Context: an optimization exercise on an open-source flow, tuned for small area and a short achievable clock period. The choices shown serve that exercise and are no tape-out recipe. At most, simulation tests tie the RTL to the original design; equivalence was not proved. The series may have gaps, and a smaller design here may also do less where the tests do not look. No functional check of the RTL was part of runs 2, 3 and 8 to 10. Power figures rest on the tool's default switching activity, not on a simulated workload.

===== config.mk =====
export PLATFORM = sky130hd
export DESIGN_NAME = HWA
export DESIGN_NICKNAME = HWA
export VERILOG_FILES = /design/flow/design.v
export SDC_FILE = /design/flow/constraint.sdc
export NUM_CORES = 4
export LEC_CHECK = 0
export CAP_MARGIN = 20
export CORE_MARGIN = 2
export CORE_UTILIZATION = 40
export SLEW_MARGIN = 20
export SYNTH_MEMORY_MAX_BITS = 32768

===== constraint.sdc =====
create_clock -name core_clock -period 6.5 [get_ports {clock_d}]
set_input_delay 1.3000 -clock core_clock [delete_from_list [all_inputs] [get_ports {clock_d}]]
set_output_delay 1.3000 -clock core_clock [all_outputs]
set_load 0.01 [all_outputs]

===== design.v =====
module VDC(
    input                   reset,
    input                   clock,
    output logic [12-1: 0]  out_re, 
    output logic [12-1: 0]  out  
);
logic [12-1:0]    count,next_count;
assign next_count = count + 1;
always_comb begin
    for (int i = 0; i < 12; ++i) begin
        out_re[i] = count[12-1-i];
    end
end
assign out = count;
always_ff @(posedge clock) begin
    if(reset) begin
        count <= 0;
    end 
    else begin
        count <= next_count;
    end
end
endmodule
module HWA(
    input [12:0]                in, 
    input                       clock_d, 
    input                       clock_s, 
    output logic [12:0]         out, 
    output logic                done
);
localparam [18:0] sign_b = 19'b0011001100011001100;
logic [5-1:0] mapping [0:4096-1];
initial $readmemh("hwa_mapping.hex", mapping);
logic [12-1:0]       mux_in_large [2*19-1:0];
logic [12-1:0]       next_mux_in_large [2*19-1:0];  
logic [12-1:0]       mux_in [18:0];  
logic [12-1:0]       sel_bits;  
logic [5-1:0] idx;
logic [12-1:0]       R_y;  
logic                reset;  
logic [12:0]         next_out;  
logic                SN_in;
logic                xored_in;
VDC vdc( .reset(reset), .clock(clock_d), .out_re(R_y),.out(sel_bits));
assign idx = mapping[sel_bits];
assign SN_in = (mux_in[idx] > R_y);
assign xored_in = SN_in ^ sign_b[idx];  
always_comb begin
    next_out = out + xored_in;
    for (int i = 1; i < 2*19; i = i + 1)
        next_mux_in_large[i] = mux_in_large[i-1];
    next_mux_in_large[0] = in[12-1:0];
end
genvar gi;
for (gi=0; gi<19; gi=gi+1) begin : genbit
    assign mux_in[gi] = mux_in_large[(gi+1)*2-1];
end
assign done = (sel_bits==4096-1);
assign reset = clock_s;
always_ff @(posedge clock_d) begin
    if(clock_s) begin  
        for (int i = 0; i < 2*19; i = i + 1)
            mux_in_large[i] <= next_mux_in_large[i];
        out         <= 0;
    end
    else begin
        out <= next_out;
    end
end
endmodule

===== hwa_mapping.hex =====
12
12
12
10
10
10
10
10
10
10
10
10
10
10
10
10
10
10
10
10
10
10
10
10
0e
0e
0e
0e
0e
0e
0e
0e
0e
0e
0e
0e
0e
0e
0e
0e
0e
0e
0e
0e
0e
0e
0e
0e
0e
0e
0e
0e
0e
0e
0e
0e
0e
0e
0e
0e
0e
0e
0e
0e
0e
0e
0e
0e
0e
0e
0e
0e
0e
0e
0e
0e
0e
0e
0e
0e
0e
0e
0e
0e
0e
0e
0e
0e
0e
0e
0e
0e
0e
0e
0e
0e
0e
0e
0e
0e
0e
0e
0c
0c
0c
0c
0c
0c
0c
0c
0c
0c
0c
0c
0c
0c
0c
0c
0c
0c
0c
0c
0c
0c
0c
0c
0c
0c
0c
0c
0c
0c
0c
0c
0c
0c
0c
0c
0c
0c
0c
0c
0c
0c
0c
0c
0c
0c
0c
0c
0c
0c
0c
0c
0c
0c
0c
0c
0c
0c
0c
0c
0c
0c
0c
0c
0c
0c
0c
0c
0c
0c
0c
0c
0c
0c
0c
0c
0c
0c
0c
0c
0c
0c
0c
0c
0c
0c
0c
0c
0c
0c
0c
0c
0c
0c
0c
0c
0c
0c
0c
0c
0c
0c
0c
0c
0c
0c
0c
0c
0c
0c
0c
0c
0c
0c
0c
0c
0c
0c
0c
0c
0c
0c
0c
0c
0c
0c
0c
0c
0c
0c
0c
0c
0c
0c
0c
0c
0c
0c
0c
0c
0c
0c
0c
0c
0c
0c
0c
0c
0c
0c
0c
0c
0c
0c
0c
0c
0c
0c
0c
0c
0c
0c
0c
0c
0c
0c
0c
0c
0c
0c
0c
0c
0c
0c
0c
0c
0c
0c
0c
0c
0c
0c
0c
0c
0c
0c
0c
0c
0c
0c
0c
0c
0c
0c
0c
0c
0c
0c
0c
0c
0c
0c
0c
0c
0c
0c
0c
0c
0c
0c
0c
0c
0c
0c
0c
0c
0c
0c
0c
0c
0c
0c
0c
0c
0c
0c
0c
0c
0c
0c
0c
0c
0c
0c
0c
0c
0c
0a
0a
0a
0a
0a
0a
0a
0a
0a
0a
0a
0a
0a
0a
0a
0a
0a
0a
0a
0a
0a
0a
0a
0a
0a
0a
0a
0a
0a
0a
0a
0a
0a
0a
0a
0a
0a
0a
0a
0a
0a
0a
0a
0a
0a
0a
0a
0a
0a
0a
0a
0a
0a
0a
0a
0a
0a
0a
0a
0a
0a
0a
0a
0a
0a
0a
0a
0a
0a
0a
0a
0a
0a
0a
0a
0a
0a
0a
0a
0a
0a
0a
0a
0a
0a
0a
0a
0a
0a
0a
0a
0a
0a
0a
0a
0a
0a
0a
0a
0a
0a
0a
0a
0a
0a
0a
0a
0a
0a
0a
0a
0a
0a
0a
0a
0a
0a
0a
0a
0a
0a
0a
0a
0a
0a
0a
0a
0a
0a
0a
0a
0a
0a
0a
0a
0a
0a
0a
0a
0a
0a
0a
0a
0a
0a
0a
0a
0a
0a
0a
0a
0a
0a
0a
0a
0a
0a
0a
0a
0a
0a
0a
0a
0a
0a
0a
0a
0a
0a
0a
0a
0a
0a
0a
0a
0a
0a
0a
0a
0a
0a
0a
0a
0a
0a
0a
0a
0a
0a
0a
0a
0a
0a
0a
0a
0a
0a
0a
0a
0a
0a
0a
0a
0a
0a
0a
0a
0a
0a
0a
0a
0a
0a
0a
0a
0a
0a
0a
0a
0a
0a
0a
0a
0a
0a
0a
0a
0a
0a
0a
0a
0a
0a
0a
0a
0a
0a
0a
0a
0a
0a
0a
0a
0a
0a
0a
0a
0a
0a
0a
0a
0a
0a
0a
0a
0a
0a
0a
0a
0a
0a
0a
0a
0a
0a
0a
0a
0a
0a
0a
0a
0a
0a
0a
0a
0a
0a
0a
0a
0a
0a
0a
0a
0a
0a
0a
0a
0a
0a
0a
0a
0a
0a
0a
0a
0a
0a
0a
0a
0a
0a
0a
0a
0a
0a
0a
0a
0a
0a
0a
0a
0a
0a
0a
0a
0a
0a
0a
0a
0a
0a
0a
0a
0a
0a
0a
0a
0a
0a
0a
0a
0a
0a
0a
0a
0a
0a
0a
0a
0a
0a
0a
0a
0a
0a
0a
0a
0a
0a
0a
0a
0a
0a
0a
0a
0a
0a
0a
0a
0a
0a
0a
0a
0a
0a
0a
0a
0a
0a
0a
0a
0a
0a
0a
0a
0a
0a
0a
0a
0a
0a
0a
0a
0a
0a
0a
0a
0a
0a
0a
0a
0a
0a
0a
0a
0a
0a
0a
0a
0a
0a
0a
0a
0a
0a
0a
0a
0a
0a
0a
0a
0a
0a
0a
0a
0a
0a
0a
0a
0a
0a
0a
0a
0a
0a
0a
0a
0a
0a
0a
0a
0a
0a
0a
0a
0a
0a
0a
0a
0a
0a
0a
0a
0a
0a
0a
0a
0a
0a
0a
0a
0a
0a
0a
0a
0a
0a
0a
0a
0a
0a
0a
0a
0a
0a
0a
0a
0a
0a
0a
0a
0a
0a
0a
0a
0a
0a
0a
0a
0a
0a
0a
0a
0a
0a
0a
0a
0a
0a
0a
0a
0a
0a
0a
0a
0a
0a
0a
0a
0a
0a
0a
0a
0a
0a
0a
0a
0a
0a
0a
0a
0a
0a
0a
0a
0a
0a
0a
0a
0a
0a
0a
0a
0a
0a
0a
0a
0a
0a
0a
0a
0a
0a
0a
0a
0a
0a
0a
0a
0a
0a
0a
0a
0a
0a
0a
0a
0a
0a
0a
0a
0a
0a
0a
0a
0a
0a
0a
0a
0a
0a
0a
0a
0a
0a
0a
0a
0a
0a
0a
0a
0a
0a
0a
0a
0a
0a
0a
0a
0a
0a
0a
0a
0a
0a
0a
0a
0a
0a
0a
0a
0a
0a
0a
0a
0a
0a
0a
0a
0a
0a
0a
0a
0a
0a
0a
0a
0a
0a
0a
0a
0a
0a
0a
0a
0a
0a
0a
0a
0a
0a
0a
0a
0a
0a
0a
0a
0a
0a
0a
0a
0a
0a
0a
0a
0a
0a
0a
0a
0a
0a
0a
0a
0a
0a
0a
0a
0a
0a
0a
0a
0a
0a
0a
0a
0a
0a
0a
0a
0a
0a
0a
0a
0a
0a
0a
0a
0a
0a
0a
0a
0a
0a
0a
0a
0a
0a
0a
0a
0a
0a
0a
0a
0a
0a
0a
0a
0a
0a
0a
0a
0a
0a
0a
0a
0a
0a
0a
0a
0a
0a
0a
0a
0a
0a
0a
0a
0a
0a
0a
0a
0a
0a
0a
0a
0a
0a
0a
0a
0a
0a
0a
0a
0a
0a
0a
0a
0a
0a
0a
0a
0a
0a
0a
0a
0a
0a
0a
0a
0a
0a
0a
0a
0a
0a
0a
0a
0a
0a
0a
0a
0a
0a
0a
0a
0a
0a
0a
0a
0a
0a
0a
0a
0a
0a
0a
0a
0a
0a
0a
0a
0a
0a
0a
0a
0a
0a
0a
0a
0a
0a
0a
0a
0a
0a
0a
0a
0a
0a
0a
0a
0a
0a
0a
0a
0a
0a
0a
0a
0a
0a
0a
0a
0a
0a
0a
0a
0a
0a
0a
0a
0a
0a
0a
0a
0a
0a
0a
0a
0a
0a
0a
0a
0a
0a
0a
0a
0a
0a
0a
0a
0a
0a
0a
0a
0a
0a
0a
0a
0a
0a
0a
0a
0a
0a
0a
0a
0a
0a
0a
0a
0a
0a
0a
0a
0a
0a
0a
0a
0a
0a
0a
0a
0a
0a
0a
0a
0a
0a
0a
0a
0a
0a
0a
0a
0a
0a
0a
0a
0a
0a
0a
0a
0a
0a
0a
0a
0a
0a
0a
0a
0a
0a
0a
0a
0a
0a
0a
0a
0a
0a
0a
0a
0a
0a
0a
0a
0a
0a
0a
0a
0a
0a
0a
0a
0a
0a
0a
0a
0a
0a
0a
0a
0a
0a
0a
0a
0a
0a
0a
0a
0a
0a
0a
0a
0a
0a
0a
0a
0a
0a
0a
0a
09
09
09
09
09
09
09
09
09
09
09
09
09
09
09
09
09
09
09
09
09
09
09
09
09
09
09
09
09
09
09
09
09
09
09
09
09
09
09
09
09
09
09
09
09
09
09
09
09
09
09
09
09
09
09
09
09
09
09
09
09
09
09
09
09
09
09
09
09
09
09
09
09
09
09
09
09
09
09
09
09
09
09
09
09
09
09
09
09
09
09
09
09
09
09
09
09
09
09
09
09
09
09
09
09
09
09
09
09
09
09
09
09
09
09
09
09
09
09
09
09
09
09
09
09
09
09
09
09
09
09
09
09
09
09
09
09
09
09
09
09
09
09
09
09
09
09
09
09
09
09
09
09
09
09
09
09
09
09
09
09
09
09
09
09
09
09
09
09
09
09
09
09
09
09
09
09
09
09
09
09
09
09
09
09
09
09
09
09
09
09
09
09
09
09
09
09
09
09
09
09
09
09
09
09
09
09
09
09
09
09
09
09
09
09
09
09
09
09
09
09
09
09
09
09
09
09
09
09
09
09
09
09
09
09
09
09
09
09
09
09
09
09
09
09
09
09
09
09
09
09
09
09
09
09
09
09
09
09
09
09
09
09
09
09
09
09
09
09
09
09
09
09
09
09
09
09
09
09
09
09
09
09
09
09
09
09
09
09
09
09
09
09
09
09
09
09
09
09
09
09
09
09
09
09
09
09
09
09
09
09
09
09
09
09
09
09
09
09
09
09
09
09
09
09
09
09
09
09
09
09
09
09
09
09
09
09
09
09
09
09
09
09
09
09
09
09
09
09
09
09
09
09
09
09
09
09
09
09
09
09
09
09
09
09
09
09
09
09
09
09
09
09
09
09
09
09
09
09
09
09
09
09
09
09
09
09
09
09
09
09
09
09
09
09
09
09
09
09
09
09
09
09
09
09
09
09
09
09
09
09
09
09
09
09
09
09
09
09
09
09
09
09
09
09
09
09
09
09
09
09
09
09
09
09
09
09
09
09
09
09
09
09
09
09
09
09
09
09
09
09
09
09
09
09
09
09
09
09
09
09
09
09
09
09
09
09
09
09
09
09
09
09
09
09
09
09
09
09
09
09
09
09
09
09
09
09
09
09
09
09
09
09
09
09
09
09
09
09
09
09
09
09
09
09
09
09
09
09
09
09
09
09
09
09
09
09
09
09
09
09
09
09
09
09
09
09
09
09
09
09
09
09
09
09
09
09
09
09
09
09
09
09
09
09
09
09
09
09
09
09
09
09
09
09
09
09
09
09
09
09
09
09
09
09
09
09
09
09
09
09
09
09
09
09
09
09
09
09
09
09
09
09
09
09
09
09
09
09
09
09
09
09
09
09
09
09
09
09
09
09
09
09
09
09
09
09
09
09
09
09
09
09
09
09
09
09
09
09
09
09
09
09
09
09
09
09
09
09
09
09
09
09
09
09
09
09
09
09
09
09
09
09
09
09
09
09
09
09
09
09
09
09
09
09
09
09
09
09
09
09
09
09
09
09
09
09
09
09
09
09
09
09
09
09
09
09
09
09
09
09
09
09
09
09
09
09
09
09
09
09
09
09
09
09
09
09
09
09
09
09
09
09
09
09
09
09
09
09
09
09
09
09
09
09
09
09
09
09
09
09
09
09
09
09
09
09
09
09
09
09
09
09
09
09
09
09
09
09
09
09
09
09
09
09
09
09
09
09
09
09
09
09
09
09
09
09
09
09
09
09
09
09
09
09
09
09
09
09
09
09
09
09
09
09
09
09
09
09
09
09
09
09
09
09
09
09
09
09
09
09
09
09
09
09
09
09
09
09
09
09
09
09
09
09
09
09
09
09
09
09
09
09
09
09
09
09
09
09
09
09
09
09
09
09
09
09
09
09
09
09
09
09
09
09
09
09
09
09
09
09
09
09
09
09
09
09
09
09
09
09
09
09
09
09
09
09
09
09
09
09
09
09
09
09
09
09
09
09
09
09
09
09
09
09
09
09
09
09
09
09
09
09
09
09
09
09
09
09
09
09
09
09
09
09
09
09
09
09
09
09
09
09
09
09
09
09
09
09
09
09
09
09
09
09
09
09
09
09
09
09
09
09
09
09
09
09
09
09
09
09
09
09
09
09
09
09
09
09
09
09
09
09
09
09
09
09
09
09
09
09
09
09
09
09
09
09
09
09
09
09
09
09
09
09
09
09
09
09
09
09
09
09
09
09
09
09
09
09
09
09
09
09
09
09
09
09
09
09
09
09
09
09
09
09
09
09
09
09
09
09
09
09
09
09
09
09
09
09
09
09
09
09
09
09
09
09
09
09
09
09
09
09
09
09
09
09
09
09
09
09
09
09
09
09
09
09
09
09
09
09
09
09
09
09
09
09
09
09
09
09
09
09
09
09
09
09
09
09
09
09
09
09
09
09
09
09
09
09
09
09
09
09
09
09
09
09
09
09
09
09
09
09
09
09
09
09
09
09
09
09
09
09
09
09
09
09
09
09
09
09
09
09
09
09
09
09
09
09
09
09
09
09
09
09
09
09
09
09
09
09
09
09
09
09
09
09
09
09
09
09
09
09
09
09
09
09
09
09
09
09
09
09
09
09
09
09
09
09
09
09
09
09
09
09
09
09
09
09
09
09
09
09
09
09
09
09
09
09
09
09
09
09
09
09
09
09
09
09
09
09
09
09
09
09
09
09
09
09
09
09
09
09
09
09
09
09
09
09
09
09
09
09
09
09
09
09
09
09
09
09
09
09
09
09
09
09
09
09
09
09
09
09
09
09
09
09
09
09
09
09
09
09
09
09
09
09
09
09
09
09
09
09
09
09
09
09
09
09
09
09
09
09
09
09
09
09
09
09
09
09
09
09
09
09
09
09
09
09
09
09
09
09
09
09
09
09
09
09
09
09
09
09
09
09
09
09
09
09
09
09
09
09
09
09
09
09
09
09
09
09
09
09
09
09
09
09
09
09
09
09
09
09
09
09
09
09
09
09
09
09
09
09
09
09
09
09
09
09
09
09
09
09
09
09
09
09
09
09
09
09
09
09
09
09
09
09
09
09
09
09
09
09
09
09
09
09
09
09
09
09
09
09
09
09
09
09
09
09
09
09
09
09
09
09
09
09
09
09
09
09
09
09
09
09
09
09
09
09
09
09
09
09
09
09
09
09
09
09
09
09
09
09
09
09
09
09
09
09
09
09
09
09
09
09
09
09
09
09
09
09
09
09
09
09
09
09
09
09
09
09
09
09
09
09
09
09
09
09
09
09
09
09
09
09
09
09
09
09
09
09
09
09
09
09
09
09
09
09
09
09
09
09
09
09
09
09
09
09
09
09
09
09
09
09
09
09
09
09
09
09
09
09
09
09
09
09
09
09
09
09
09
09
09
09
09
09
09
09
09
09
09
09
09
09
09
09
09
09
09
09
09
09
09
09
09
09
09
09
09
09
09
09
09
09
09
09
09
09
09
09
09
09
08
08
08
08
08
08
08
08
08
08
08
08
08
08
08
08
08
08
08
08
08
08
08
08
08
08
08
08
08
08
08
08
08
08
08
08
08
08
08
08
08
08
08
08
08
08
08
08
08
08
08
08
08
08
08
08
08
08
08
08
08
08
08
08
08
08
08
08
08
08
08
08
08
08
08
08
08
08
08
08
08
08
08
08
08
08
08
08
08
08
08
08
08
08
08
08
08
08
08
08
08
08
08
08
08
08
08
08
08
08
08
08
08
08
08
08
08
08
08
08
08
08
08
08
08
08
08
08
08
08
08
08
08
08
08
08
08
08
08
08
08
08
08
08
08
08
08
08
08
08
08
08
08
08
08
08
08
08
08
08
08
08
08
08
08
08
08
08
08
08
08
08
08
08
08
08
08
08
08
08
08
08
08
08
08
08
08
08
08
08
08
08
08
08
08
08
08
08
08
08
08
08
08
08
08
08
08
08
08
08
08
08
08
08
08
08
08
08
08
08
08
08
08
08
08
08
08
08
08
08
08
08
08
08
08
08
08
08
08
08
08
08
08
08
08
08
08
08
08
08
08
08
08
08
08
08
08
08
08
08
08
08
08
08
08
08
08
08
08
08
08
08
08
08
08
08
08
08
08
08
08
08
08
08
08
08
08
08
08
08
08
08
08
08
08
08
08
08
08
08
08
08
08
08
08
08
08
08
08
08
08
08
08
08
08
08
08
08
08
08
08
08
08
08
08
08
08
08
08
08
08
08
08
08
08
08
08
08
08
08
08
08
08
08
08
08
08
08
08
08
08
08
08
08
08
08
08
08
08
08
08
08
08
08
08
08
08
08
08
08
08
08
08
08
08
08
08
08
08
08
08
08
08
08
08
08
08
08
08
08
08
08
08
08
08
08
08
08
08
08
08
08
08
08
08
08
08
08
08
08
08
08
08
08
08
08
08
08
08
08
08
08
08
08
08
08
08
08
08
08
08
08
08
08
08
08
08
08
08
08
08
08
08
08
08
08
08
08
08
08
08
08
08
08
08
08
08
08
08
08
08
08
08
08
08
08
08
08
08
08
08
08
08
08
08
08
08
08
08
08
08
08
08
08
08
08
08
08
08
08
08
08
08
08
08
08
08
08
08
08
08
08
08
08
08
08
08
08
08
08
08
08
08
08
08
08
08
08
08
08
08
08
08
08
08
08
08
08
08
08
08
08
08
08
08
08
08
08
08
08
08
08
08
08
08
08
08
08
08
08
08
08
08
08
08
08
08
08
08
08
08
08
08
08
08
08
08
08
08
08
08
08
08
08
08
08
08
08
08
08
08
08
08
08
08
08
08
08
08
08
08
08
08
08
08
08
08
08
08
08
08
08
08
08
08
08
08
08
08
08
08
08
08
08
08
08
08
08
08
08
08
08
08
08
08
08
08
08
08
08
08
08
08
08
08
08
08
08
08
08
08
08
08
08
08
08
08
08
08
08
08
08
08
08
08
08
08
08
08
08
08
08
08
08
08
08
08
08
08
08
08
08
08
08
08
08
08
08
08
08
08
08
08
08
08
08
08
08
08
08
08
08
08
08
08
08
08
08
08
08
08
08
08
08
08
08
08
08
08
08
08
08
08
08
08
08
08
08
08
08
08
08
08
08
08
08
08
08
08
08
08
08
08
08
08
08
08
08
08
08
08
08
08
08
08
08
08
08
08
08
08
08
08
08
08
08
08
08
08
08
08
08
08
08
08
08
08
08
08
08
08
08
08
08
08
08
08
08
08
08
08
08
08
08
08
08
08
08
08
08
08
08
08
08
08
08
08
08
08
08
08
08
08
08
08
08
08
08
08
08
08
08
08
08
08
08
08
08
08
08
08
08
08
08
08
08
08
08
08
08
08
08
08
08
08
08
08
08
08
08
08
08
08
08
08
08
08
08
08
08
08
08
08
08
08
08
08
08
08
08
08
08
08
08
08
08
08
08
08
08
08
08
08
08
08
08
08
08
08
08
08
08
08
08
08
08
08
08
08
08
08
08
08
08
08
08
08
08
08
08
08
08
08
08
08
08
08
08
08
08
08
08
08
08
08
08
08
08
08
08
08
08
08
08
08
08
08
08
08
08
08
08
08
08
08
08
08
08
08
08
08
08
06
06
06
06
06
06
06
06
06
06
06
06
06
06
06
06
06
06
06
06
06
06
06
06
06
06
06
06
06
06
06
06
06
06
06
06
06
06
06
06
06
06
06
06
06
06
06
06
06
06
06
06
06
06
06
06
06
06
06
06
06
06
06
06
06
06
06
06
06
06
06
06
06
06
06
06
06
06
06
06
06
06
06
06
06
06
06
06
06
06
06
06
06
06
06
06
06
06
06
06
06
06
06
06
06
06
06
06
06
06
06
06
06
06
06
06
06
06
06
06
06
06
06
06
06
06
06
06
06
06
06
06
06
06
06
06
06
06
06
06
06
06
06
06
06
06
06
06
06
06
06
06
06
06
06
06
06
06
06
06
06
06
06
06
06
06
06
06
06
06
06
06
06
06
06
06
06
06
06
06
06
06
06
06
06
06
06
06
06
06
06
06
06
06
06
06
06
06
06
06
06
06
06
06
06
06
06
06
06
06
06
06
06
06
06
06
06
06
06
06
06
06
06
06
06
06
06
06
06
06
06
06
06
06
06
06
06
04
04
04
04
04
04
04
04
04
04
04
04
04
04
04
04
04
04
04
04
04
04
04
04
04
04
04
04
04
04
04
04
04
04
04
04
04
04
04
04
04
04
04
04
04
04
04
04
04
04
04
04
04
04
04
04
04
04
04
04
04
04
04
04
04
04
04
04
04
04
04
04
04
04
04
04
04
04
02
02
02
02
02
02
02
02
02
02
02
02
02
02
02
02
02
02
02
02
02
00
00
00

===== run.sh =====
#!/bin/bash
# synth_recipe.tcl (not shown) runs the flow's synth.tcl, then flattens the netlist and writes it again
# the make line also repeats each setting of config.mk as NAME=value (left out here)
make -C /OpenROAD-flow-scripts/flow DESIGN_CONFIG=/design/flow/config.mk WORK_HOME=/design/flow/orfs CLKGATE_MAP_FILE= SYNTH_SCRIPT=/design/flow/synth_recipe.tcl finish

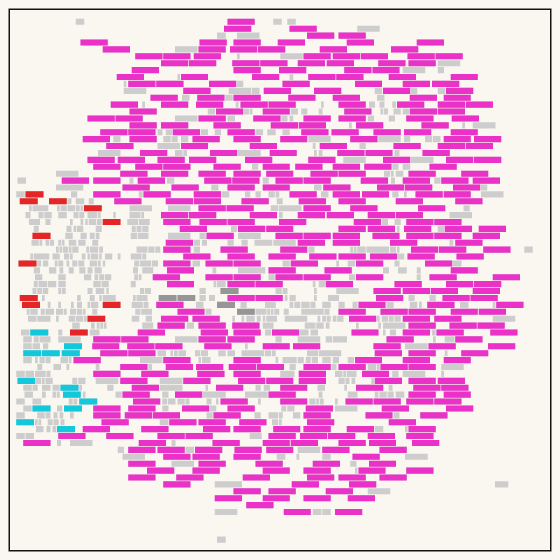
**Above:** run 1 (sequential cells grouped by signal name).
Other sequential cells in the stronger gray, the rest of the logic in the fainter gray.
[cyan] out | flops: 13
[magenta] mux_in_large | flops: 456
[red] vdc.count | flops: 12 | where: middle left
not colored: 5

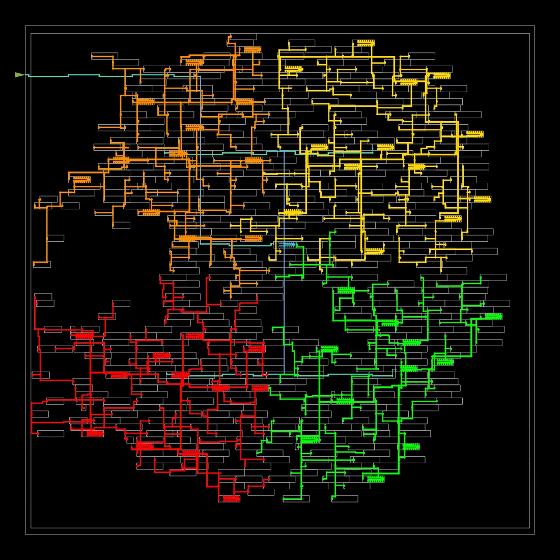
**Above:** run 1 (clock tree after CTS).
TritonCTS Sinks: 486
num sequential: 486
H-tree levels: 2

==> impl_metrics.csv, run 1 <==
group,metric,value,unit
clocking,post_cts_buffers,0,
floorplan,placementRows,76,
floorplan,die_x,213,um
placed_design,dp_slack,1.12,ns
timing,drv_slew,0,
worst_setup_path,crit_arrival,5.90,ns
worst_setup_path,crit_start,"idx[4]",
timing,fin_crit_sh,0.832,
clocking,ctsResizeCount,0,
timing,skew,0.0253,ns
synth,syn_area_per_cell,18.4,um2
floorplan,die_h,213,um
worst_setup_path,worst_setup_path_start_kind,"flop",
timing,grt_setup_unrepaired,"no",
floorplan,ios,29,
min_path,hold-path-cell-count,0,
timing,slew_headroom,0.246,
clocking,cts_made_buffers,49,
synth,synth-edff-count,456,
worst_setup_path,path_max_fanout,22,
route,ant_nets,0,
synth,synth.distinct_cells,69,
synth,synthesis.nets,983,
min_path,hold_class,"flop to flop",
floorplan,die_area,0.0452,mm2
clocking,cts_tree,"built",
layout,area_growth,15.4,%
route,viasPerCell,5.37,
route,drt_pass1_iterations,5,
synth,synth_top_flop_cell,"edfxtp_1",
worst_setup_path,worstSetupPathType,"flop to flop",
layout,diodes,0,
worst_setup_path,crit_required,6.99,ns
synth,ys_ff_latch,486,
run_status,status,"no timing/DRC/antenna violations",
grt,antenna_found_initial,0,
synth,yosys_warnings,5,
min_path,hold_path.startpoint,"mux_in_large[20][7]",
clocking,holdBufCountCts,0,
timing,holdWs,0.409,ns
clocking,cts_buffer_depth,3,
job,maxCapViolations,0,
worst_setup_path,r2r-start,"idx[4]",
grt,grt_first_pass_wirelength,53.1,mm
worst_setup_path,r2r_cells,17,
worst_setup_path,r2r-end,"out[12]",
synth,syn_inst,949,
grt,grt_pass1_vias,8627,
timing,period_minus_slack,5.41,ns
timing,worst_pin_slew,1.13,ns
synth,syn-cell-area,0.0174,mm2
layout,fin_nets,1052,
layout,instances_no_fill,1642,
clocking,clock_tree.root_cell,"clkbuf_16",
placed_design,place_congestion,0.848,
placed_design,post-place-cells,1552,
worst_setup_path,r2r_slack,1.09,ns
grt,grt_max_degree,170,
synth,ys_seq_area_frac,0.820,
timing,setup_slack,1.09,ns
clocking,clk_latency,0.58,ns
timing,final_hold_viol_count,0,
route,drc,0,
worst_setup_path,critical_path.endpoint_type,"flop",
route,drtIter0Drc,1041,
min_path,min_to,"mux_in_large[21][7]",
placed_design,dpl.hpwl,21.7,mm
layout,utilization,0.467,
power,leakagePower,6.61,nW
clocking,cts.reportedPaths.clkPinSlew,0.06,ns
synth,async_flop_share,0,
timing,finalSetupTns,0,ns
layout,layout-drive-gt1-share,0.120,
power,ir_drop,0.209,mV
route,routed-via-count,8818,
floorplan,coreArea,0.0431,mm2
placed_design,port-buffer-count,27,
floorplan,start_util,0.405,
timing,setup-violations-final,0,
grt,grt.overflow.total,0,
grt,grt_usage,0.159,
timing,max_freq,185,MHz
power,p_per_area,332,mW/mm2
route,routed_wl,35.4,mm
route,wire_per_inst,21.6,um
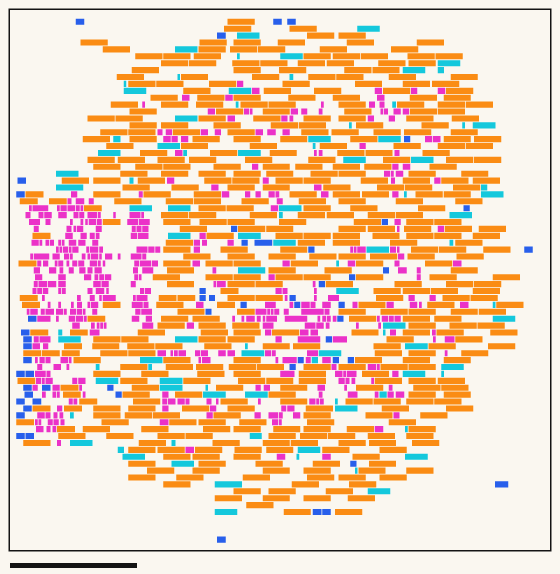
**Above:** run 1 (cell classes on the final placement).
Scale bar: 50 um.
[orange] flops | cells: 486
[cyan] clock drivers and dummy loads | cells: 90
[magenta] all other logic | cells: 427
[blue] other buffers and delay cells | cells: 54

## run 1: registers in the layout (all words and copies together), names as in the netlist
| register | count |
|---|---|
| vdc.count | 12 |
| idx | 5 |
| mux_in_large | 456 |
| out | 13 |
## run 1: layout by cell type (no fill, tap or decap), types with 4 or more instances in the layout
master           count
a22oi_1             45
a21o_1               5
clkdlybuf4s50_1     26
xnor2_1              9
dfxtp_1             30
and4_1               4
a31oi_1              7
buf_4               26
clkbuf_16           51
inv_1               16
nand3b_1             5
nand2_1             23
a222oi_1             6
mux2_2               5
mux2i_1             12
a22o_1              16
clkbuf_1            12
nand4_1             16
clkinvlp_4           4
nor4_1               4
and3_1               8
nand2b_1             4
clkinv_2            11
or3_1                8
nand3_1             10
nor3_1              10
o21ai_0             17
edfxtp_1           456
a21oi_1             20
xor2_1               8
ha_1                19
nor2b_1             12
a221oi_1            23
clkinv_1             6
nor2_1              52
## run 1: kinds of logic after synthesis
family | after synthesis | synth area share
AND/OR/NAND/NOR | 185 | 0.0607
multiplexers | 17 | 0.0101
adder cells (fa/ha/maj) | 19 | 0.0136
XOR/XNOR | 17 | 0.00854
buffers and inverters | 52 | 0.0124
AO/OA/AOI/OAI | 173 | 0.0742
flip-flops | 486 | 0.820
## run 1: area by class of cell
| cell class | instances | area [um2] |
|---|---|---|
| Clock buffer | 64 | 1340 |
| Sequential cell | 486 | 14300 |
| Multi-Input combinational cell | 411 | 2990 |
| Fill cell | 3612 | 23000 |
| Clock inverter | 26 | 215 |
| Tap cell | 585 | 732 |
| Inverter | 16 | 60.1 |
| Timing Repair Buffer | 54 | 490 |
## run 1: through the flow
step                      total power, mW  instance area (um2)
final                                6.68                20100
after global routing                 6.91                20100
after CTS                            6.76                20100
after detailed placement             4.03                18600
after global placement               4.02                18600
after floorplan                      3.85                17400
## run 1: layer usage
layer / global-route usage / vias to the layer above / wire (um)
li1: - / 3968 / -
met1: 0.237 / 4491 / 16400
met2: 0.234 / 303 / 15900
met3: 0.0382 / 56 / 2410
met4: 0.0424 / 0 / 743
met5: 0 / - / 0
## run 1: how the worst max path moves through the flow
stage | slack [ns] | cells after the start | endpoint
2_1_floorplan | 2.67 | 20 | out[12]
3_3_place_gp | 1.19 | 17 | out[12]
3_5_place_dp | 1.12 | 17 | out[12]
4_1_cts | 1.11 | 17 | out[12]
5_1_grt | 0.68 | 17 | out[12]
6_report | 1.09 | 17 | out[12]
## run 1: cell usage after synthesis, types with 3 or more instances
library cell / instances / area (um2)
a2111oi_0: 3 / 26.3
a21o_1: 5 / 37.5
a21oi_1: 20 / 100
a221oi_1: 23 / 201
a222oi_1: 6 / 60.1
a22o_1: 16 / 140
a22oi_1: 45 / 338
a31oi_1: 7 / 43.8
a41oi_1: 3 / 26.3
and2_1: 3 / 18.8
and3_1: 8 / 50.1
and4_1: 4 / 35.0
and4b_1: 3 / 30.0
buf_2: 5 / 25.0
clkbuf_1: 27 / 101
dfxtp_1: 30 / 601
edfxtp_1: 456 / 13700
ha_1: 19 / 238
inv_1: 16 / 60.1
mux2_2: 5 / 56.3
mux2i_1: 12 / 120
nand2_1: 23 / 86.3
nand2b_1: 4 / 25.0
nand3_1: 10 / 50.1
nand3b_1: 5 / 37.5
nand4_1: 16 / 100
nor2_1: 52 / 195
nor2b_1: 12 / 75.1
nor3_1: 10 / 50.1
nor4_1: 4 / 25.0
nor4bb_1: 6 / 60.1
o211ai_1: 3 / 22.5
o21ai_0: 17 / 85.1
or3_1: 8 / 50.1
or4_1: 3 / 22.5
xnor2_1: 9 / 78.8
xor2_1: 8 / 70.1
## run 1: critical path, stage by stage, from the launching register on
cell and delay, ns:
dfxtp_1 0.60, nand2b_1 0.41, nor3b_2 0.96, a222oi_1 0.29, nand3_1 0.14, nor3_1 0.06, a21oi_1 0.49, ha_1 0.36
a21o_1 0.16, a21o_1 0.17, a21oi_1 0.16, a31oi_1 0.13, xnor2_1 0.27, ha_1 0.23, ha_1 0.28, nand3_1 0.12
or3_1 0.32, a21oi_1 0.17
## run 1: report_power, final
| part | internal, mW | total [mW] | switching [mW] |
|---|---|---|---|
| registers | 3.62 | 3.71 | 0.0819 |
| clock network | 1.57 | 2.71 | 1.15 |
| logic | 0.0910 | 0.259 | 0.168 |
==> run 2: changes to the inputs <==
==> design.v (replaced) <==
module VDC(
    input               clock,
    input               reset,    
    output logic [11:0] cnt,
    output logic [11:0] rev,
    output logic [11:0] nxt,      
    output logic        last      
);
logic [11:0] carry;
always_comb begin
    for (int i = 0; i < 12; i++) rev[i] = cnt[11-i];
end
assign carry[0] = 1'b1;
for (genvar i = 1; i < 12; i++) begin : g_carry
    assign carry[i] = &cnt[i-1:0];
end
assign nxt  = cnt ^ carry;
assign last = &cnt;
always_ff @(posedge clock)
    if (reset) cnt <= 12'd1;
    else       cnt <= nxt;
endmodule
module HWA(
    input [12:0]        in,
    input               clock_d,
    input               clock_s,
    output logic [12:0] out,
    output logic        done
);
localparam [10:0] SGN = 11'b01010001010;    
logic [11:0] l12 [0:21];
logic [9:0]  l10 [22:25];
logic [7:0]  l8  [26:29];
logic [5:0]  l6  [30:33];
logic [1:0]  l2  [34:37];
logic [11:0] q;       
logic [11:0] rq;      
logic        qlast;   
logic [10:0] seg;     
logic        bit_r;   
VDC vdc(.clock(clock_d), .reset(clock_s), .cnt(q), .rev(rq), .nxt(q1), .last(qlast));
logic       nz10;     
logic [1:0] r34;
assign nz10 = |l6[33][3:0];
assign r34  = (l6[33][5:4] == 2'd3) ? 2'd3 : l6[33][5:4] + {1'b0, nz10};
logic [11:0] q1;
logic [10:0] seg_n;
always_comb begin
    logic [10:0] ge;      
    ge[0]  = 1'b1;
    ge[1]  = q1 >= 12'd3;
    ge[2]  = q1 >= 12'd24;
    ge[3]  = q1 >= 12'd102;
    ge[4]  = q1 >= 12'd339;
    ge[5]  = q1 >= 12'd1282;
    ge[6]  = q1 >= 12'd2815;
    ge[7]  = q1 >= 12'd3757;
    ge[8]  = q1 >= 12'd3994;
    ge[9]  = q1 >= 12'd4072;
    ge[10] = q1 >= 12'd4093;
    for (int s = 0; s < 10; s++) seg_n[s] = ge[s] & ~ge[s+1];
    seg_n[10] = ge[10];
end
logic [11:0] tapv;
always_comb
    tapv = ({12{seg[0]}}  & {l2[37], 10'b0})
         | ({12{seg[1]}}  & {l6[33], 6'b0})
         | ({12{seg[2]}}  & {l8[29], 4'b0})
         | ({12{seg[3]}}  & {l10[25], 2'b0})
         | ({12{seg[4]}}  & l12[21])
         | ({12{seg[5]}}  & l12[19])
         | ({12{seg[6]}}  & l12[17])
         | ({12{seg[7]}}  & l12[13])
         | ({12{seg[8]}}  & l12[9])
         | ({12{seg[9]}}  & l12[5])
         | ({12{seg[10]}} & l12[1]);
logic gt;
always_comb begin
    gt = 1'b0;
    for (int i = 0; i < 12; i++)
        gt = (tapv[i] & ~rq[i]) | ((tapv[i] | ~rq[i]) & gt);
end
logic [12:0] acc_carry;
assign acc_carry[0] = bit_r;
for (genvar i = 1; i < 13; i++) begin : g_acc_carry
    assign acc_carry[i] = bit_r & (&out[i-1:0]);
end
always_ff @(posedge clock_d) begin
    if (clock_s) begin
        l12[0] <= in[11:0];
        for (int j = 1; j < 22; j++) l12[j] <= l12[j-1];
        l10[22] <= {l12[21][11:3], |l12[21][2:0]};
        for (int j = 23; j < 26; j++) l10[j] <= l10[j-1];
        l8[26] <= {l10[25][9:3], |l10[25][2:0]};
        for (int j = 27; j < 30; j++) l8[j] <= l8[j-1];
        l6[30] <= {l8[29][7:3], |l8[29][2:0]};
        for (int j = 31; j < 34; j++) l6[j] <= l6[j-1];
        l2[34] <= r34;
        for (int j = 35; j < 38; j++) l2[j] <= l2[j-1];
    end
end
always_ff @(posedge clock_d) begin
    if (clock_s) begin
        out   <= 13'd0;
        done  <= 1'b0;
        seg   <= 11'd1;                    
        bit_r <= |l2[36];                  
    end else begin
        out   <= out ^ acc_carry;
        done  <= qlast;
        seg   <= seg_n;
        bit_r <= gt ^ |(seg & SGN);
    end
end
endmodule
--- a/config.mk
+++ b/config.mk
@@ -10,2 +10,3 @@
 export CORE_UTILIZATION = 40
+export CTS_BUF_LIST = sky130_fd_sc_hd__clkbuf_4 sky130_fd_sc_hd__clkbuf_8
 export SLEW_MARGIN = 20
removed: hwa_mapping.hex
==> run 2 against run 1 <==
Non-clock buffer count fell by 23. Worst setup slack improved by 2.1 ns. Die area fell by 22%. Still clean. Largest cell class unchanged. Power fell by 19%. Design area fell by 22%. Highest routed layer unchanged. Critical endpoint is now bit_r.
==> impl_metrics.csv, run 2 <==
group,metric,value,unit
grt,grt_usage,0.125,
power,ir_drop,0.162,mV
floorplan,die_h,188,um
job,maxCapViolations,0,
run_status,status,"no timing/DRC/antenna violations",
placed_design,postPlaceCellArea,0.0143,mm2
floorplan,die_x,188,um
synth,ys_top_cells_by_count,"368 x edfxtp_1, 38 x dfxtp_1, 38 x nor2_1",
synth,synthesis.nets,690,
route,wire_per_inst,17.6,um
grt,grt_pass1_vias,6115,
timing,skew,0.0214,ns
floorplan,start_util,0.405,
grt,grt_use_met2,0.179,
route,viasPerCell,4.90,
synth,yosysTopAreaCell,"edfxtp_1",
timing,final_hold_viol_count,0,
floorplan,coreArea,0.0334,mm2
layout,largest_reg_flops,264,
layout,multi_input_area,0.00160,mm2
synth,yosys_warnings,7,
clocking,holdBufCountCts,0,
placed_design,place_congestion,0.814,
grt,use_met1,0.182,
synth,async_flop_share,0,
synth,ys_seq_area_frac,0.872,
synth,syn-cell-area,0.0136,mm2
worst_setup_path,critical_path.endpoint_type,"flop",
power,leakagePower,5.29,nW
clocking,cts.reportedPaths.clkPinSlew,0.07,ns
clocking,post_cts_buffers,0,
synth,syn_inst,667,
synth,synth_area_leaders,"edfxtp_1 82%, dfxtp_1 5.6%, a22oi_1 1.7%",
power,p_per_area,344,mW/mm2
clocking,cts_buffer_depth,3,
min_path,hold_class,"flop to flop",
placed_design,dpl.hpwl,11.9,mm
route,drc,0,
grt,antenna_found_initial,0,
placed_design,port-buffer-count,27,
route,drtIter0Drc,513,
synth,synth_top_flop_cell,"edfxtp_1",
grt,grt.busiest_layer,"met1",
clocking,cts_tree,"built",
worst_setup_path,crit_required,6.93,ns
clocking,clk_latency,0.56,ns
floorplan,placementRows,67,
layout,design_area,0.0157,mm2
timing,worst_pin_slew,1.01,ns
route,routed_wl,22.1,mm
worst_setup_path,worst_setup_path_start_kind,"flop",
worst_setup_path,r2r_cells,10,
timing,fin_crit_sh,0.512,
placed_design,post-place-cells,1132,
worst_setup_path,worstSetupPathType,"flop to flop",
layout,diodes,0,
grt,grtUsageMet3,0.0324,
layout,layout-drive-gt1-share,0.158,
min_path,hold-path-cell-count,0,
clocking,ctsResizeCount,0,
layout,top_regs,"l12 (264), l10 (40), l8 (32)",
grt,grt.overflow.total,0,
layout,final_cell_mix,"368 x edfxtp_1, 72 x clkbuf_8, 38 x nor2_1, 38 x dfxtp_1, 31 x a22oi_1",
worst_setup_path,path_max_fanout,13,
timing,slew_headroom,0.324,
layout,fillers,2810,
synth,yosysMostFrequentCell,"edfxtp_1",
layout,fin_nets,776,
timing,holdWs,0.400,ns
synth,syn_area_per_cell,20.3,um2
synth,yosys.area.top_type_share,0.815,
layout,largest-register,"l12",
floorplan,ios,29,
grt,grt_first_pass_wirelength,33.8,mm
worst_setup_path,crit_arrival,3.76,ns
route,routed-via-count,6145,
layout,final_common_cell,"edfxtp_1",
timing,grt_setup_unrepaired,"no",
timing,max_freq,300,MHz
synth,synth-edff-count,368,
route,drt_pass1_iterations,5,
synth,synth.distinct_cells,57,
synth,ys_ff_latch,406,
floorplan,die_area,0.0354,mm2
timing,setup-violations-final,0,
layout,seqCellArea,0.0118,mm2
grt,grt_max_degree,185,
route,ant_nets,0,
layout,area_growth,15.6,%
timing,drv_slew,0,
## run 2: cell types whose count changed after synthesis, moves of 11 or more
cell,before,now
ha_1,19,8
edfxtp_1,456,368
clkbuf_1,27,5
nor2_1,52,38
a21oi_1,20,4
a221oi_1,23,6
mux2i_1,12,0
nand4_1,16,5
a22oi_1,45,31
## run 2: layer usage
layer,up-vias,routed length (um)
met4,0,448
met5,-,0
met2,153,9680
li1,2850,-
met1,3103,10800
met3,39,1160
## run 2: report_power, final
group          switching, mW  internal, mW
sequential            0.0619          3.01
clock                  0.956          1.24
combinational         0.0811        0.0431
total                   1.10          4.30
## run 2: worst paths after layout
check                               start  slack, ns         to
worst max-delay path               seg[7]       3.17      bit_r
worst max register to register     seg[7]       3.17      bit_r
worst min-delay path            l6[31][0]       0.40  l6[32][0]
worst min register to register  l6[31][0]       0.40  l6[32][0]
## run 2: stage by stage
step                      worst slack [ns]  total power [mW]   util
after floorplan                       4.07              3.15      -
after global placement                3.25              3.24  0.428
after detailed placement              3.21              3.25  0.428
after CTS                             3.20              5.48  0.469
after global routing                  2.95              5.62  0.469
final                                 3.17              5.39  0.469
## run 2: area by class of cell
class / count / area share
flip-flops and latches: 406 / 0.754
clock inverters: 26 / 0.0114
multi-input cells: 236 / 0.102
well taps: 448 / 0.0358
repair buffers: 31 / 0.0203
inverters: 11 / 0.00263
clock buffers: 95 / 0.0743
## run 2: logic make-up after synthesis
group / count (synthesis) / share of synthesized area
xor+xnor: 20 / 0.0129
simple gates: 117 / 0.0438
flops: 406 / 0.872
fa+ha+maj: 9 / 0.00822
buf+inv: 25 / 0.0105
compound gates: 90 / 0.0530
## run 2: worst max-delay path, cell delays in order (launching register included)
cell and delay, ns:
dfxtp_1 0.93, a222oi_1 0.23, and3_1 0.22, maj3_2 0.30, o211ai_1 0.24, a21oi_1 0.16
a2111oi_2 0.41, a2111oi_1 0.10, nor4_1 0.36, or4_1 0.18, o211ai_2 0.08
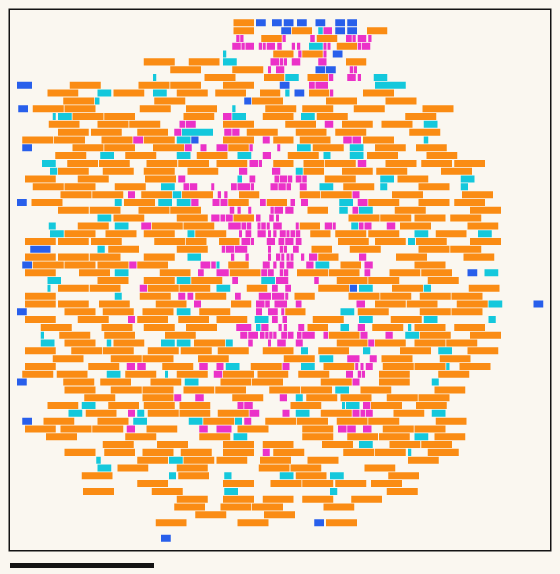
**Above:** run 2 (cell classes on the final placement).
Scale bar: 50 um.
[orange] flops | cells: 406
[magenta] all other logic | cells: 247
[cyan] clock drivers and dummy loads | cells: 121
[blue] other buffers and delay cells | cells: 31

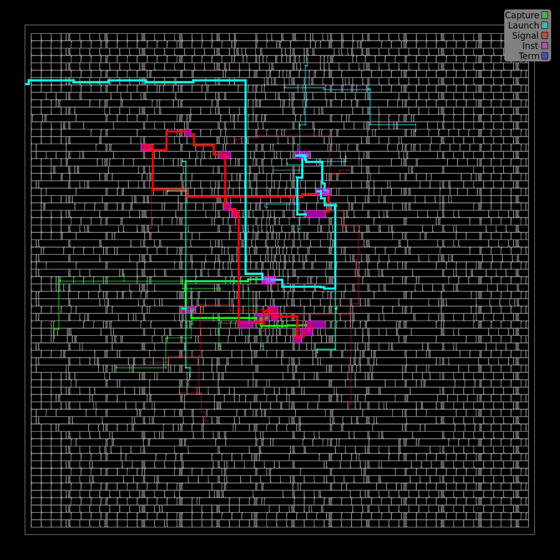
**Above:** run 2 (path with the least slack).
Setup TNS: 0 ns
Post-Layout Cell Count: 1253
min cycle time layout: 3.33 ns
final setup margin: 3.17 ns

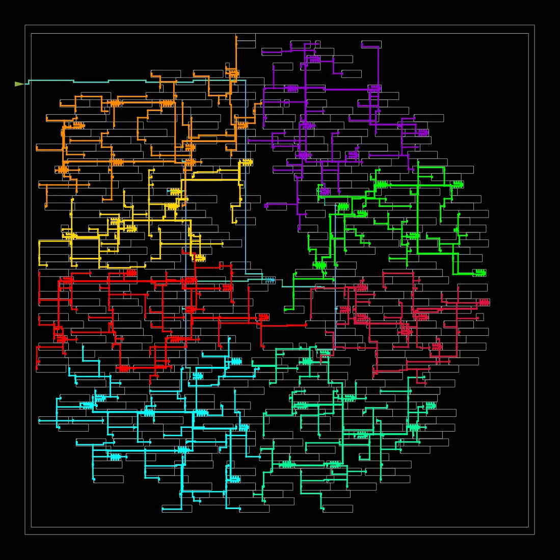
**Above:** run 2 (clock tree after CTS).
num sequential: 406
H-tree levels: 3
CTS root buf: clkbuf_8
TritonCTS Sinks: 406
CTS Buf Count: 67

==> run 3: changes to the inputs <==
--- a/config.mk
+++ b/config.mk
@@ -10,3 +10,2 @@
 export CORE_UTILIZATION = 40
-export CTS_BUF_LIST = sky130_fd_sc_hd__clkbuf_4 sky130_fd_sc_hd__clkbuf_8
 export SLEW_MARGIN = 20
==> run 3 against run 2 <==
Highest routed layer unchanged. Worst setup slack better by 0.035 ns. Hold slack improved by 0.0091 ns. Combinational power hardly changed. Synthesized cell count unchanged. Critical path type unchanged. Power shrank 0.12%.
==> impl_metrics.csv, run 3 <==
group,metric,value,unit
worst_setup_path,r2r_slack,3.21,ns
synth,yosys_warnings,7,
power,power_switching,1.06,mW
synth,ys_ff_latch,406,
grt,grt_max_degree,185,
layout,fillers,2794,
synth,yosys.area.top_type_share,0.815,
timing,drv_slew,0,
power,clockPowerShare,0.407,
synth,syn_inst,667,
synth,synth-edff-count,368,
min_path,hold_path.startpoint,"l10[24][1]",
clocking,post_cts_buffers,0,
layout,top_regs,"l12 (264), l10 (40), l8 (32)",
floorplan,ios,29,
clocking,clk_latency,0.53,ns
synth,yosysMostFrequentCell,"edfxtp_1",
worst_setup_path,max_stage_delay,0.91,ns
power,p_per_area,346,mW/mm2
timing,holdWs,0.409,ns
placed_design,dpl.hpwl,11.9,mm
grt,grt_first_pass_wirelength,33.0,mm
worst_setup_path,path_max_fanout,13,
clocking,cts_buffer_depth,3,
worst_setup_path,r2r-end,"bit_r",
route,drt_pass1_iterations,7,
worst_setup_path,crit_required,6.89,ns
synth,yosysTopAreaCell,"edfxtp_1",
floorplan,placementRows,67,
timing,max_freq,304,MHz
route,drtIter0Drc,586,
timing,finalSetupTns,0,ns
worst_setup_path,r2r_cells,10,
worst_setup_path,crit_arrival,3.68,ns
worst_setup_path,crit_path_top_delay_cell,"dfxtp_1",
grt,grt.overflow.total,0,
route,drc,0,
timing,grt_setup_unrepaired,"no",
synth,syn_area_per_cell,20.3,um2
timing,fin_crit_sh,0.507,
min_path,hold-path-cell-count,0,
timing,worst_pin_slew,0.955,ns
layout,instances_no_fill,1206,
synth,synth_area_leaders,"edfxtp_1 82%, dfxtp_1 5.6%, a22oi_1 1.7%",
layout,layout-drive-gt1-share,0.0976,
synth,ys_top_cells_by_count,"368 x edfxtp_1, 38 x dfxtp_1, 38 x nor2_1",
worst_setup_path,r2r-start,"seg[7]",
power,seq_power_share,0.570,
timing,slew_headroom,0.363,
floorplan,die_area,0.0354,mm2
synth,synthesis.nets,690,
grt,antenna_found_initial,0,
power,leakagePower,5.19,nW
placed_design,post-place-cells,1132,
layout,diodes,0,
layout,fin_nets,750,
route,wire_per_inst,17.9,um
layout,largest_reg_flops,264,
synth,synth.distinct_cells,57,
synth,async_flop_share,0,
timing,setup-violations-final,0,
floorplan,die_h,188,um
placed_design,port-buffer-count,27,
placed_design,place_congestion,0.814,
layout,final_cell_mix,"368 x edfxtp_1, 43 x clkbuf_16, 38 x nor2_1, 38 x dfxtp_1, 31 x a22oi_1",
worst_setup_path,path_cells,"a22oi_1, a31o_1, maj3_2, o211ai_1, a21oi_1, a2111oi_2, a2111oi_1, nor4_1, or4_1, o211ai_2",
floorplan,coreArea,0.0334,mm2
worst_setup_path,path_delay_family,"compound AO/OA/AOI/OAI gates",
clocking,ctsResizeCount,0,
layout,area_growth,15.0,%
route,viasPerCell,4.90,
worst_setup_path,cp.buffers_inverters,0,
worst_setup_path,worstSetupPathType,"flop to flop",
grt,grt_pass1_vias,5848,
grt,grt_usage,0.122,
job,maxCapViolations,0,
power,combPwrFrac,0.023,
synth,ys_seq_area_frac,0.872,
route,ant_nets,0,
clocking,cts.sinks,406,
timing,skew,0.0106,ns
timing,period_minus_slack,3.29,ns
power,swShare,0.197,
min_path,min_to,"l10[25][1]",
synth,synth_top_flop_cell,"edfxtp_1",
worst_setup_path,worst_setup_path_start_kind,"flop",
layout,largest-register,"l12",
floorplan,die_x,188,um
power,ir_drop,0.200,mV
route,routed_wl,21.5,mm
route,routed-via-count,5905,
floorplan,start_util,0.405,
clocking,holdBufCountCts,0,
min_path,hold_class,"flop to flop",
layout,final_common_cell,"edfxtp_1",
timing,final_hold_viol_count,0,
worst_setup_path,critical_path.endpoint_type,"flop",
synth,syn-cell-area,0.0136,mm2
power,internal_power,4.33,mW
run_status,status,"no timing/DRC/antenna violations",
clocking,cts_tree,"built",
clocking,cts.reportedPaths.clkPinSlew,0.06,ns
## run 3: changes by cell type in the layout (fill, tap and decap cells not counted), sizes merged
cell / delta
inv: -2
bufinv: -1
clkinv: -5
clkbuf: -39
## run 3: logic make-up after synthesis
| family | count (synthesis) | share of synthesized area |
|---|---|---|
| buffers and inverters | 25 | 0.0105 |
| AND/OR/NAND/NOR | 117 | 0.0438 |
| flip-flops | 406 | 0.872 |
| AO/OA/AOI/OAI | 90 | 0.0530 |
| adder cells (fa/ha/maj) | 9 | 0.00822 |
| XOR/XNOR | 20 | 0.0129 |
## run 3: worst max-delay path by stage
stage           start  endpoint  slack (ns)  cells past startpoint
2_1_floorplan  seg[5]     bit_r        4.07                     11
3_3_place_gp   seg[7]     bit_r        3.25                     10
3_5_place_dp   seg[6]     bit_r        3.21                     10
4_1_cts        seg[6]     bit_r        3.19                     10
5_1_grt        seg[7]     bit_r        2.92                     10
6_report       seg[7]     bit_r        3.21                     10
## run 3: cell type report
type / count / area, um2 / share of cell area
clock buffer: 56 / 1140 / 0.0735
clock inverter: 18 / 113 / 0.00722
inverter: 11 / 41.3 / 0.00265
multi-input combinational: 236 / 1600 / 0.103
sequential: 406 / 11800 / 0.758
tap: 448 / 561 / 0.0360
timing repair buffer: 31 / 318 / 0.0204
## run 3: worst register-to-register path, cell delays in order (launching register included)
cell and delay (ns):
dfxtp_1 0.91, a22oi_1 0.16, a31o_1 0.27, maj3_2 0.31, o211ai_1 0.23, a21oi_1 0.15
a2111oi_2 0.39, a2111oi_1 0.10, nor4_1 0.37, or4_1 0.18, o211ai_2 0.08
## run 3: metal layers
metal	track usage	vias up	wire, um	part of all wire
met5	0	-	0	0
met2	0.175	101	9340	0.43
met4	0.0430	0	535	0.025
met1	0.184	2986	10700	0.50
li1	-	2775	-	-
met3	0.0251	43	977	0.045
## run 3: through the flow
| step | total power [mW] | cell area [um2] | worst slack, ns | util |
|---|---|---|---|---|
| 2_1_floorplan | 3.15 | 13600 | 4.07 | - |
| 3_3_place_gp | 3.24 | 14300 | 3.25 | 0.428 |
| 3_5_place_dp | 3.25 | 14300 | 3.21 | 0.428 |
| 4_1_cts | 5.46 | 15600 | 3.19 | 0.466 |
| 5_1_grt | 5.59 | 15600 | 2.92 | 0.466 |
| 6_report | 5.39 | 15600 | 3.21 | 0.466 |
## run 3: power groups by stage
stage | clock (mW) | combinational, mW | sequential (mW)
floorplan | 0 | 0.0515 | 3.10
global placement | 0 | 0.122 | 3.12
detailed placement | 0 | 0.125 | 3.13
CTS | 2.26 | 0.126 | 3.07
global route | 2.36 | 0.139 | 3.09
finish | 2.19 | 0.124 | 3.07
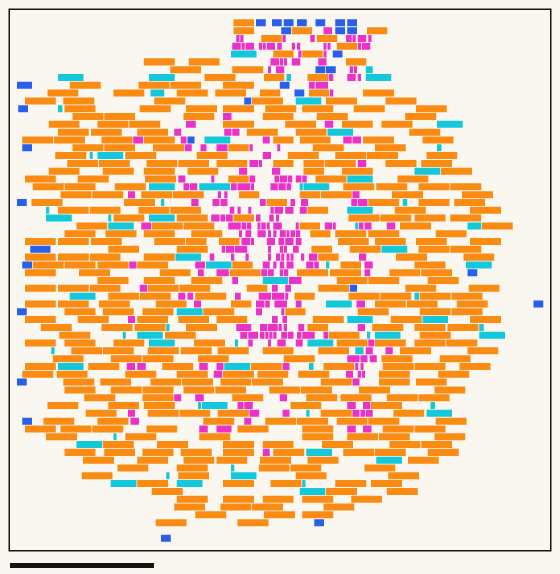
**Above:** run 3 (cell classes on the final placement).
Scale bar: 50 um.
[orange] flops | cells: 406
[magenta] all other logic | cells: 247
[blue] other buffers and delay cells | cells: 31
[cyan] clock drivers and dummy loads | cells: 74

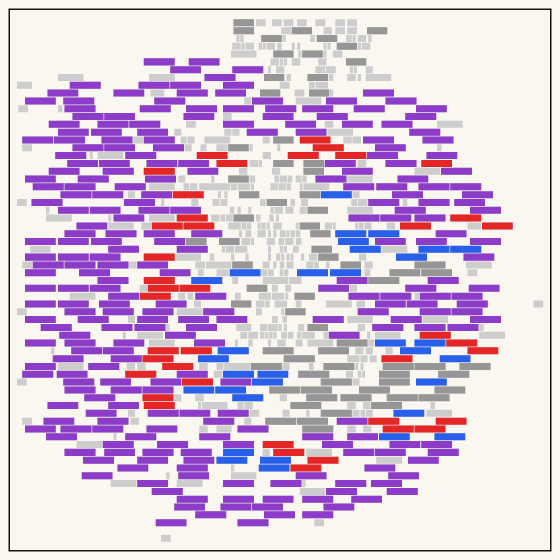
**Above:** run 3 (sequential cells grouped by signal name).
Other sequential cells in the stronger gray, the rest of the logic in the fainter gray.
[blue] l8 | flops: 32
[purple] l12 | flops: 264 | where: widely spread
[red] l10 | flops: 40
not colored: 70

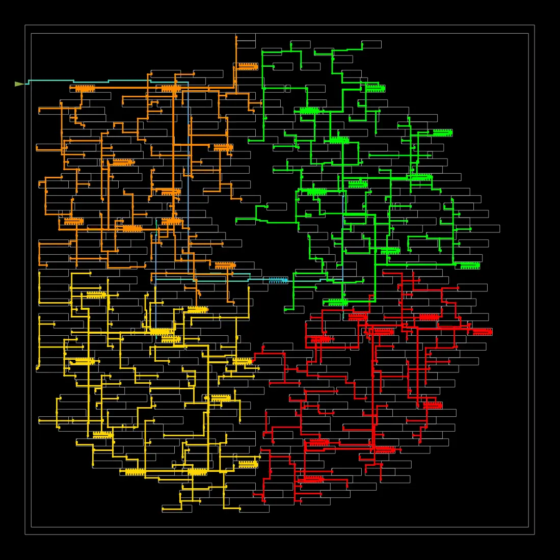
**Above:** run 3 (clock tree after CTS).
CTS Buf Count: 41
H-tree levels: 2
CTS root buf: clkbuf_16

==> run 4: changes to the inputs <==
==> design.v (replaced) <==
module VDC(
    input               clock,
    input               reset,    
    output logic [11:0] cnt,
    output logic [11:0] rev
);
always_comb
    for (int i = 0; i < 12; i++) rev[i] = cnt[11-i];
always_ff @(posedge clock)
    if (reset) cnt <= 12'd1;
    else       cnt <= cnt + 12'd1;
endmodule
module HWA(
    input [12:0]        in,
    input               clock_d,
    input               clock_s,
    output logic [12:0] out,
    output logic        done
);
localparam [18:0] sign_b = 19'b0011001100011001100;
logic [11:0] l12 [0:21];
logic [9:0]  l10 [22:25];
logic [7:0]  l8  [26:29];
logic [5:0]  l6  [30:33];
logic [1:0]  l2  [34:37];
logic [11:0] q;       
logic [11:0] rq;      
logic        bit_r;   
VDC vdc(.clock(clock_d), .reset(clock_s), .cnt(q), .rev(rq));
logic       nz10;     
logic [1:0] r34;
assign nz10 = |l6[33][3:0];
assign r34  = (l6[33][5:4] == 2'd3) ? 2'd3 : l6[33][5:4] + {1'b0, nz10};
logic [11:0] tapv;
logic        sgn;
always_comb begin
    if      (q <= 12'd2)    begin tapv = {l2[37], 10'b0};      sgn = sign_b[18]; end
    else if (q <= 12'd23)   begin tapv = {l6[33], 6'b0};       sgn = sign_b[16]; end
    else if (q <= 12'd101)  begin tapv = {l8[29], 4'b0};       sgn = sign_b[14]; end
    else if (q <= 12'd338)  begin tapv = {l10[25], 2'b0};      sgn = sign_b[12]; end
    else if (q <= 12'd1281) begin tapv = l12[21];              sgn = sign_b[10]; end
    else if (q <= 12'd2814) begin tapv = l12[19];              sgn = sign_b[9];  end
    else if (q <= 12'd3756) begin tapv = l12[17];              sgn = sign_b[8];  end
    else if (q <= 12'd3993) begin tapv = l12[13];              sgn = sign_b[6];  end
    else if (q <= 12'd4071) begin tapv = l12[9];               sgn = sign_b[4];  end
    else if (q <= 12'd4092) begin tapv = l12[5];               sgn = sign_b[2];  end
    else                    begin tapv = l12[1];               sgn = sign_b[0];  end
end
always_ff @(posedge clock_d) begin
    if (clock_s) begin
        l12[0] <= in[11:0];
        for (int j = 1; j < 22; j++) l12[j] <= l12[j-1];
        l10[22] <= {l12[21][11:3], |l12[21][2:0]};
        for (int j = 23; j < 26; j++) l10[j] <= l10[j-1];
        l8[26] <= {l10[25][9:3], |l10[25][2:0]};
        for (int j = 27; j < 30; j++) l8[j] <= l8[j-1];
        l6[30] <= {l8[29][7:3], |l8[29][2:0]};
        for (int j = 31; j < 34; j++) l6[j] <= l6[j-1];
        l2[34] <= r34;
        for (int j = 35; j < 38; j++) l2[j] <= l2[j-1];
    end
end
always_ff @(posedge clock_d) begin
    if (clock_s) begin
        out   <= 13'd0;
        done  <= 1'b0;
        bit_r <= |l2[36];                  
    end else begin
        out   <= out + {12'd0, bit_r};
        done  <= (q == 12'd4095);
        bit_r <= (tapv > rq) ^ sgn;
    end
end
endmodule
==> run 4 against run 3 <==
Clock power up 2%. Count of clock-buffer cells in the layout did not move. Combinational power rose by 27%. Design area is 2.4% higher. Sequential power shrank 2%. Hold slack gained 0.0017 ns. Synthesized cell count is 8.7% higher. Via count rose by 6.6%. Non-clock buffer count unchanged. Still clean. Maximum frequency is 20% lower. Global-route usage is 0.61 points lower. Critical path type unchanged. Utilization decreased by 0.19 points.
==> impl_metrics.csv, run 4 <==
group,metric,value,unit
clocking,ctsResizeCount,0,
grt,grt_first_pass_wirelength,33.0,mm
synth,synth_top_flop_cell,"edfxtp_1",
synth,synth-edff-count,368,
floorplan,start_util,0.405,
synth,yosys.area.top_type_share,0.794,
worst_setup_path,max_stage_delay,1.04,ns
route,routed_wl,21.0,mm
clocking,clock_tree.root_cell,"clkbuf_16",
synth,syn_area_per_cell,19.2,um2
floorplan,ios,29,
layout,top_regs,"l12 (264), l10 (40), l8 (32)",
timing,finalSetupTns,0,ns
power,p_per_area,338,mW/mm2
grt,grt.overflow.total,0,
worst_setup_path,r2r_slack,2.37,ns
grt,grt_pass1_vias,6003,
placed_design,dpl.hpwl,12.2,mm
floorplan,die_area,0.0363,mm2
synth,ys_top_cells_by_count,"368 x edfxtp_1, 37 x nor2_1, 27 x dfxtp_1",
grt,antenna_found_initial,0,
clocking,cts_tree,"built",
route,wire_per_inst,16.7,um
worst_setup_path,cp.buffers_inverters,0,
placed_design,postPlaceCellArea,0.0146,mm2
synth,yosysMostFrequentCell,"edfxtp_1",
worst_setup_path,path_cells,"nand2_1, o311ai_2, a2111oi_4, nor2_1, a221oi_1, a32oi_1, ha_1, nand4_1, or3_1, o211a_1, o31a_1",
clocking,cts_buffer_depth,3,
synth,synthesis.nets,760,
min_path,hold_class,"flop to flop",
clocking,clk_latency,0.53,ns
power,leakagePower,5.26,nW
layout,fin_nets,807,
timing,grt_setup_unrepaired,"no",
clocking,cts.sinks,395,
floorplan,placementRows,68,
layout,seqCellArea,0.0116,mm2
floorplan,die_x,190,um
worst_setup_path,critical_path.endpoint_type,"flop",
run_status,status,"no timing/DRC/antenna violations",
timing,fin_crit_sh,0.635,
worst_setup_path,path_max_fanout,13,
synth,synth_area_leaders,"edfxtp_1 79%, dfxtp_1 3.9%, ha_1 1.8%",
synth,yosys_warnings,7,
worst_setup_path,path_depth,11,
route,drc,0,
worst_setup_path,worstSetupPathType,"flop to flop",
worst_setup_path,crit_arrival,4.54,ns
synth,syn_inst,725,
clocking,htree_num_levels,2,
layout,multi_input_area,0.00212,mm2
clocking,holdBufCountCts,0,
synth,yosysTopAreaCell,"edfxtp_1",
grt,grt_usage,0.116,
synth,ys_ff_latch,395,
placed_design,port-buffer-count,27,
timing,worst_pin_slew,1.11,ns
layout,final_cell_mix,"368 x edfxtp_1, 41 x clkbuf_16, 37 x nor2_1",
worst_setup_path,crit_required,6.91,ns
timing,slew_headroom,0.257,
route,ant_nets,0,
layout,layout-drive-gt1-share,0.107,
clocking,cts.reportedPaths.clkPinSlew,0.06,ns
timing,setup-violations-final,0,
job,maxCapViolations,0,
clocking,post_cts_buffers,0,
route,routed-via-count,6295,
grt,grt_max_degree,181,
timing,final_hold_viol_count,0,
route,drt_pass1_iterations,5,
worst_setup_path,crit_start,"vdc.cnt[5]",
timing,max_freq,242,MHz
layout,largest_reg_flops,264,
route,viasPerCell,5.01,
timing,skew,0.0160,ns
worst_setup_path,path_delay_family,"compound AO/OA/AOI/OAI gates",
timing,drv_slew,0,
worst_setup_path,r2r_cells,11,
route,drtIter0Drc,567,
synth,ys_seq_area_frac,0.833,
clocking,cts_made_buffers,40,
synth,synth.distinct_cells,58,
layout,final_common_cell,"edfxtp_1",
synth,async_flop_share,0,
worst_setup_path,r2r-end,"bit_r",
placed_design,place_congestion,0.814,
worst_setup_path,endpoint,"bit_r",
worst_setup_path,worst_setup_path_start_kind,"flop",
layout,fillers,2931,
power,ir_drop,0.200,mV
synth,syn-cell-area,0.0139,mm2
layout,largest-register,"l12",
worst_setup_path,r2r-start,"vdc.cnt[5]",
layout,diodes,0,
layout,area_growth,14.7,%
worst_setup_path,crit_path_top_delay_cell,"a2111oi_4",
floorplan,die_h,190,um
[run 4: per-layer routing]
| metal | vias up | routed length (um) | track usage |
|---|---|---|---|
| met5 | - | 0 | 0 |
| met4 | 0 | 503 | 0.0355 |
| met3 | 47 | 943 | 0.0212 |
| met2 | 112 | 9030 | 0.167 |
| met1 | 3153 | 10500 | 0.178 |
| li1 | 2983 | - | - |
[run 4: area by class of cell]
cell class	count	share of cell area
Clock buffer	56	0.0716
Tap cell	455	0.0357
Clock inverter	16	0.0100
Sequential cell	395	0.727
Multi-Input combinational cell	293	0.133
Timing Repair Buffer	31	0.0207
Inverter	11	0.00259
[run 4: cells by family (layout without fill, tap and decap cells)]
family,after synthesis,count (layout),share of synthesized area
flops,395,395,0.833
xor+xnor,14,14,0.00881
fa+ha+maj,20,20,0.0180
buf+inv,37,114,0.0152
simple gates,125,125,0.0481
mux,12,12,0.00864
compound gates,122,122,0.0679
[run 4: stage by stage]
| step | std cells | setup slack [ns] | hold WS (ns) | total power [mW] |
|---|---|---|---|---|
| finish | 1257 | 2.37 | 0.411 | 5.38 |
| global route | 1257 | 2.00 | 0.419 | 5.59 |
| CTS | 1257 | 2.11 | 0.414 | 5.46 |
| detailed placement | 1185 | 2.14 | 0.405 | 3.21 |
| global placement | 1185 | 2.21 | 0.401 | 3.20 |
| floorplan | 725 | 3.28 | 0.400 | 3.11 |
[run 4: worst min path at each step]
stage	cells after the start	startpoint	slack, ns	endpoint
3_5_place_dp	0	l10[23][3]	0.40	l10[24][3]
6_report	0	l10[24][4]	0.41	l10[25][4]
5_1_grt	0	l8[26][7]	0.42	l8[27][7]
4_1_cts	0	l10[24][4]	0.41	l10[25][4]
2_1_floorplan	0	l10[22][0]	0.40	l10[23][0]
3_3_place_gp	0	l12[18][8]	0.40	l12[19][8]
[run 4: power breakdown]
part           switching (mW)  internal, mW  total, mW
clock network           0.910          1.32       2.23
logic                  0.0975        0.0603      0.158
registers              0.0565          2.94       3.00
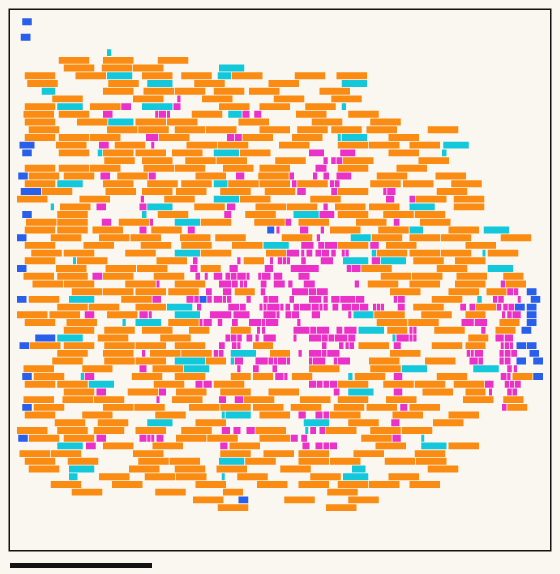
**Above:** run 4 (cell classes on the final placement).
Scale bar: 50 um.
fraction of area in registers: 0.727
post-route cell area: 0.0160 mm2
Core Area: 0.0344 mm2

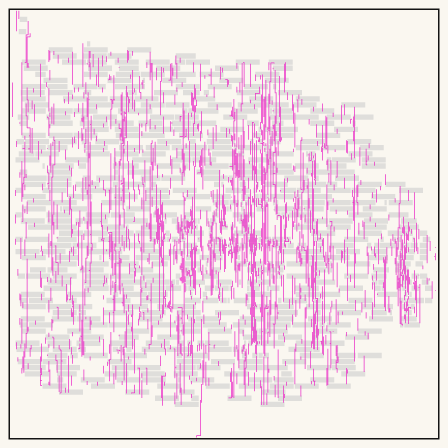
**Above:** run 4 (signal wires on met2).
wire length on this layer: 9030 um
share of all routed wire: 43%
nets with wire on the layer: 704
main direction: vertical
longest straight run: 72.8 um

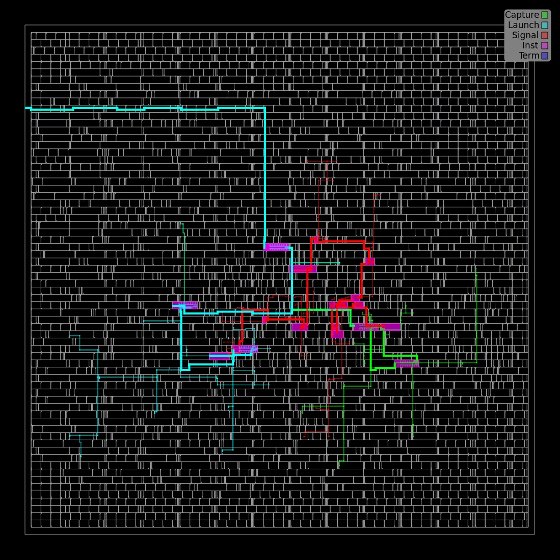
**Above:** run 4 (path with the least slack).
Post-Layout Cell Count: 1257
min cycle time layout: 4.13 ns
Post-Route Utilization: 0.464
final setup margin: 2.37 ns

==> run 5: changes to the inputs <==
==> design.v (replaced) <==
module VDC(
    input               clock,
    input               reset,    
    output logic [11:0] cnt,
    output logic [11:0] rev,
    output logic [11:0] nxt,      
    output logic        last      
);
logic [11:0] carry;
always_comb begin
    for (int i = 0; i < 12; i++) rev[i] = cnt[11-i];
end
assign carry[0] = 1'b1;
for (genvar i = 1; i < 12; i++) begin : g_carry
    assign carry[i] = &cnt[i-1:0];
end
assign nxt  = cnt ^ carry;
assign last = &cnt;
always_ff @(posedge clock)
    if (reset) cnt <= 12'd1;
    else       cnt <= nxt;
endmodule
module HWA(
    input [12:0]        in,
    input               clock_d,
    input               clock_s,
    output logic [12:0] out,
    output logic        done
);
localparam [10:0] SGN = 11'b01010001010;    
logic [11:0] l12 [0:21];
logic [9:0]  l10 [22:25];
logic [7:0]  l8  [26:29];
logic [5:0]  l6  [30:33];
logic [1:0]  l2  [34:37];
logic [11:0] q;       
logic [11:0] rq;      
logic        qlast;   
logic [10:0] seg2;    
logic [11:0] tapv;    
logic        sgn;     
logic        bit_r;   
VDC vdc(.clock(clock_d), .reset(clock_s), .cnt(q), .rev(rq), .nxt(), .last(qlast));
logic       nz10;     
logic [1:0] r34;
assign nz10 = |l6[33][3:0];
assign r34  = (l6[33][5:4] == 2'd3) ? 2'd3 : l6[33][5:4] + {1'b0, nz10};
logic [10:0] seg_n;
always_comb begin
    logic [11:0] ge;      
    ge[0]  = 1'b1;
    ge[1]  = q >= 12'd1;
    ge[2]  = q >= 12'd22;
    ge[3]  = q >= 12'd100;
    ge[4]  = q >= 12'd337;
    ge[5]  = q >= 12'd1280;
    ge[6]  = q >= 12'd2813;
    ge[7]  = q >= 12'd3755;
    ge[8]  = q >= 12'd3992;
    ge[9]  = q >= 12'd4070;
    ge[10] = q >= 12'd4091;
    ge[11] = q >= 12'd4094;   
    for (int s = 0; s < 11; s++) seg_n[s] = ge[s] & ~ge[s+1];
    seg_n[0] = seg_n[0] | ge[11];
end
logic [11:0] tapv_n;
always_comb
    tapv_n = ({12{seg2[0]}}  & {l2[37], 10'b0})
           | ({12{seg2[1]}}  & {l6[33], 6'b0})
           | ({12{seg2[2]}}  & {l8[29], 4'b0})
           | ({12{seg2[3]}}  & {l10[25], 2'b0})
           | ({12{seg2[4]}}  & l12[21])
           | ({12{seg2[5]}}  & l12[19])
           | ({12{seg2[6]}}  & l12[17])
           | ({12{seg2[7]}}  & l12[13])
           | ({12{seg2[8]}}  & l12[9])
           | ({12{seg2[9]}}  & l12[5])
           | ({12{seg2[10]}} & l12[1]);
logic gt;
always_comb begin
    logic [11:0] g1, e1;
    logic [5:0]  g2, e2;
    logic [2:0]  g3, e3;
    for (int i = 0; i < 12; i++) begin
        g1[i] = tapv[i] & ~rq[i];
        e1[i] = ~(tapv[i] ^ rq[i]);
    end
    for (int i = 0; i < 6; i++) begin
        g2[i] = g1[2*i+1] | (e1[2*i+1] & g1[2*i]);
        e2[i] = e1[2*i+1] & e1[2*i];
    end
    for (int i = 0; i < 3; i++) begin
        g3[i] = g2[2*i+1] | (e2[2*i+1] & g2[2*i]);
        e3[i] = e2[2*i+1] & e2[2*i];
    end
    gt = g3[2] | (e3[2] & g3[1]) | (e3[2] & e3[1] & g3[0]);
end
logic [12:0] acc_carry;
assign acc_carry[0] = bit_r;
for (genvar i = 1; i < 13; i++) begin : g_acc_carry
    assign acc_carry[i] = bit_r & (&out[i-1:0]);
end
always_ff @(posedge clock_d) begin
    if (clock_s) begin
        l12[0] <= in[11:0];
        for (int j = 1; j < 22; j++) l12[j] <= l12[j-1];
        l10[22] <= {l12[21][11:3], |l12[21][2:0]};
        for (int j = 23; j < 26; j++) l10[j] <= l10[j-1];
        l8[26] <= {l10[25][9:3], |l10[25][2:0]};
        for (int j = 27; j < 30; j++) l8[j] <= l8[j-1];
        l6[30] <= {l8[29][7:3], |l8[29][2:0]};
        for (int j = 31; j < 34; j++) l6[j] <= l6[j-1];
        l2[34] <= r34;
        for (int j = 35; j < 38; j++) l2[j] <= l2[j-1];
    end
end
always_ff @(posedge clock_d) begin
    if (clock_s) begin
        out   <= 13'd0;
        done  <= 1'b0;
        seg2  <= 11'd1;                    
        tapv  <= {l2[36], 10'b0};          
        sgn   <= SGN[0];
        bit_r <= |l2[36];                  
    end else begin
        out   <= out ^ acc_carry;
        done  <= qlast;
        seg2  <= seg_n;
        tapv  <= tapv_n;
        sgn   <= |(seg2 & SGN);
        bit_r <= gt ^ sgn;
    end
end
endmodule
--- a/config.mk
+++ b/config.mk
@@ -10,2 +10,4 @@
 export CORE_UTILIZATION = 40
+export CTS_CLUSTER_DIAMETER = 100
+export CTS_CLUSTER_SIZE = 28
 export SLEW_MARGIN = 20
==> run 5 against run 4 <==
Via count down 6.8%. Maximum frequency up 47%. Area after synthesis down 0.16%. Non-clock buffer count unchanged. Utilization down 2.2 points. Cell count down 6.0%. Design area down 4.7%. Still clean on timing, DRC and antenna.
==> impl_metrics.csv, run 5 <==
group,metric,value,unit
run_status,status,"no timing/DRC/antenna violations",
timing,worst_pin_slew,0.952,ns
grt,antenna_found_initial,0,
timing,finalSetupTns,0,ns
layout,largest-register,"l12",
clocking,holdBufCountCts,0,
route,drc,0,
synth,syn_inst,684,
worst_setup_path,path_delay_family,"buffers and inverters",
worst_setup_path,endpoint,"out[7]",
timing,drv_slew,0,
worst_setup_path,critical_path.endpoint_type,"output port",
timing,grt_setup_unrepaired,"no",
worst_setup_path,max_stage_delay,0.57,ns
timing,setup-violations-final,0,
floorplan,ios,29,
timing,final_hold_viol_count,0,
clocking,post_cts_buffers,0,
placed_design,place_congestion,0.805,
power,power_switching,888,uW
layout,layout-drive-gt1-share,0.0468,
synth,yosys_warnings,7,
power,swShare,0.195,
min_path,hold_class,"flop to flop",
clocking,cts_buffer_depth,3,
synth,syn_area_per_cell,20.3,um2
layout,largest_reg_flops,264,
floorplan,coreArea,0.0344,mm2
clocking,clock_tree.root_cell,"clkbuf_16",
layout,final_common_cell,"edfxtp_1",
synth,async_flop_share,0,
timing,period_minus_slack,2.82,ns
synth,synth_area_leaders,"edfxtp_1 80%, dfxtp_1 7.4%, ha_1 1.8%",
worst_setup_path,r2r_slack,4.15,ns
worst_setup_path,r2r_cells,7,
worst_setup_path,worst_setup_path_start_kind,"flop",
floorplan,placementRows,68,
route,drtIter0Drc,600,
worst_setup_path,worstSetupPathType,"flop to output port",
layout,top_regs,"l12 (264), l10 (40), l8 (32)",
synth,synthesis.nets,719,
synth,yosysTopAreaCell,"edfxtp_1",
layout,fillers,2945,
synth,syn-cell-area,0.0139,mm2
synth,ys_top_cells_by_count,"368 x edfxtp_1, 51 x dfxtp_1, 33 x nor2_1",
clocking,cts_made_buffers,18,
route,viasPerCell,4.96,
floorplan,start_util,0.404,
route,wire_per_inst,18.1,um
power,leakagePower,4.93,nW
worst_setup_path,crit_start,"out[7]",
clocking,cts.sinks,419,
placed_design,dpl.hpwl,12.0,mm
placed_design,port-buffer-count,27,
timing,fin_crit_sh,0.434,
power,seq_power_share,0.692,
grt,grt.overflow.total,0,
synth,ys_ff_latch,419,
worst_setup_path,r2r-end,"bit_r",
worst_setup_path,path_depth,1,
clocking,htree_num_levels,1,
clocking,cts_tree,"built",
worst_setup_path,path_max_fanout,6,
synth,yosysMostFrequentCell,"edfxtp_1",
synth,ys_seq_area_frac,0.869,
timing,skew,0.0237,ns
power,p_per_area,300,mW/mm2
layout,diodes,0,
synth,synth_top_flop_cell,"edfxtp_1",
layout,area_growth,9.49,%
route,routed-via-count,5867,
worst_setup_path,cp.buffers_inverters,1,
synth,yosys.area.top_type_share,0.796,
floorplan,die_area,0.0362,mm2
synth,synth-edff-count,368,
timing,max_freq,355,MHz
job,maxCapViolations,0,
worst_setup_path,crit_path_top_delay_cell,"clkdlybuf4s50_1",
worst_setup_path,crit_required,5.20,ns
layout,final_cell_mix,"368 x edfxtp_1, 51 x dfxtp_1, 33 x nor2_1",
route,ant_nets,0,
layout,fin_nets,750,
clocking,ctsResizeCount,0,
worst_setup_path,crit_arrival,1.52,ns
grt,grt_max_degree,159,
layout,multi_input_area,0.00167,mm2
power,combPwrFrac,0.024,
floorplan,die_x,190,um
route,drt_pass1_iterations,4,
power,internal_power,3.67,mW
worst_setup_path,path_cells,"clkdlybuf4s50_1",
power,clockPowerShare,0.284,
timing,slew_headroom,0.364,
worst_setup_path,r2r-start,"vdc.cnt[9]",
clocking,clk_latency,0.53,ns
grt,grt_pass1_vias,5624,
grt,grt_first_pass_wirelength,32.9,mm
layout,seqCellArea,0.0121,mm2
floorplan,die_h,190,um
grt,grt_usage,0.118,
power,ir_drop,0.194,mV
clocking,cts.reportedPaths.clkPinSlew,0.11,ns
route,routed_wl,21.4,mm
synth,synth.distinct_cells,49,
==> run 5: area by class of cell <==
| cell class | instances | area share |
|---|---|---|
| repair buffers | 31 | 0.0209 |
| inverters | 14 | 0.00346 |
| flip-flops and latches | 419 | 0.794 |
| multi-input cells | 231 | 0.110 |
| clock inverters | 1 | 0.00107 |
| clock buffers | 31 | 0.0331 |
| well taps | 455 | 0.0374 |
==> run 5: how the worst min path moves through the flow <==
stage	cells past startpoint	startpoint	end	slack, ns
2_1_floorplan	1	vdc.cnt[0]	vdc.cnt[0]	0.40
4_1_cts	0	l12[18][11]	l12[19][11]	0.42
5_1_grt	0	l8[28][4]	l8[29][4]	0.42
6_report	0	l6[30][3]	l6[31][3]	0.42
3_5_place_dp	0	l10[22][1]	l10[23][1]	0.40
3_3_place_gp	0	l2[35][1]	l2[36][1]	0.40
==> run 5: through the flow <==
stage	std cells	power, mW	worst slack (ns)	hold WS (ns)	area [um2]
3_5_place_dp	1150	3.33	3.44	0.405	14700
2_1_floorplan	684	3.22	4.52	0.400	13900
4_1_cts	1182	4.62	3.64	0.417	15200
6_report	1182	4.56	3.68	0.416	15200
5_1_grt	1182	4.73	3.61	0.424	15200
3_3_place_gp	1150	3.32	3.47	0.400	14700
==> run 5: kinds of logic (layout without fill, tap and decap cells) <==
group | count (synthesis) | count (layout) | synth area share
flip-flops | 419 | 419 | 0.869
AO/OA/AOI/OAI | 93 | 93 | 0.0515
multiplexers | 1 | 1 | 0.000721
XOR/XNOR | 18 | 18 | 0.0114
AND/OR/NAND/NOR | 99 | 99 | 0.0389
adder cells (fa/ha/maj) | 20 | 20 | 0.0180
buffers and inverters | 34 | 77 | 0.0102
==> run 5: power by group through the flow <==
stage | Sequential, mW | Combinational [mW] | Clock (mW)
final | 3.15 | 0.111 | 1.29
after global routing | 3.17 | 0.127 | 1.43
after CTS | 3.15 | 0.114 | 1.35
after detailed placement | 3.21 | 0.113 | 0
after global placement | 3.21 | 0.111 | 0
after floorplan | 3.18 | 0.0416 | 0
==> run 5: layer usage <==
metal / up-vias / track usage / share of wire
met3: 25 / 0.0195 / 0.042
met5: - / 0 / 0
met1: 2990 / 0.183 / 0.51
met4: 0 / 0.0292 / 0.019
li1: 2754 / - / -
met2: 98 / 0.173 / 0.43
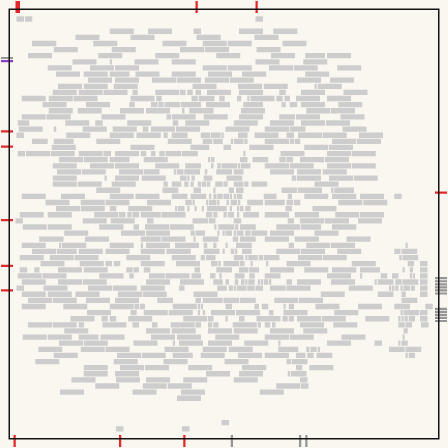
**Above:** run 5 (pin map).
Pins as bars across the die edge, other pins in gray.
[red] in | pins: 13 | direction: input | edge: 5 left, 4 top, 3 bottom, 1 right
[purple] clock_s | pins: 1 | direction: input | edge: left

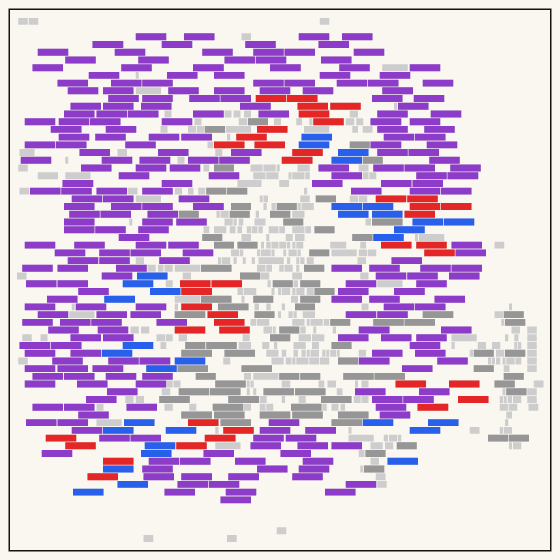
**Above:** run 5 (sequential cells grouped by signal name).
Other sequential cells in the stronger gray, the rest of the logic in the fainter gray.
[red] l10 | flops: 40
[blue] l8 | flops: 32
[purple] l12 | flops: 264 | where: widely spread
not colored: 83

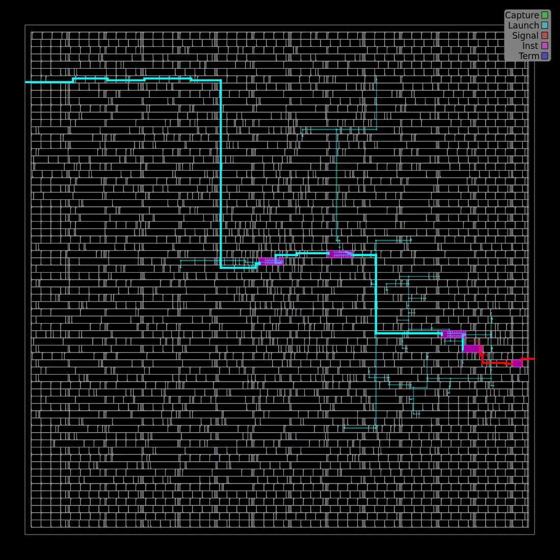
**Above:** run 5 (path with the least slack).
Post-Route Utilization: 0.442
Post-Layout Cell Count: 1182
final setup margin: 3.68 ns

==> run 6: changes to the inputs <==
--- a/config.mk
+++ b/config.mk
@@ -12,2 +12,3 @@
 export CTS_CLUSTER_SIZE = 28
+export SETUP_SLACK_MARGIN = 4.1
 export SLEW_MARGIN = 20
==> run 6 against run 5 <==
Design area is 0.62% higher. Critical path depth is the same. First-iteration DRC count decreased by 3.2%. Sequential power about the same. Hold slack about the same. Sequential share of layout area shrank 0.36 points. Critical path type unchanged. Critical endpoint is now done.
==> impl_metrics.csv, run 6 <==
group,metric,value,unit
worst_setup_path,crit_start,"done",
run_status,status,"no timing/DRC/antenna violations",
route,routed_wl,21.6,mm
grt,grt_pass1_vias,5710,
placed_design,dpl.hpwl,12.0,mm
layout,largest_reg_flops,264,
synth,syn-cell-area,0.0139,mm2
synth,ys_ff_latch,419,
worst_setup_path,crit_required,5.20,ns
timing,max_freq,431,MHz
min_path,hold_class,"flop to flop",
worst_setup_path,path_cells,"buf_2",
grt,grt_usage,0.119,
route,viasPerCell,4.94,
placed_design,place_congestion,0.805,
synth,synth_area_leaders,"edfxtp_1 80%, dfxtp_1 7.4%, ha_1 1.8%",
layout,fin_nets,766,
layout,layout-drive-gt1-share,0.106,
worst_setup_path,path_depth,1,
synth,yosys_warnings,7,
synth,synth.distinct_cells,49,
worst_setup_path,worstSetupPathType,"flop to output port",
clocking,cts.reportedPaths.clkPinSlew,0.11,ns
grt,grt_max_degree,159,
layout,top_regs,"l12 (264), l10 (40), l8 (32)",
layout,final_common_cell,"edfxtp_1",
power,ir_drop,0.193,mV
floorplan,coreArea,0.0344,mm2
worst_setup_path,cp.buffers_inverters,1,
min_path,min_to,"l6[31][3]",
worst_setup_path,critical_path.endpoint_type,"output port",
route,wire_per_inst,18.0,um
clocking,clock_tree.root_cell,"clkbuf_16",
clocking,clk_latency,0.53,ns
route,drc,0,
timing,final_hold_viol_count,0,
synth,yosysTopAreaCell,"edfxtp_1",
synth,yosysMostFrequentCell,"edfxtp_1",
timing,holdWs,0.417,ns
timing,skew,0.0222,ns
power,leakagePower,5.06,nW
timing,worst_pin_slew,0.937,ns
worst_setup_path,max_stage_delay,0.36,ns
grt,grt.overflow.total,0,
synth,syn_inst,684,
synth,yosys.area.top_type_share,0.796,
power,p_per_area,298,mW/mm2
route,routed-via-count,5920,
synth,synthesis.nets,719,
worst_setup_path,worst_setup_path_start_kind,"flop",
floorplan,ios,29,
worst_setup_path,crit_arrival,1.02,ns
min_path,hold-path-cell-count,0,
layout,utilization,0.445,
clocking,cts_buffer_depth,3,
floorplan,die_area,0.0362,mm2
worst_setup_path,r2r-start,"vdc.cnt[9]",
timing,drv_slew,0,
route,drt_pass1_iterations,5,
placed_design,port-buffer-count,27,
layout,final_cell_mix,"368 x edfxtp_1, 37 x dfxtp_1, 33 x nor2_1",
worst_setup_path,r2r_slack,4.35,ns
clocking,htree_num_levels,1,
route,drtIter0Drc,581,
clocking,cts_tree,"built",
grt,grt_first_pass_wirelength,33.2,mm
job,maxCapViolations,0,
synth,async_flop_share,0,
synth,ys_seq_area_frac,0.869,
layout,instances_no_fill,1198,
layout,largest-register,"l12",
worst_setup_path,path_delay_family,"flip-flops",
timing,setup_slack,4.18,ns
floorplan,die_h,190,um
floorplan,die_x,190,um
floorplan,start_util,0.404,
worst_setup_path,r2r-end,"bit_r",
placed_design,dp_slack,3.44,ns
layout,area_growth,10.2,%
synth,synth-edff-count,368,
layout,diodes,0,
clocking,holdBufCountCts,0,
route,ant_nets,0,
timing,finalSetupTns,0,ns
worst_setup_path,crit_path_top_delay_cell,"dfxtp_2",
synth,synth_top_flop_cell,"edfxtp_1",
timing,period_minus_slack,2.32,ns
timing,setup-violations-final,0,
timing,grt_setup_unrepaired,"no",
synth,syn_area_per_cell,20.3,um2
floorplan,placementRows,68,
timing,fin_crit_sh,0.357,
worst_setup_path,r2r_cells,7,
synth,ys_top_cells_by_count,"368 x edfxtp_1, 51 x dfxtp_1, 33 x nor2_1",
min_path,hold_path.startpoint,"l6[30][3]",
placed_design,post-place-cells,1150,
timing,slew_headroom,0.374,
worst_setup_path,path_max_fanout,1,
grt,antenna_found_initial,0,
layout,fillers,2938,
[run 6: layout make-up]
type,instances,area [um2],area share
Clock buffer,31,503,0.0329
Clock inverter,1,16.3,0.00106
Multi-Input combinational cell,231,1680,0.110
Inverter,14,52.6,0.00344
Tap cell,455,569,0.0372
Sequential cell,419,12100,0.790
Timing Repair Buffer,47,387,0.0253
[run 6: power by group]
part	switching, mW	internal (mW)	total (mW)
clock	0.753	0.541	1.29
combinational	0.0753	0.0409	0.116
sequential	0.0607	3.09	3.15
total	0.889	3.67	4.56
[run 6: cells by family (layout without fill, tap and decap cells)]
| family | Yosys count | after routing | share of synthesized area |
|---|---|---|---|
| flops | 419 | 419 | 0.869 |
| mux | 1 | 1 | 0.000721 |
| fa+ha+maj | 20 | 20 | 0.0180 |
| compound gates | 93 | 93 | 0.0515 |
| xor+xnor | 18 | 18 | 0.0114 |
| simple gates | 99 | 99 | 0.0389 |
| buf+inv | 34 | 93 | 0.0102 |
[run 6: routing by layer]
metal,up-vias,part of all wire,GRT usage
li1,2785,-,-
met1,3007,0.51,0.183
met2,97,0.44,0.176
met3,31,0.035,0.0195
met4,0,0.019,0.0292
met5,-,0,0
[run 6: worst max-delay path by stage]
| stage | endpoint | slack, ns |
|---|---|---|
| after floorplan | seg2[10] | 4.52 |
| after global placement | l12[0][10] | 3.47 |
| after detailed placement | l12[5][11] | 3.44 |
| after CTS | seg2[1] | 4.02 |
| after global routing | seg2[1] | 4.11 |
| final | done | 4.18 |
[run 6: what timing repair did]
action / 4_1_cts / 5_1_grt
gates resized for setup: 61 / 14
setup buffers: 13 / 3
setup endpoints to repair: 92 / 221
[run 6: per-stage QoR]
stage / power, mW / instance area, um2
after global routing: 4.73 / 15300
after global placement: 3.32 / 14700
final: 4.56 / 15300
after detailed placement: 3.33 / 14700
after floorplan: 3.22 / 13900
after CTS: 4.62 / 15300
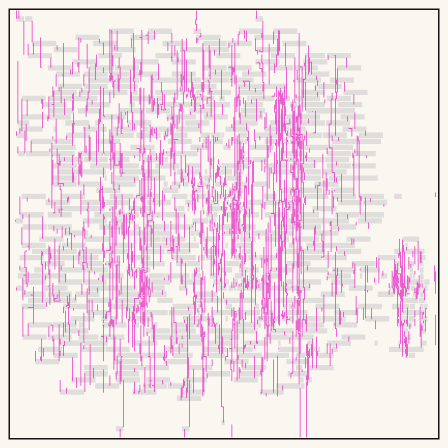
**Above:** run 6 (signal wires on met2).
wire length on this layer: 9450 um
share of all routed wire: 44%
longest straight run: 68.3 um
nets with wire on the layer: 654

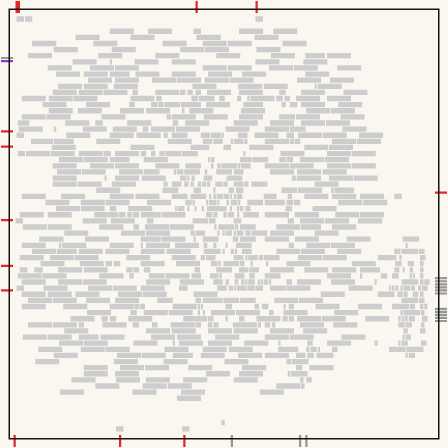
**Above:** run 6 (pin map).
Pins as bars across the die edge, other pins in gray.
[purple] clock_s | pins: 1 | direction: input | edge: left
[red] in | pins: 13 | direction: input | edge: 5 left, 4 top, 3 bottom, 1 right

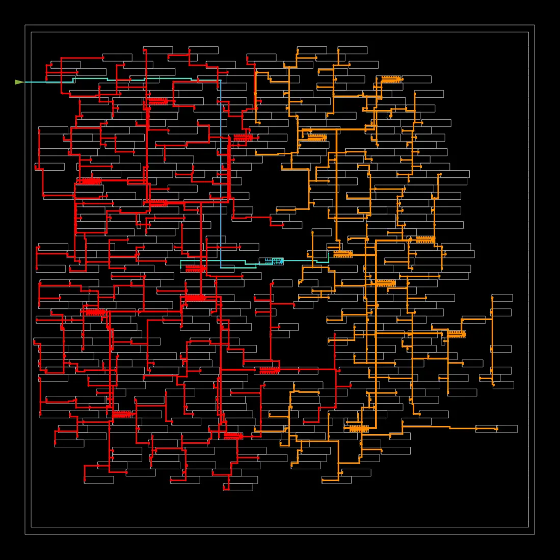
**Above:** run 6 (clock tree after CTS).
TritonCTS Sinks: 419
CTS Buf Count: 18

==> run 7: changes to the inputs <==
--- a/config.mk
+++ b/config.mk
@@ -9,6 +9,6 @@
 export CORE_MARGIN = 2
-export CORE_UTILIZATION = 40
+export CORE_UTILIZATION = 65
 export CTS_CLUSTER_DIAMETER = 100
 export CTS_CLUSTER_SIZE = 28
-export SETUP_SLACK_MARGIN = 4.1
+export SETUP_SLACK_MARGIN = 4.2
 export SLEW_MARGIN = 20
==> run 7 against run 6 <==
Clock skew about the same. Via count rose by 3.4%. Sequential power barely moved. Synthesized cell count unchanged. Routed wire length rose by 1.2%. Area after synthesis stayed put. Sequential cell count stayed put. Cell count shrank 15%. Power decreased by 0.13%. Maximum frequency is 0.80% higher. First-iteration DRC count grew 7.2%. Global-route usage rose by 8.1 points. Critical endpoint is now out[8].
==> impl_metrics.csv, run 7 <==
group,metric,value,unit
timing,fin_crit_sh,0.354,
route,routed_wl,21.8,mm
synth,synth_area_leaders,"edfxtp_1 80%, dfxtp_1 7.4%, ha_1 1.8%",
min_path,min_to,"l12[8][6]",
clocking,cts_buffer_depth,3,
worst_setup_path,crit_arrival,1.00,ns
placed_design,port-buffer-count,27,
clocking,cts.sinks,419,
clocking,cts_made_buffers,18,
timing,period_minus_slack,2.30,ns
worst_setup_path,cp.buffers_inverters,1,
timing,max_freq,434,MHz
worst_setup_path,r2r_slack,4.41,ns
min_path,hold_path.startpoint,"l12[7][6]",
clocking,htree_num_levels,1,
timing,slew_headroom,0.357,
route,drtIter0Drc,623,
timing,holdWs,0.414,ns
grt,antenna_found_initial,0,
floorplan,die_area,0.0225,mm2
clocking,holdBufCountCts,0,
synth,synth_top_flop_cell,"edfxtp_1",
timing,finalSetupTns,0,ns
synth,syn_inst,684,
layout,layout-drive-gt1-share,0.109,
worst_setup_path,worst_setup_path_start_kind,"flop",
placed_design,post-place-cells,968,
timing,setup_slack,4.20,ns
worst_setup_path,crit_path_top_delay_cell,"dfxtp_4",
placed_design,place_congestion,0.817,
layout,multi_input_area,0.00168,mm2
timing,worst_pin_slew,0.963,ns
synth,yosysMostFrequentCell,"edfxtp_1",
clocking,clk_latency,0.54,ns
layout,top_regs,"l12 (264), l10 (40), l8 (32)",
route,viasPerCell,5.99,
layout,utilization,0.725,
power,ir_drop,0.258,mV
placed_design,dp_slack,3.09,ns
synth,syn-cell-area,0.0139,mm2
synth,syn_area_per_cell,20.3,um2
run_status,status,"no timing/DRC/antenna violations",
synth,yosys.area.top_type_share,0.796,
min_path,hold_class,"flop to flop",
worst_setup_path,path_delay_family,"flip-flops",
worst_setup_path,r2r-end,"bit_r",
layout,seqCellArea,0.0121,mm2
worst_setup_path,critical_path.endpoint_type,"output port",
synth,ys_seq_area_frac,0.869,
layout,diodes,0,
clocking,cts_tree,"built",
layout,area_growth,9.75,%
synth,synth.distinct_cells,49,
layout,fillers,1239,
synth,synthesis.nets,719,
worst_setup_path,path_max_fanout,2,
floorplan,ios,29,
synth,yosysTopAreaCell,"edfxtp_1",
clocking,cts.reportedPaths.clkPinSlew,0.10,ns
power,leakagePower,5.12,nW
timing,drv_slew,0,
synth,synth-edff-count,368,
synth,async_flop_share,0,
timing,setup-violations-final,0,
layout,design_area,0.0152,mm2
worst_setup_path,r2r_cells,7,
layout,largest-register,"l12",
timing,skew,0.0218,ns
worst_setup_path,path_cells,"buf_6",
floorplan,coreArea,0.0210,mm2
clocking,clock_tree.root_cell,"clkbuf_16",
power,finalPower,4.55,mW
job,maxCapViolations,0,
floorplan,die_h,150,um
layout,final_cell_mix,"368 x edfxtp_1, 37 x dfxtp_1, 33 x nor2_1",
route,ant_nets,0,
grt,grt_first_pass_wirelength,33.5,mm
grt,grt.overflow.total,0,
grt,grt_pass1_vias,5836,
worst_setup_path,crit_required,5.20,ns
grt,grt_usage,0.200,
layout,largest_reg_flops,264,
grt,grt_max_degree,98,
route,routed-via-count,6120,
layout,fin_nets,769,
power,p_per_area,299,mW/mm2
floorplan,start_util,0.661,
timing,grt_setup_unrepaired,"yes",
placed_design,dpl.hpwl,11.9,mm
floorplan,placementRows,53,
worst_setup_path,worstSetupPathType,"flop to output port",
route,drc,0,
## run 7: kinds of logic after synthesis
kind of cell | share of synthesized area
muxes | 0.000721
and+or+nand+nor | 0.0389
DFF | 0.869
buffers and inverters | 0.0102
adders and majority gates | 0.0180
AOI/OAI and AO/OA | 0.0515
xor gates and xnor gates | 0.0114
## run 7: how the worst max path moves through the flow
stage	end	slack, ns	cells after the start	from
after floorplan	seg2[10]	4.52	3	clock_s
after global placement	l12[0][6]	3.20	2	clock_s
after detailed placement	l12[1][6]	3.09	2	clock_s
after CTS	out[8]	4.17	1	out[8]
after global routing	out[8]	4.17	1	out[8]
final	out[8]	4.20	1	out[8]
## run 7: metal layers
layer	up-vias	part of all wire	GRT usage
met5	-	0	0
met4	0	0.027	0.0594
met3	37	0.056	0.0270
met2	184	0.46	0.307
met1	3115	0.45	0.309
li1	2784	-	-
## run 7: report_power, final
| group | total, mW | switching, mW | internal (mW) | leakage, nW |
|---|---|---|---|---|
| logic | 0.130 | 0.0771 | 0.0525 | 0.859 |
| registers | 3.15 | 0.0626 | 3.09 | 4.01 |
| clock network | 1.27 | 0.738 | 0.536 | 0.244 |
## run 7: what timing repair did
action	4_1_cts	5_1_grt
pin swaps	0	1
gates cloned	2	0
resized for setup	86	7
setup buffers	13	6
setup endpoints to repair	295	15
## run 7: final cells by class
cell class	count	area share
sequential	419	0.794
timing repair buffer	50	0.0365
inverter	14	0.00345
clock buffer	31	0.0328
clock inverter	1	0.00107
multi-input combinational	231	0.110
tap	275	0.0226
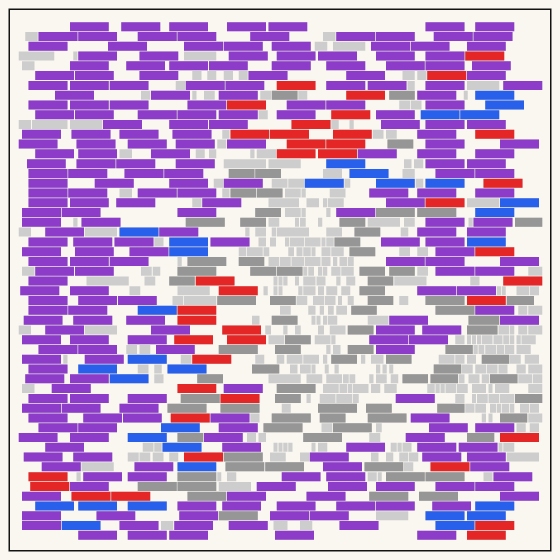
**Above:** run 7 (sequential cells grouped by signal name).
Other sequential cells in the stronger gray, the rest of the logic in the fainter gray.
[red] l10 | flops: 40
[blue] l8 | flops: 32 | where: widely spread
[purple] l12 | flops: 264 | where: widely spread
not colored: 83

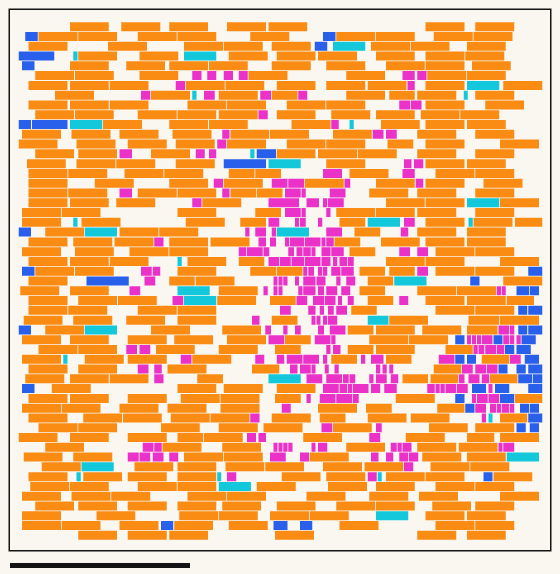
**Above:** run 7 (cell classes on the final placement).
Scale bar: 50 um.
[orange] flops | cells: 419
[magenta] all other logic | cells: 245
[blue] other buffers and delay cells | cells: 50
[cyan] clock drivers and dummy loads | cells: 32

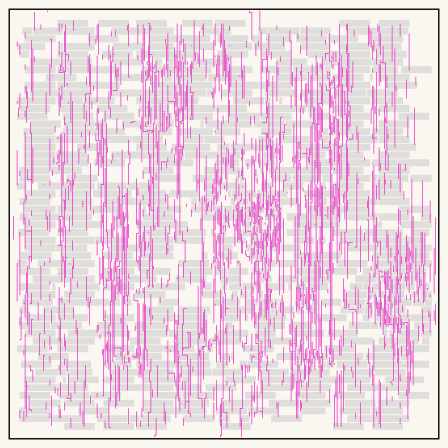
**Above:** run 7 (signal wires on met2).
wire length on this layer: 10100 um
main direction: vertical

==> run 8: changes to the inputs <==
--- a/design.v
+++ b/design.v
@@ -42,2 +42,4 @@
 logic        bit_r;   
+logic        s_r;     
+logic [11:0] in_r;    
 VDC vdc(.clock(clock_d), .reset(clock_s), .cnt(q), .rev(rq), .nxt(), .last(qlast));
@@ -66,4 +68,8 @@
 logic [11:0] tapv_n;
+logic [1:0] l37;      
+logic [1:0] l36;      
+assign l37 = s_r ? l2[36] : l2[37];
+assign l36 = s_r ? l2[35] : l2[36];
 always_comb
-    tapv_n = ({12{seg2[0]}}  & {l2[37], 10'b0})
+    tapv_n = ({12{seg2[0]}}  & {l37, 10'b0})
            | ({12{seg2[1]}}  & {l6[33], 6'b0})
@@ -103,4 +109,8 @@
 always_ff @(posedge clock_d) begin
-    if (clock_s) begin
-        l12[0] <= in[11:0];
+    s_r  <= clock_s;
+    in_r <= in[11:0];
+end
+always_ff @(posedge clock_d) begin
+    if (s_r) begin
+        l12[0] <= in_r;
         for (int j = 1; j < 22; j++) l12[j] <= l12[j-1];
@@ -121,5 +131,5 @@
         seg2  <= 11'd1;                    
-        tapv  <= {l2[36], 10'b0};          
+        tapv  <= {l36, 10'b0};             
         sgn   <= SGN[0];
-        bit_r <= |l2[36];                  
+        bit_r <= |l36;                     
     end else begin
--- a/config.mk
+++ b/config.mk
@@ -9,6 +9,6 @@
 export CORE_MARGIN = 2
-export CORE_UTILIZATION = 65
+export CORE_UTILIZATION = 40
 export CTS_CLUSTER_DIAMETER = 100
 export CTS_CLUSTER_SIZE = 28
-export SETUP_SLACK_MARGIN = 4.2
+export SETUP_SLACK_MARGIN = 4.3
 export SLEW_MARGIN = 20
==> run 8 against run 7 <==
Die area rose by 64%. Via count decreased by 0.29%. Register-to-register slack improved by 0.03 ns. Critical path depth unchanged. Area after synthesis rose by 1.9%. Sequential share of layout area down 0.70 points. Global-route usage fell by 8.1 points. Critical endpoint is now out[0]. Largest power group unchanged. Count of clock-buffer cells in the layout up 1.
==> impl_metrics.csv, run 8 <==
group,metric,value,unit
layout,final_cell_mix,"364 x edfxtp_1, 53 x dfxtp_1, 34 x nor2_1",
layout,largest-register,"l12",
floorplan,coreArea,0.0347,mm2
grt,grt_max_degree,181,
synth,yosysMostFrequentCell,"edfxtp_1",
worst_setup_path,crit_required,5.20,ns
layout,diodes,0,
route,drtIter0Drc,633,
grt,antenna_found_initial,0,
worst_setup_path,path_delay_family,"flip-flops",
synth,syn_area_per_cell,20.0,um2
synth,ys_top_cells_by_count,"364 x edfxtp_1, 68 x dfxtp_1, 34 x nor2_1",
worst_setup_path,path_max_fanout,2,
timing,fin_crit_sh,0.354,
timing,drv_slew,0,
layout,design_area,0.0157,mm2
min_path,hold_class,"flop to flop",
layout,layout-drive-gt1-share,0.0993,
timing,setup-violations-final,0,
worst_setup_path,worstSetupPathType,"flop to output port",
placed_design,place_congestion,0.815,
worst_setup_path,max_stage_delay,0.36,ns
synth,yosys_warnings,7,
power,leakagePower,5.20,nW
timing,skew,0.0195,ns
floorplan,ios,29,
worst_setup_path,cp.buffers_inverters,1,
synth,yosysTopAreaCell,"edfxtp_1",
floorplan,placementRows,68,
synth,synthesis.nets,743,
layout,final_common_cell,"edfxtp_1",
timing,grt_setup_unrepaired,"yes",
placed_design,dpl.hpwl,12.1,mm
synth,yosys.area.top_type_share,0.772,
run_status,status,"no timing/DRC/antenna violations",
clocking,cts_buffer_depth,3,
synth,ys_ff_latch,432,
clocking,clock_tree.root_cell,"clkbuf_16",
route,drt_pass1_iterations,5,
placed_design,dp_slack,3.94,ns
placed_design,postPlaceCellArea,0.0150,mm2
worst_setup_path,path_cells,"buf_6",
grt,grt.overflow.total,0,
timing,period_minus_slack,2.30,ns
floorplan,start_util,0.408,
power,p_per_area,302,mW/mm2
route,drc,0,
worst_setup_path,crit_arrival,1.00,ns
synth,syn_inst,708,
synth,synth.distinct_cells,52,
layout,top_regs,"l12 (264), l10 (40), l8 (32)",
synth,synth_area_leaders,"edfxtp_1 77%, dfxtp_1 9.6%, ha_1 1.8%",
route,viasPerCell,5.00,
timing,worst_pin_slew,1.04,ns
route,wire_per_inst,17.9,um
synth,synth_top_flop_cell,"edfxtp_1",
synth,syn-cell-area,0.0141,mm2
synth,async_flop_share,0,
grt,grt_first_pass_wirelength,33.6,mm
placed_design,port-buffer-count,27,
power,finalPower,4.73,mW
timing,finalSetupTns,0,ns
timing,final_hold_viol_count,0,
route,ant_nets,0,
timing,slew_headroom,0.303,
floorplan,die_h,192,um
clocking,clk_latency,0.54,ns
layout,area_growth,10.7,%
grt,grt_pass1_vias,5729,
worst_setup_path,crit_path_top_delay_cell,"dfxtp_4",
power,ir_drop,0.193,mV
job,maxCapViolations,0,
floorplan,die_x,192,um
synth,synth-edff-count,364,
synth,ys_seq_area_frac,0.869,
clocking,holdBufCountCts,0,
timing,max_freq,434,MHz
timing,setup_slack,4.20,ns
clocking,cts.reportedPaths.clkPinSlew,0.10,ns
worst_setup_path,critical_path.endpoint_type,"output port",
grt,grt_usage,0.119,
layout,utilization,0.451,
floorplan,die_area,0.0369,mm2
layout,fin_nets,787,
-- run 8: cell families after synthesis --
kind of cell             count (synthesis)  share of synthesized area
multiplexers                             5                    0.00371
flip-flops                             432                      0.869
adder cells (fa/ha/maj)                 20                     0.0177
buffers and inverters                   37                    0.00981
AO/OA/AOI/OAI                           93                     0.0487
AND/OR/NAND/NOR                        105                     0.0415
XOR/XNOR                                16                    0.00990
-- run 8: final cells by class --
type | count | area, um2
inverters | 18 | 67.6
flip-flops and latches | 432 | 12300
clock buffers | 32 | 524
clock inverters | 2 | 25.0
multi-input cells | 239 | 1750
repair buffers | 42 | 408
fillers | 2974 | 19000
well taps | 455 | 569
-- run 8: through the flow --
step,hold WS (ns),std cells
after global routing,0.408,1220
after global placement,0.386,1175
after floorplan,0.386,708
after detailed placement,0.391,1175
after CTS,0.406,1220
final,0.414,1220
-- run 8: worst paths after layout --
| check | startpoint | endpoint | slack (ns) | cells after the start |
|---|---|---|---|---|
| max | out[0] | out[0] | 4.20 | 1 |
| min | l12[2][1] | l12[3][1] | 0.41 | 0 |
| max reg2reg | vdc.cnt[9] | bit_r | 4.44 | 7 |
| min reg2reg | l12[2][1] | l12[3][1] | 0.41 | 0 |
-- run 8: metal layers --
| layer | track usage | vias to the layer above | routed length [um] |
|---|---|---|---|
| li1 | - | 2856 | - |
| met1 | 0.186 | 3087 | 10800 |
| met2 | 0.173 | 129 | 9480 |
| met3 | 0.0196 | 30 | 1160 |
| met4 | 0.0326 | 0 | 468 |
| met5 | 0 | - | 0 |
-- run 8: power breakdown --
group | internal, mW | switching [mW] | total [mW]
registers | 3.17 | 0.0687 | 3.24
logic | 0.0514 | 0.0811 | 0.132
clock network | 0.569 | 0.790 | 1.36
total | 3.79 | 0.940 | 4.73
-- run 8: what timing repair did --
| item | in CTS | in global routing |
|---|---|---|
| setup endpoints to repair | 15 | 15 |
| pin swaps | 0 | 1 |
| buffers inserted | 11 | 0 |
| gates resized for setup | 87 | 6 |
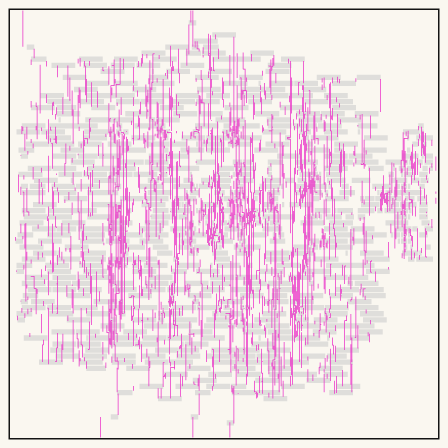
**Above:** run 8 (signal wires on met2).
vias: 6102
final WL: 21.9 mm
met2 Usage GRT: 0.173

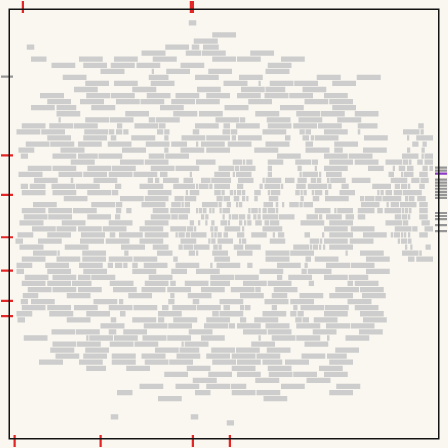
**Above:** run 8 (pin map).
Pins as bars across the die edge, other pins in gray.
[purple] clock_s | pins: 1 | direction: input | edge: right
[red] in | pins: 13 | direction: input | edge: 6 left, 4 bottom, 3 top

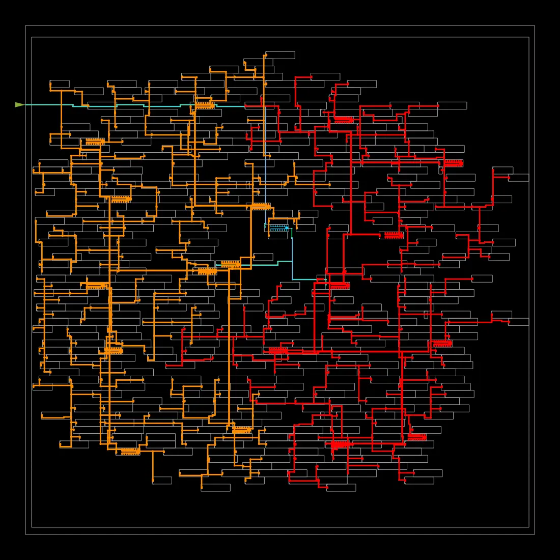
**Above:** run 8 (clock tree after CTS).
CTS Buf Count: 19
H-tree levels: 1
TritonCTS Sinks: 432

==> run 9: changes to the inputs <==
--- a/config.mk
+++ b/config.mk
@@ -10,5 +10,5 @@
 export CORE_UTILIZATION = 40
-export CTS_CLUSTER_DIAMETER = 100
-export CTS_CLUSTER_SIZE = 28
-export SETUP_SLACK_MARGIN = 4.3
+export CTS_CLUSTER_DIAMETER = 80
+export CTS_CLUSTER_SIZE = 20
+export SETUP_SLACK_MARGIN = 4.4
 export SLEW_MARGIN = 20
==> run 9 against run 8 <==
Global-route usage is 0.13 points higher. Non-clock buffer count grew 5. Area after synthesis unchanged. Sequential cell count unchanged. Design area up 1.4%. Register-to-register slack gained 0.08 ns. Highest routed layer unchanged.
==> impl_metrics.csv, run 9 <==
group,metric,value,unit
timing,period_minus_slack,2.30,ns
clocking,cts.reportedPaths.clkPinSlew,0.08,ns
floorplan,die_x,192,um
worst_setup_path,critical_path.endpoint_type,"output port",
floorplan,die_h,192,um
timing,grt_setup_unrepaired,"yes",
worst_setup_path,cp.buffers_inverters,1,
power,ir_drop,0.288,mV
placed_design,place_congestion,0.815,
layout,final_common_cell,"edfxtp_1",
worst_setup_path,path_cells,"buf_6",
clocking,cts_tree,"built",
layout,diodes,0,
synth,synthesis.nets,743,
synth,synth-edff-count,364,
synth,ys_top_cells_by_count,"364 x edfxtp_1, 68 x dfxtp_1, 34 x nor2_1",
job,maxCapViolations,0,
synth,syn_inst,708,
placed_design,port-buffer-count,27,
worst_setup_path,max_stage_delay,0.35,ns
grt,antenna_found_initial,0,
synth,async_flop_share,0,
grt,grt_usage,0.120,
synth,ys_seq_area_frac,0.869,
worst_setup_path,worst_setup_path_start_kind,"flop",
worst_setup_path,path_delay_family,"flip-flops",
clocking,cts.sinks,432,
floorplan,die_area,0.0369,mm2
synth,yosysMostFrequentCell,"edfxtp_1",
synth,syn_area_per_cell,20.0,um2
route,routed-via-count,6157,
timing,setup_slack,4.20,ns
floorplan,ios,29,
layout,fin_nets,798,
route,viasPerCell,4.98,
timing,setup-violations-final,0,
grt,grt.overflow.total,0,
route,drc,0,
layout,largest_reg_flops,264,
run_status,status,"no timing/DRC/antenna violations",
synth,ys_ff_latch,432,
clocking,htree_num_levels,1,
route,wire_per_inst,17.9,um
timing,finalSetupTns,0,ns
timing,drv_slew,0,
timing,fin_crit_sh,0.354,
synth,yosys_warnings,7,
layout,area_growth,12.3,%
grt,grt_max_degree,181,
placed_design,dpl.hpwl,12.1,mm
synth,synth.distinct_cells,52,
layout,final_cell_mix,"364 x edfxtp_1, 51 x dfxtp_1, 34 x nor2_1",
route,drtIter0Drc,618,
synth,synth_top_flop_cell,"edfxtp_1",
synth,yosysTopAreaCell,"edfxtp_1",
grt,grt_first_pass_wirelength,33.9,mm
layout,layout-drive-gt1-share,0.116,
timing,skew,0.0188,ns
clocking,clock_tree.root_cell,"clkbuf_16",
floorplan,placementRows,68,
grt,grt_pass1_vias,5785,
synth,synth_area_leaders,"edfxtp_1 77%, dfxtp_1 9.6%, ha_1 1.8%",
min_path,hold_class,"flop to flop",
placed_design,dp_slack,3.94,ns
worst_setup_path,worstSetupPathType,"flop to output port",
power,leakagePower,5.30,nW
layout,top_regs,"l12 (264), l10 (40), l8 (32)",
power,p_per_area,310,mW/mm2
timing,worst_pin_slew,1.05,ns
route,drt_pass1_iterations,4,
worst_setup_path,crit_arrival,1.00,ns
timing,max_freq,435,MHz
timing,slew_headroom,0.300,
floorplan,start_util,0.408,
route,routed_wl,22.1,mm
worst_setup_path,path_max_fanout,2,
worst_setup_path,crit_path_top_delay_cell,"dfxtp_4",
worst_setup_path,crit_required,5.20,ns
layout,largest-register,"l12",
clocking,cts_buffer_depth,3,
timing,final_hold_viol_count,0,
synth,syn-cell-area,0.0141,mm2
floorplan,coreArea,0.0347,mm2
clocking,clk_latency,0.55,ns
synth,yosys.area.top_type_share,0.772,
route,ant_nets,0,
==> run 9: cell count changes in the layout (fill, tap and decap cells not counted) <==
cell / change
a2111oi_2: -1
a2111oi_4: +1
a211oi_1: -1
a211oi_2: +1
buf_4: +5
clkbuf_1: +6
clkbuf_16: +6
clkinv_1: -1
clkinvlp_4: +1
dfxtp_1: -2
dfxtp_2: +2
inv_12: -1
inv_6: +1
==> run 9: kinds of logic (layout without fill, tap and decap cells) <==
group,count (synthesis),count (layout),share of synthesized area
XOR/XNOR,16,16,0.00990
AND/OR/NAND/NOR,105,105,0.0415
multiplexers,5,5,0.00371
adder cells (fa/ha/maj),20,20,0.0177
buffers and inverters,37,111,0.00981
AO/OA/AOI/OAI,93,93,0.0487
flip-flops,432,432,0.869
==> run 9: power by group <==
part / switching, mW / total, mW / internal (mW)
registers: 0.0691 / 3.24 / 3.17
clock network: 0.820 / 1.55 / 0.734
logic: 0.0811 / 0.132 / 0.0513
==> run 9: per-stage QoR <==
step	power [mW]	instances	hold slack (ns)	instance area [um2]
floorplan	3.36	708	0.386	14200
global placement	3.42	1175	0.386	15000
detailed placement	3.43	1175	0.391	15000
CTS	5.00	1232	0.411	15800
global route	5.13	1237	0.416	15900
finish	4.93	1237	0.408	15900
==> run 9: path summary, 6_finish.rpt <==
| check | startpoint | to | slack (ns) | cells after the start |
|---|---|---|---|---|
| max | out[0] | out[0] | 4.20 | 1 |
| min | in_r[3] | l12[0][3] | 0.41 | 0 |
| max reg2reg | vdc.cnt[8] | bit_r | 4.52 | 7 |
| min reg2reg | in_r[3] | l12[0][3] | 0.41 | 0 |
==> run 9: what timing repair did <==
| action | in CTS | in global routing |
|---|---|---|
| gates resized for setup | 88 | 10 |
| setup endpoints to repair | 15 | 15 |
| pin swaps | 1 | 0 |
| buffers inserted | 11 | 5 |
| hold buffers | 0 | 0 |
==> run 9: layout make-up <==
class	instances	area, um2
tap	455	569
fill	2969	18800
clock buffer	44	697
multi-input combinational	239	1770
timing repair buffer	47	445
sequential	432	12300
clock inverter	2	17.5
inverter	18	71.3
==> run 9: per-layer routing <==
metal,vias to the layer above,global-route usage,part of all wire
met2,138,0.171,0.43
li1,2885,-,-
met1,3092,0.188,0.49
met4,0,0.0367,0.028
met5,-,0,0
met3,42,0.0217,0.051
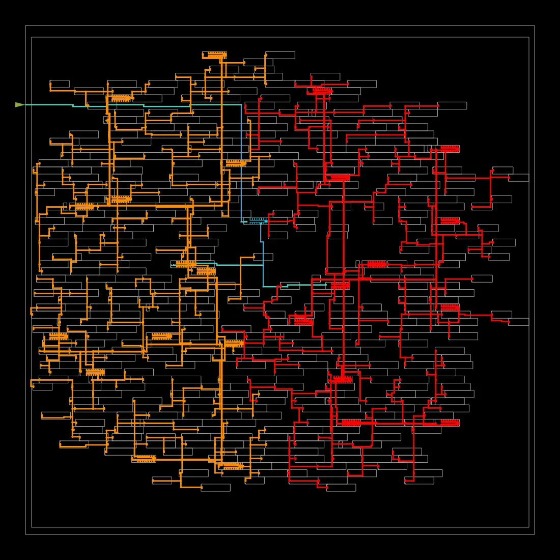
**Above:** run 9 (clock tree after CTS).
CTS Buf Count: 25
num sequential: 432

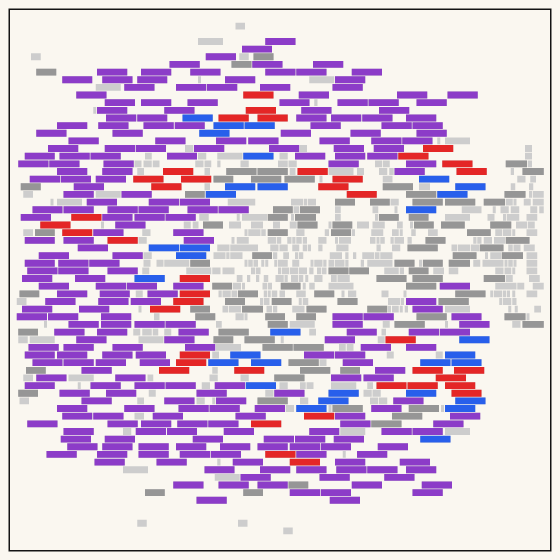
**Above:** run 9 (sequential cells grouped by signal name).
Other sequential cells in the stronger gray, the rest of the logic in the fainter gray.
Post-Route Utilization: 0.458
fraction of area in registers: 0.775
P_seq: 3.24 mW
Seq. cell area: 0.0123 mm2

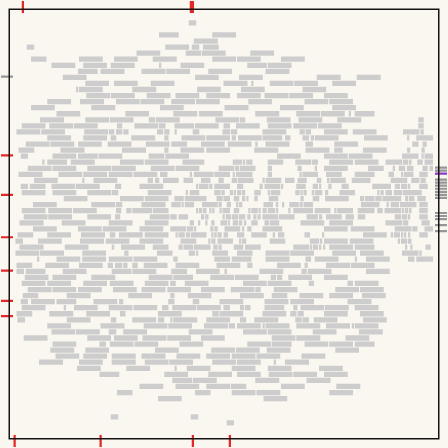
**Above:** run 9 (pin map).
Pins as bars across the die edge, other pins in gray.
[purple] clock_s | pins: 1 | direction: input | edge: right
[red] in | pins: 13 | direction: input | edge: 6 left, 4 bottom, 3 top
all pins by edge: 15 right, 7 left, 4 bottom, 3 top

==> run 10: changes to the inputs <==
--- a/design.v
+++ b/design.v
@@ -38,3 +38,2 @@
 logic        qlast;   
-logic [10:0] seg2;    
 logic [11:0] tapv;    
@@ -42,4 +41,2 @@
 logic        bit_r;   
-logic        s_r;     
-logic [11:0] in_r;    
 VDC vdc(.clock(clock_d), .reset(clock_s), .cnt(q), .rev(rq), .nxt(), .last(qlast));
@@ -49,3 +46,3 @@
 assign r34  = (l6[33][5:4] == 2'd3) ? 2'd3 : l6[33][5:4] + {1'b0, nz10};
-logic [10:0] seg_n;
+logic [10:0] seg2;
 always_comb begin
@@ -53,23 +50,19 @@
     ge[0]  = 1'b1;
-    ge[1]  = q >= 12'd1;
-    ge[2]  = q >= 12'd22;
-    ge[3]  = q >= 12'd100;
-    ge[4]  = q >= 12'd337;
-    ge[5]  = q >= 12'd1280;
-    ge[6]  = q >= 12'd2813;
-    ge[7]  = q >= 12'd3755;
-    ge[8]  = q >= 12'd3992;
-    ge[9]  = q >= 12'd4070;
-    ge[10] = q >= 12'd4091;
-    ge[11] = q >= 12'd4094;   
-    for (int s = 0; s < 11; s++) seg_n[s] = ge[s] & ~ge[s+1];
-    seg_n[0] = seg_n[0] | ge[11];
+    ge[1]  = q >= 12'd2;
+    ge[2]  = q >= 12'd23;
+    ge[3]  = q >= 12'd101;
+    ge[4]  = q >= 12'd338;
+    ge[5]  = q >= 12'd1281;
+    ge[6]  = q >= 12'd2814;
+    ge[7]  = q >= 12'd3756;
+    ge[8]  = q >= 12'd3993;
+    ge[9]  = q >= 12'd4071;
+    ge[10] = q >= 12'd4092;
+    ge[11] = q == 12'd4095;   
+    for (int s = 0; s < 11; s++) seg2[s] = ge[s] & ~ge[s+1];
+    seg2[0] = seg2[0] | ge[11];
 end
 logic [11:0] tapv_n;
-logic [1:0] l37;      
-logic [1:0] l36;      
-assign l37 = s_r ? l2[36] : l2[37];
-assign l36 = s_r ? l2[35] : l2[36];
 always_comb
-    tapv_n = ({12{seg2[0]}}  & {l37, 10'b0})
+    tapv_n = ({12{seg2[0]}}  & {l2[37], 10'b0})
            | ({12{seg2[1]}}  & {l6[33], 6'b0})
@@ -109,8 +102,4 @@
 always_ff @(posedge clock_d) begin
-    s_r  <= clock_s;
-    in_r <= in[11:0];
-end
-always_ff @(posedge clock_d) begin
-    if (s_r) begin
-        l12[0] <= in_r;
+    if (clock_s) begin
+        l12[0] <= in[11:0];
         for (int j = 1; j < 22; j++) l12[j] <= l12[j-1];
@@ -130,6 +119,5 @@
         done  <= 1'b0;
-        seg2  <= 11'd1;                    
-        tapv  <= {l36, 10'b0};             
+        tapv  <= {l2[36], 10'b0};          
         sgn   <= SGN[0];
-        bit_r <= |l36;                     
+        bit_r <= |l2[36];                  
     end else begin
@@ -137,3 +125,2 @@
         done  <= qlast;
-        seg2  <= seg_n;
         tapv  <= tapv_n;
--- a/config.mk
+++ b/config.mk
@@ -10,5 +10,5 @@
 export CORE_UTILIZATION = 40
-export CTS_CLUSTER_DIAMETER = 80
-export CTS_CLUSTER_SIZE = 20
-export SETUP_SLACK_MARGIN = 4.4
+export CTS_CLUSTER_DIAMETER = 100
+export CTS_CLUSTER_SIZE = 28
+export SETUP_SLACK_MARGIN = 4.1
 export SLEW_MARGIN = 20
==> run 10 against run 9 <==
Still clean. Count of clock-buffer cells in the layout shrank 14. Cell count shrank 0.89%. Worst setup slack lost 0.030 ns. First-iteration DRC count grew 28%. Critical path type unchanged. Critical endpoint is now out[4]. Largest cell class unchanged. Largest power group unchanged.
==> impl_metrics.csv, run 10 <==
group,metric,value,unit
clocking,htree_num_levels,1,
worst_setup_path,max_stage_delay,0.37,ns
layout,top_regs,"l12 (264), l10 (40), l8 (32)",
floorplan,die_area,0.0362,mm2
floorplan,die_h,190,um
timing,period_minus_slack,2.33,ns
placed_design,post-place-cells,1168,
synth,yosys.area.top_type_share,0.797,
synth,synthesis.nets,733,
grt,grt_usage,0.120,
clocking,cts.sinks,408,
clocking,cts_buffer_depth,3,
timing,max_freq,429,MHz
worst_setup_path,path_delay_family,"flip-flops",
timing,slew_headroom,0.541,
timing,finalSetupTns,0,ns
synth,synth_top_flop_cell,"edfxtp_1",
floorplan,ios,29,
layout,layout-drive-gt1-share,0.158,
synth,syn-cell-area,0.0139,mm2
timing,setup-violations-final,0,
synth,ys_top_cells_by_count,"368 x edfxtp_1, 40 x dfxtp_1, 33 x nor2_1",
grt,grt_first_pass_wirelength,33.5,mm
grt,grt_max_degree,80,
power,internal_power,3.61,mW
layout,largest-register,"l12",
power,ir_drop,0.230,mV
route,routed_wl,22.4,mm
worst_setup_path,cp.buffers_inverters,1,
layout,seqCellArea,0.0119,mm2
floorplan,placementRows,68,
synth,muxShareOfSynthArea,0,
layout,fin_nets,793,
synth,yosys_warnings,7,
placed_design,port-buffer-count,27,
floorplan,start_util,0.403,
floorplan,die_x,190,um
synth,yosys.area_share.simple,0.0467,
run_status,status,"no timing/DRC/antenna violations",
route,drtIter0Drc,794,
power,p_per_area,290,mW/mm2
worst_setup_path,worst_setup_path_start_kind,"flop",
route,ant_nets,0,
clocking,cts_tree,"built",
synth,synth_fa_ha_area_frac,0.0171,
timing,final_hold_viol_count,0,
placed_design,place_congestion,0.833,
synth,syn_inst,699,
timing,grt_setup_unrepaired,"no",
synth,ys_seq_area_frac,0.855,
synth,synth_area_leaders,"edfxtp_1 80%, dfxtp_1 5.8%, ha_1 1.7%",
synth,yosysMostFrequentCell,"edfxtp_1",
power,leakagePower,5.17,nW
grt,grt.overflow.total,0,
floorplan,coreArea,0.0344,mm2
synth,synth_compound_area_frac,0.0572,
route,drt_pass1_iterations,6,
layout,final_common_cell,"edfxtp_1",
worst_setup_path,path_max_fanout,4,
grt,antenna_found_initial,0,
min_path,hold_class,"flop to flop",
clocking,holdBufCountCts,0,
worst_setup_path,crit_required,5.20,ns
==> run 10: metal layers <==
metal,track usage,up-vias,part of all wire
met5,0,-,0
met3,0.0201,34,0.055
met1,0.180,3186,0.47
met4,0.0331,0,0.022
met2,0.183,145,0.45
li1,-,2867,-
==> run 10: cell families after synthesis <==
logic type / after synthesis
flip-flops: 408
AND/OR/NAND/NOR: 121
AO/OA/AOI/OAI: 97
buffers and inverters: 36
adder cells (fa/ha/maj): 19
XOR/XNOR: 18
==> run 10: timing repair <==
item | in CTS | in global routing
pin swaps | 6 | 8
gates cloned | 1 | 0
resized for setup | 84 | 30
buffers inserted | 18 | 7
setup endpoints to repair | 106 | 21
==> run 10: layout make-up <==
class | count | area share
Multi-Input combinational cell | 255 | 0.129
Tap cell | 455 | 0.0366
Timing Repair Buffer | 60 | 0.0333
Sequential cell | 408 | 0.763
Clock buffer | 30 | 0.0318
Clock inverter | 2 | 0.00209
Inverter | 16 | 0.00402
==> run 10: path summary, 6_finish.rpt <==
kind	start	to	slack, ns	depth (start not counted)
max	out[4]	out[4]	4.17	1
min	l10[22][8]	l10[23][8]	0.41	0
max reg2reg	vdc.cnt[5]	tapv[11]	4.22	6
min reg2reg	l10[22][8]	l10[23][8]	0.41	0
==> run 10: through the flow <==
step	area [um2]	util	power, mW	worst slack, ns
2_1_floorplan	13900	-	3.17	4.18
4_1_cts	15500	0.451	4.57	4.05
3_5_place_dp	14700	0.427	3.27	3.21
5_1_grt	15600	0.453	4.69	4.08
6_report	15600	0.453	4.52	4.17
3_3_place_gp	14700	0.427	3.27	3.21
==> run 10: power by group through the flow <==
stage | clock network, mW | logic, mW | registers, mW
detailed placement | 0 | 0.132 | 3.14
global placement | 0 | 0.130 | 3.14
finish | 1.29 | 0.149 | 3.08
floorplan | 0 | 0.0599 | 3.11
CTS | 1.34 | 0.146 | 3.08
global route | 1.43 | 0.165 | 3.10
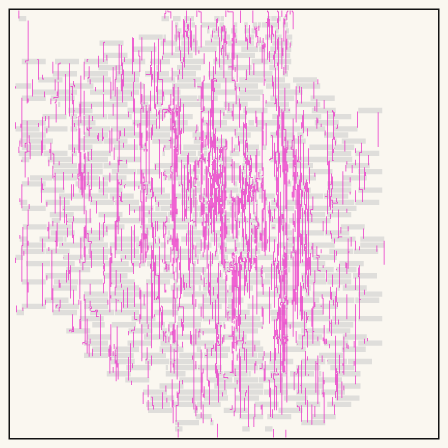
**Above:** run 10 (signal wires on met2).
longest straight run: 96.9 um
wire length on this layer: 10100 um
nets with wire on the layer: 706
main direction: vertical
share of all routed wire: 45%

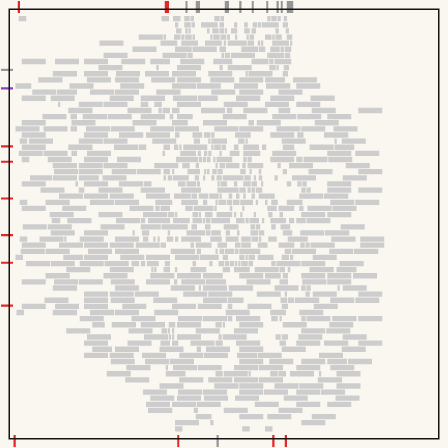
**Above:** run 10 (pin map).
Pins as bars across the die edge, other pins in gray.
[purple] clock_s | pins: 1 | direction: input | edge: left
[red] in | pins: 13 | direction: input | edge: 6 left, 4 bottom, 3 top
all pins by edge: 16 top, 8 left, 5 bottom

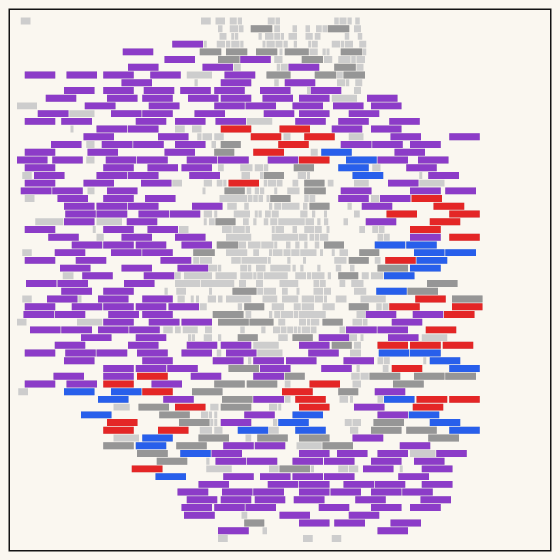
**Above:** run 10 (sequential cells grouped by signal name).
Other sequential cells in the stronger gray, the rest of the logic in the fainter gray.
[blue] l8 | flops: 32
[red] l10 | flops: 40
[purple] l12 | flops: 264
not colored: 72

## re-timing with driven ports
No port has a modelled driver above. Below, the same layouts with a new extraction and two added sets of constraints. Step 1 (the two cells are an assumption about what drives the block):
set clk [get_ports {clock_d}]
set_driving_cell -lib_cell sky130_fd_sc_hd__clkbuf_16 $clk
set_driving_cell -lib_cell sky130_fd_sc_hd__buf_2 [delete_from_list [all_inputs] $clk]
Step 2 moves the port delays by t, midway between the first and last clock arrival at a register: inputs arrive t later, outputs are due t later. That takes back most of the time a late clock gives input paths. a / b / c = ideal / step 1 / step 2; a / b = the first two.
| run | t (ns) | setup WS [ns] | worst setup path after step 2 | worst slew at a driven data input, ns |
|---|---|---|---|---|
| run 1 | 0.620 | 1.090 / 1.090 / 1.090 | register to register | 0.06 |
| run 2 | 0.591 | 3.171 / 3.172 / 3.172 | register to register | 0.05 |
| run 3 | 0.569 | 3.206 / 3.206 / 3.206 | register to register | 0.05 |
| run 4 | 0.572 | 2.370 / 2.370 / 2.370 | register to register | 0.05 |
| run 5 | 0.567 | 3.681 / 3.632 / 3.419 | input to register | 0.06 |
| run 6 | 0.570 | 4.180 / 4.131 / 3.624 | input to register | 0.06 |
| run 7 | 0.570 | 4.198 / 4.154 / 3.794 | input to register | 0.15 |
| run 8 | 0.570 | 4.198 / 4.155 / 3.962 | input to register | 0.03 |
| run 9 | 0.585 | 4.201 / 4.160 / 3.975 | input to register | 0.03 |
| run 10 | 0.567 | 4.171 / 4.127 / 3.696 | input to register | 0.06 |
After both steps every run listed still meets setup and hold. For run 6, which loses most, drivers alone change the setup slack by -0.049 ns; drivers and shift together by -0.556 ns.
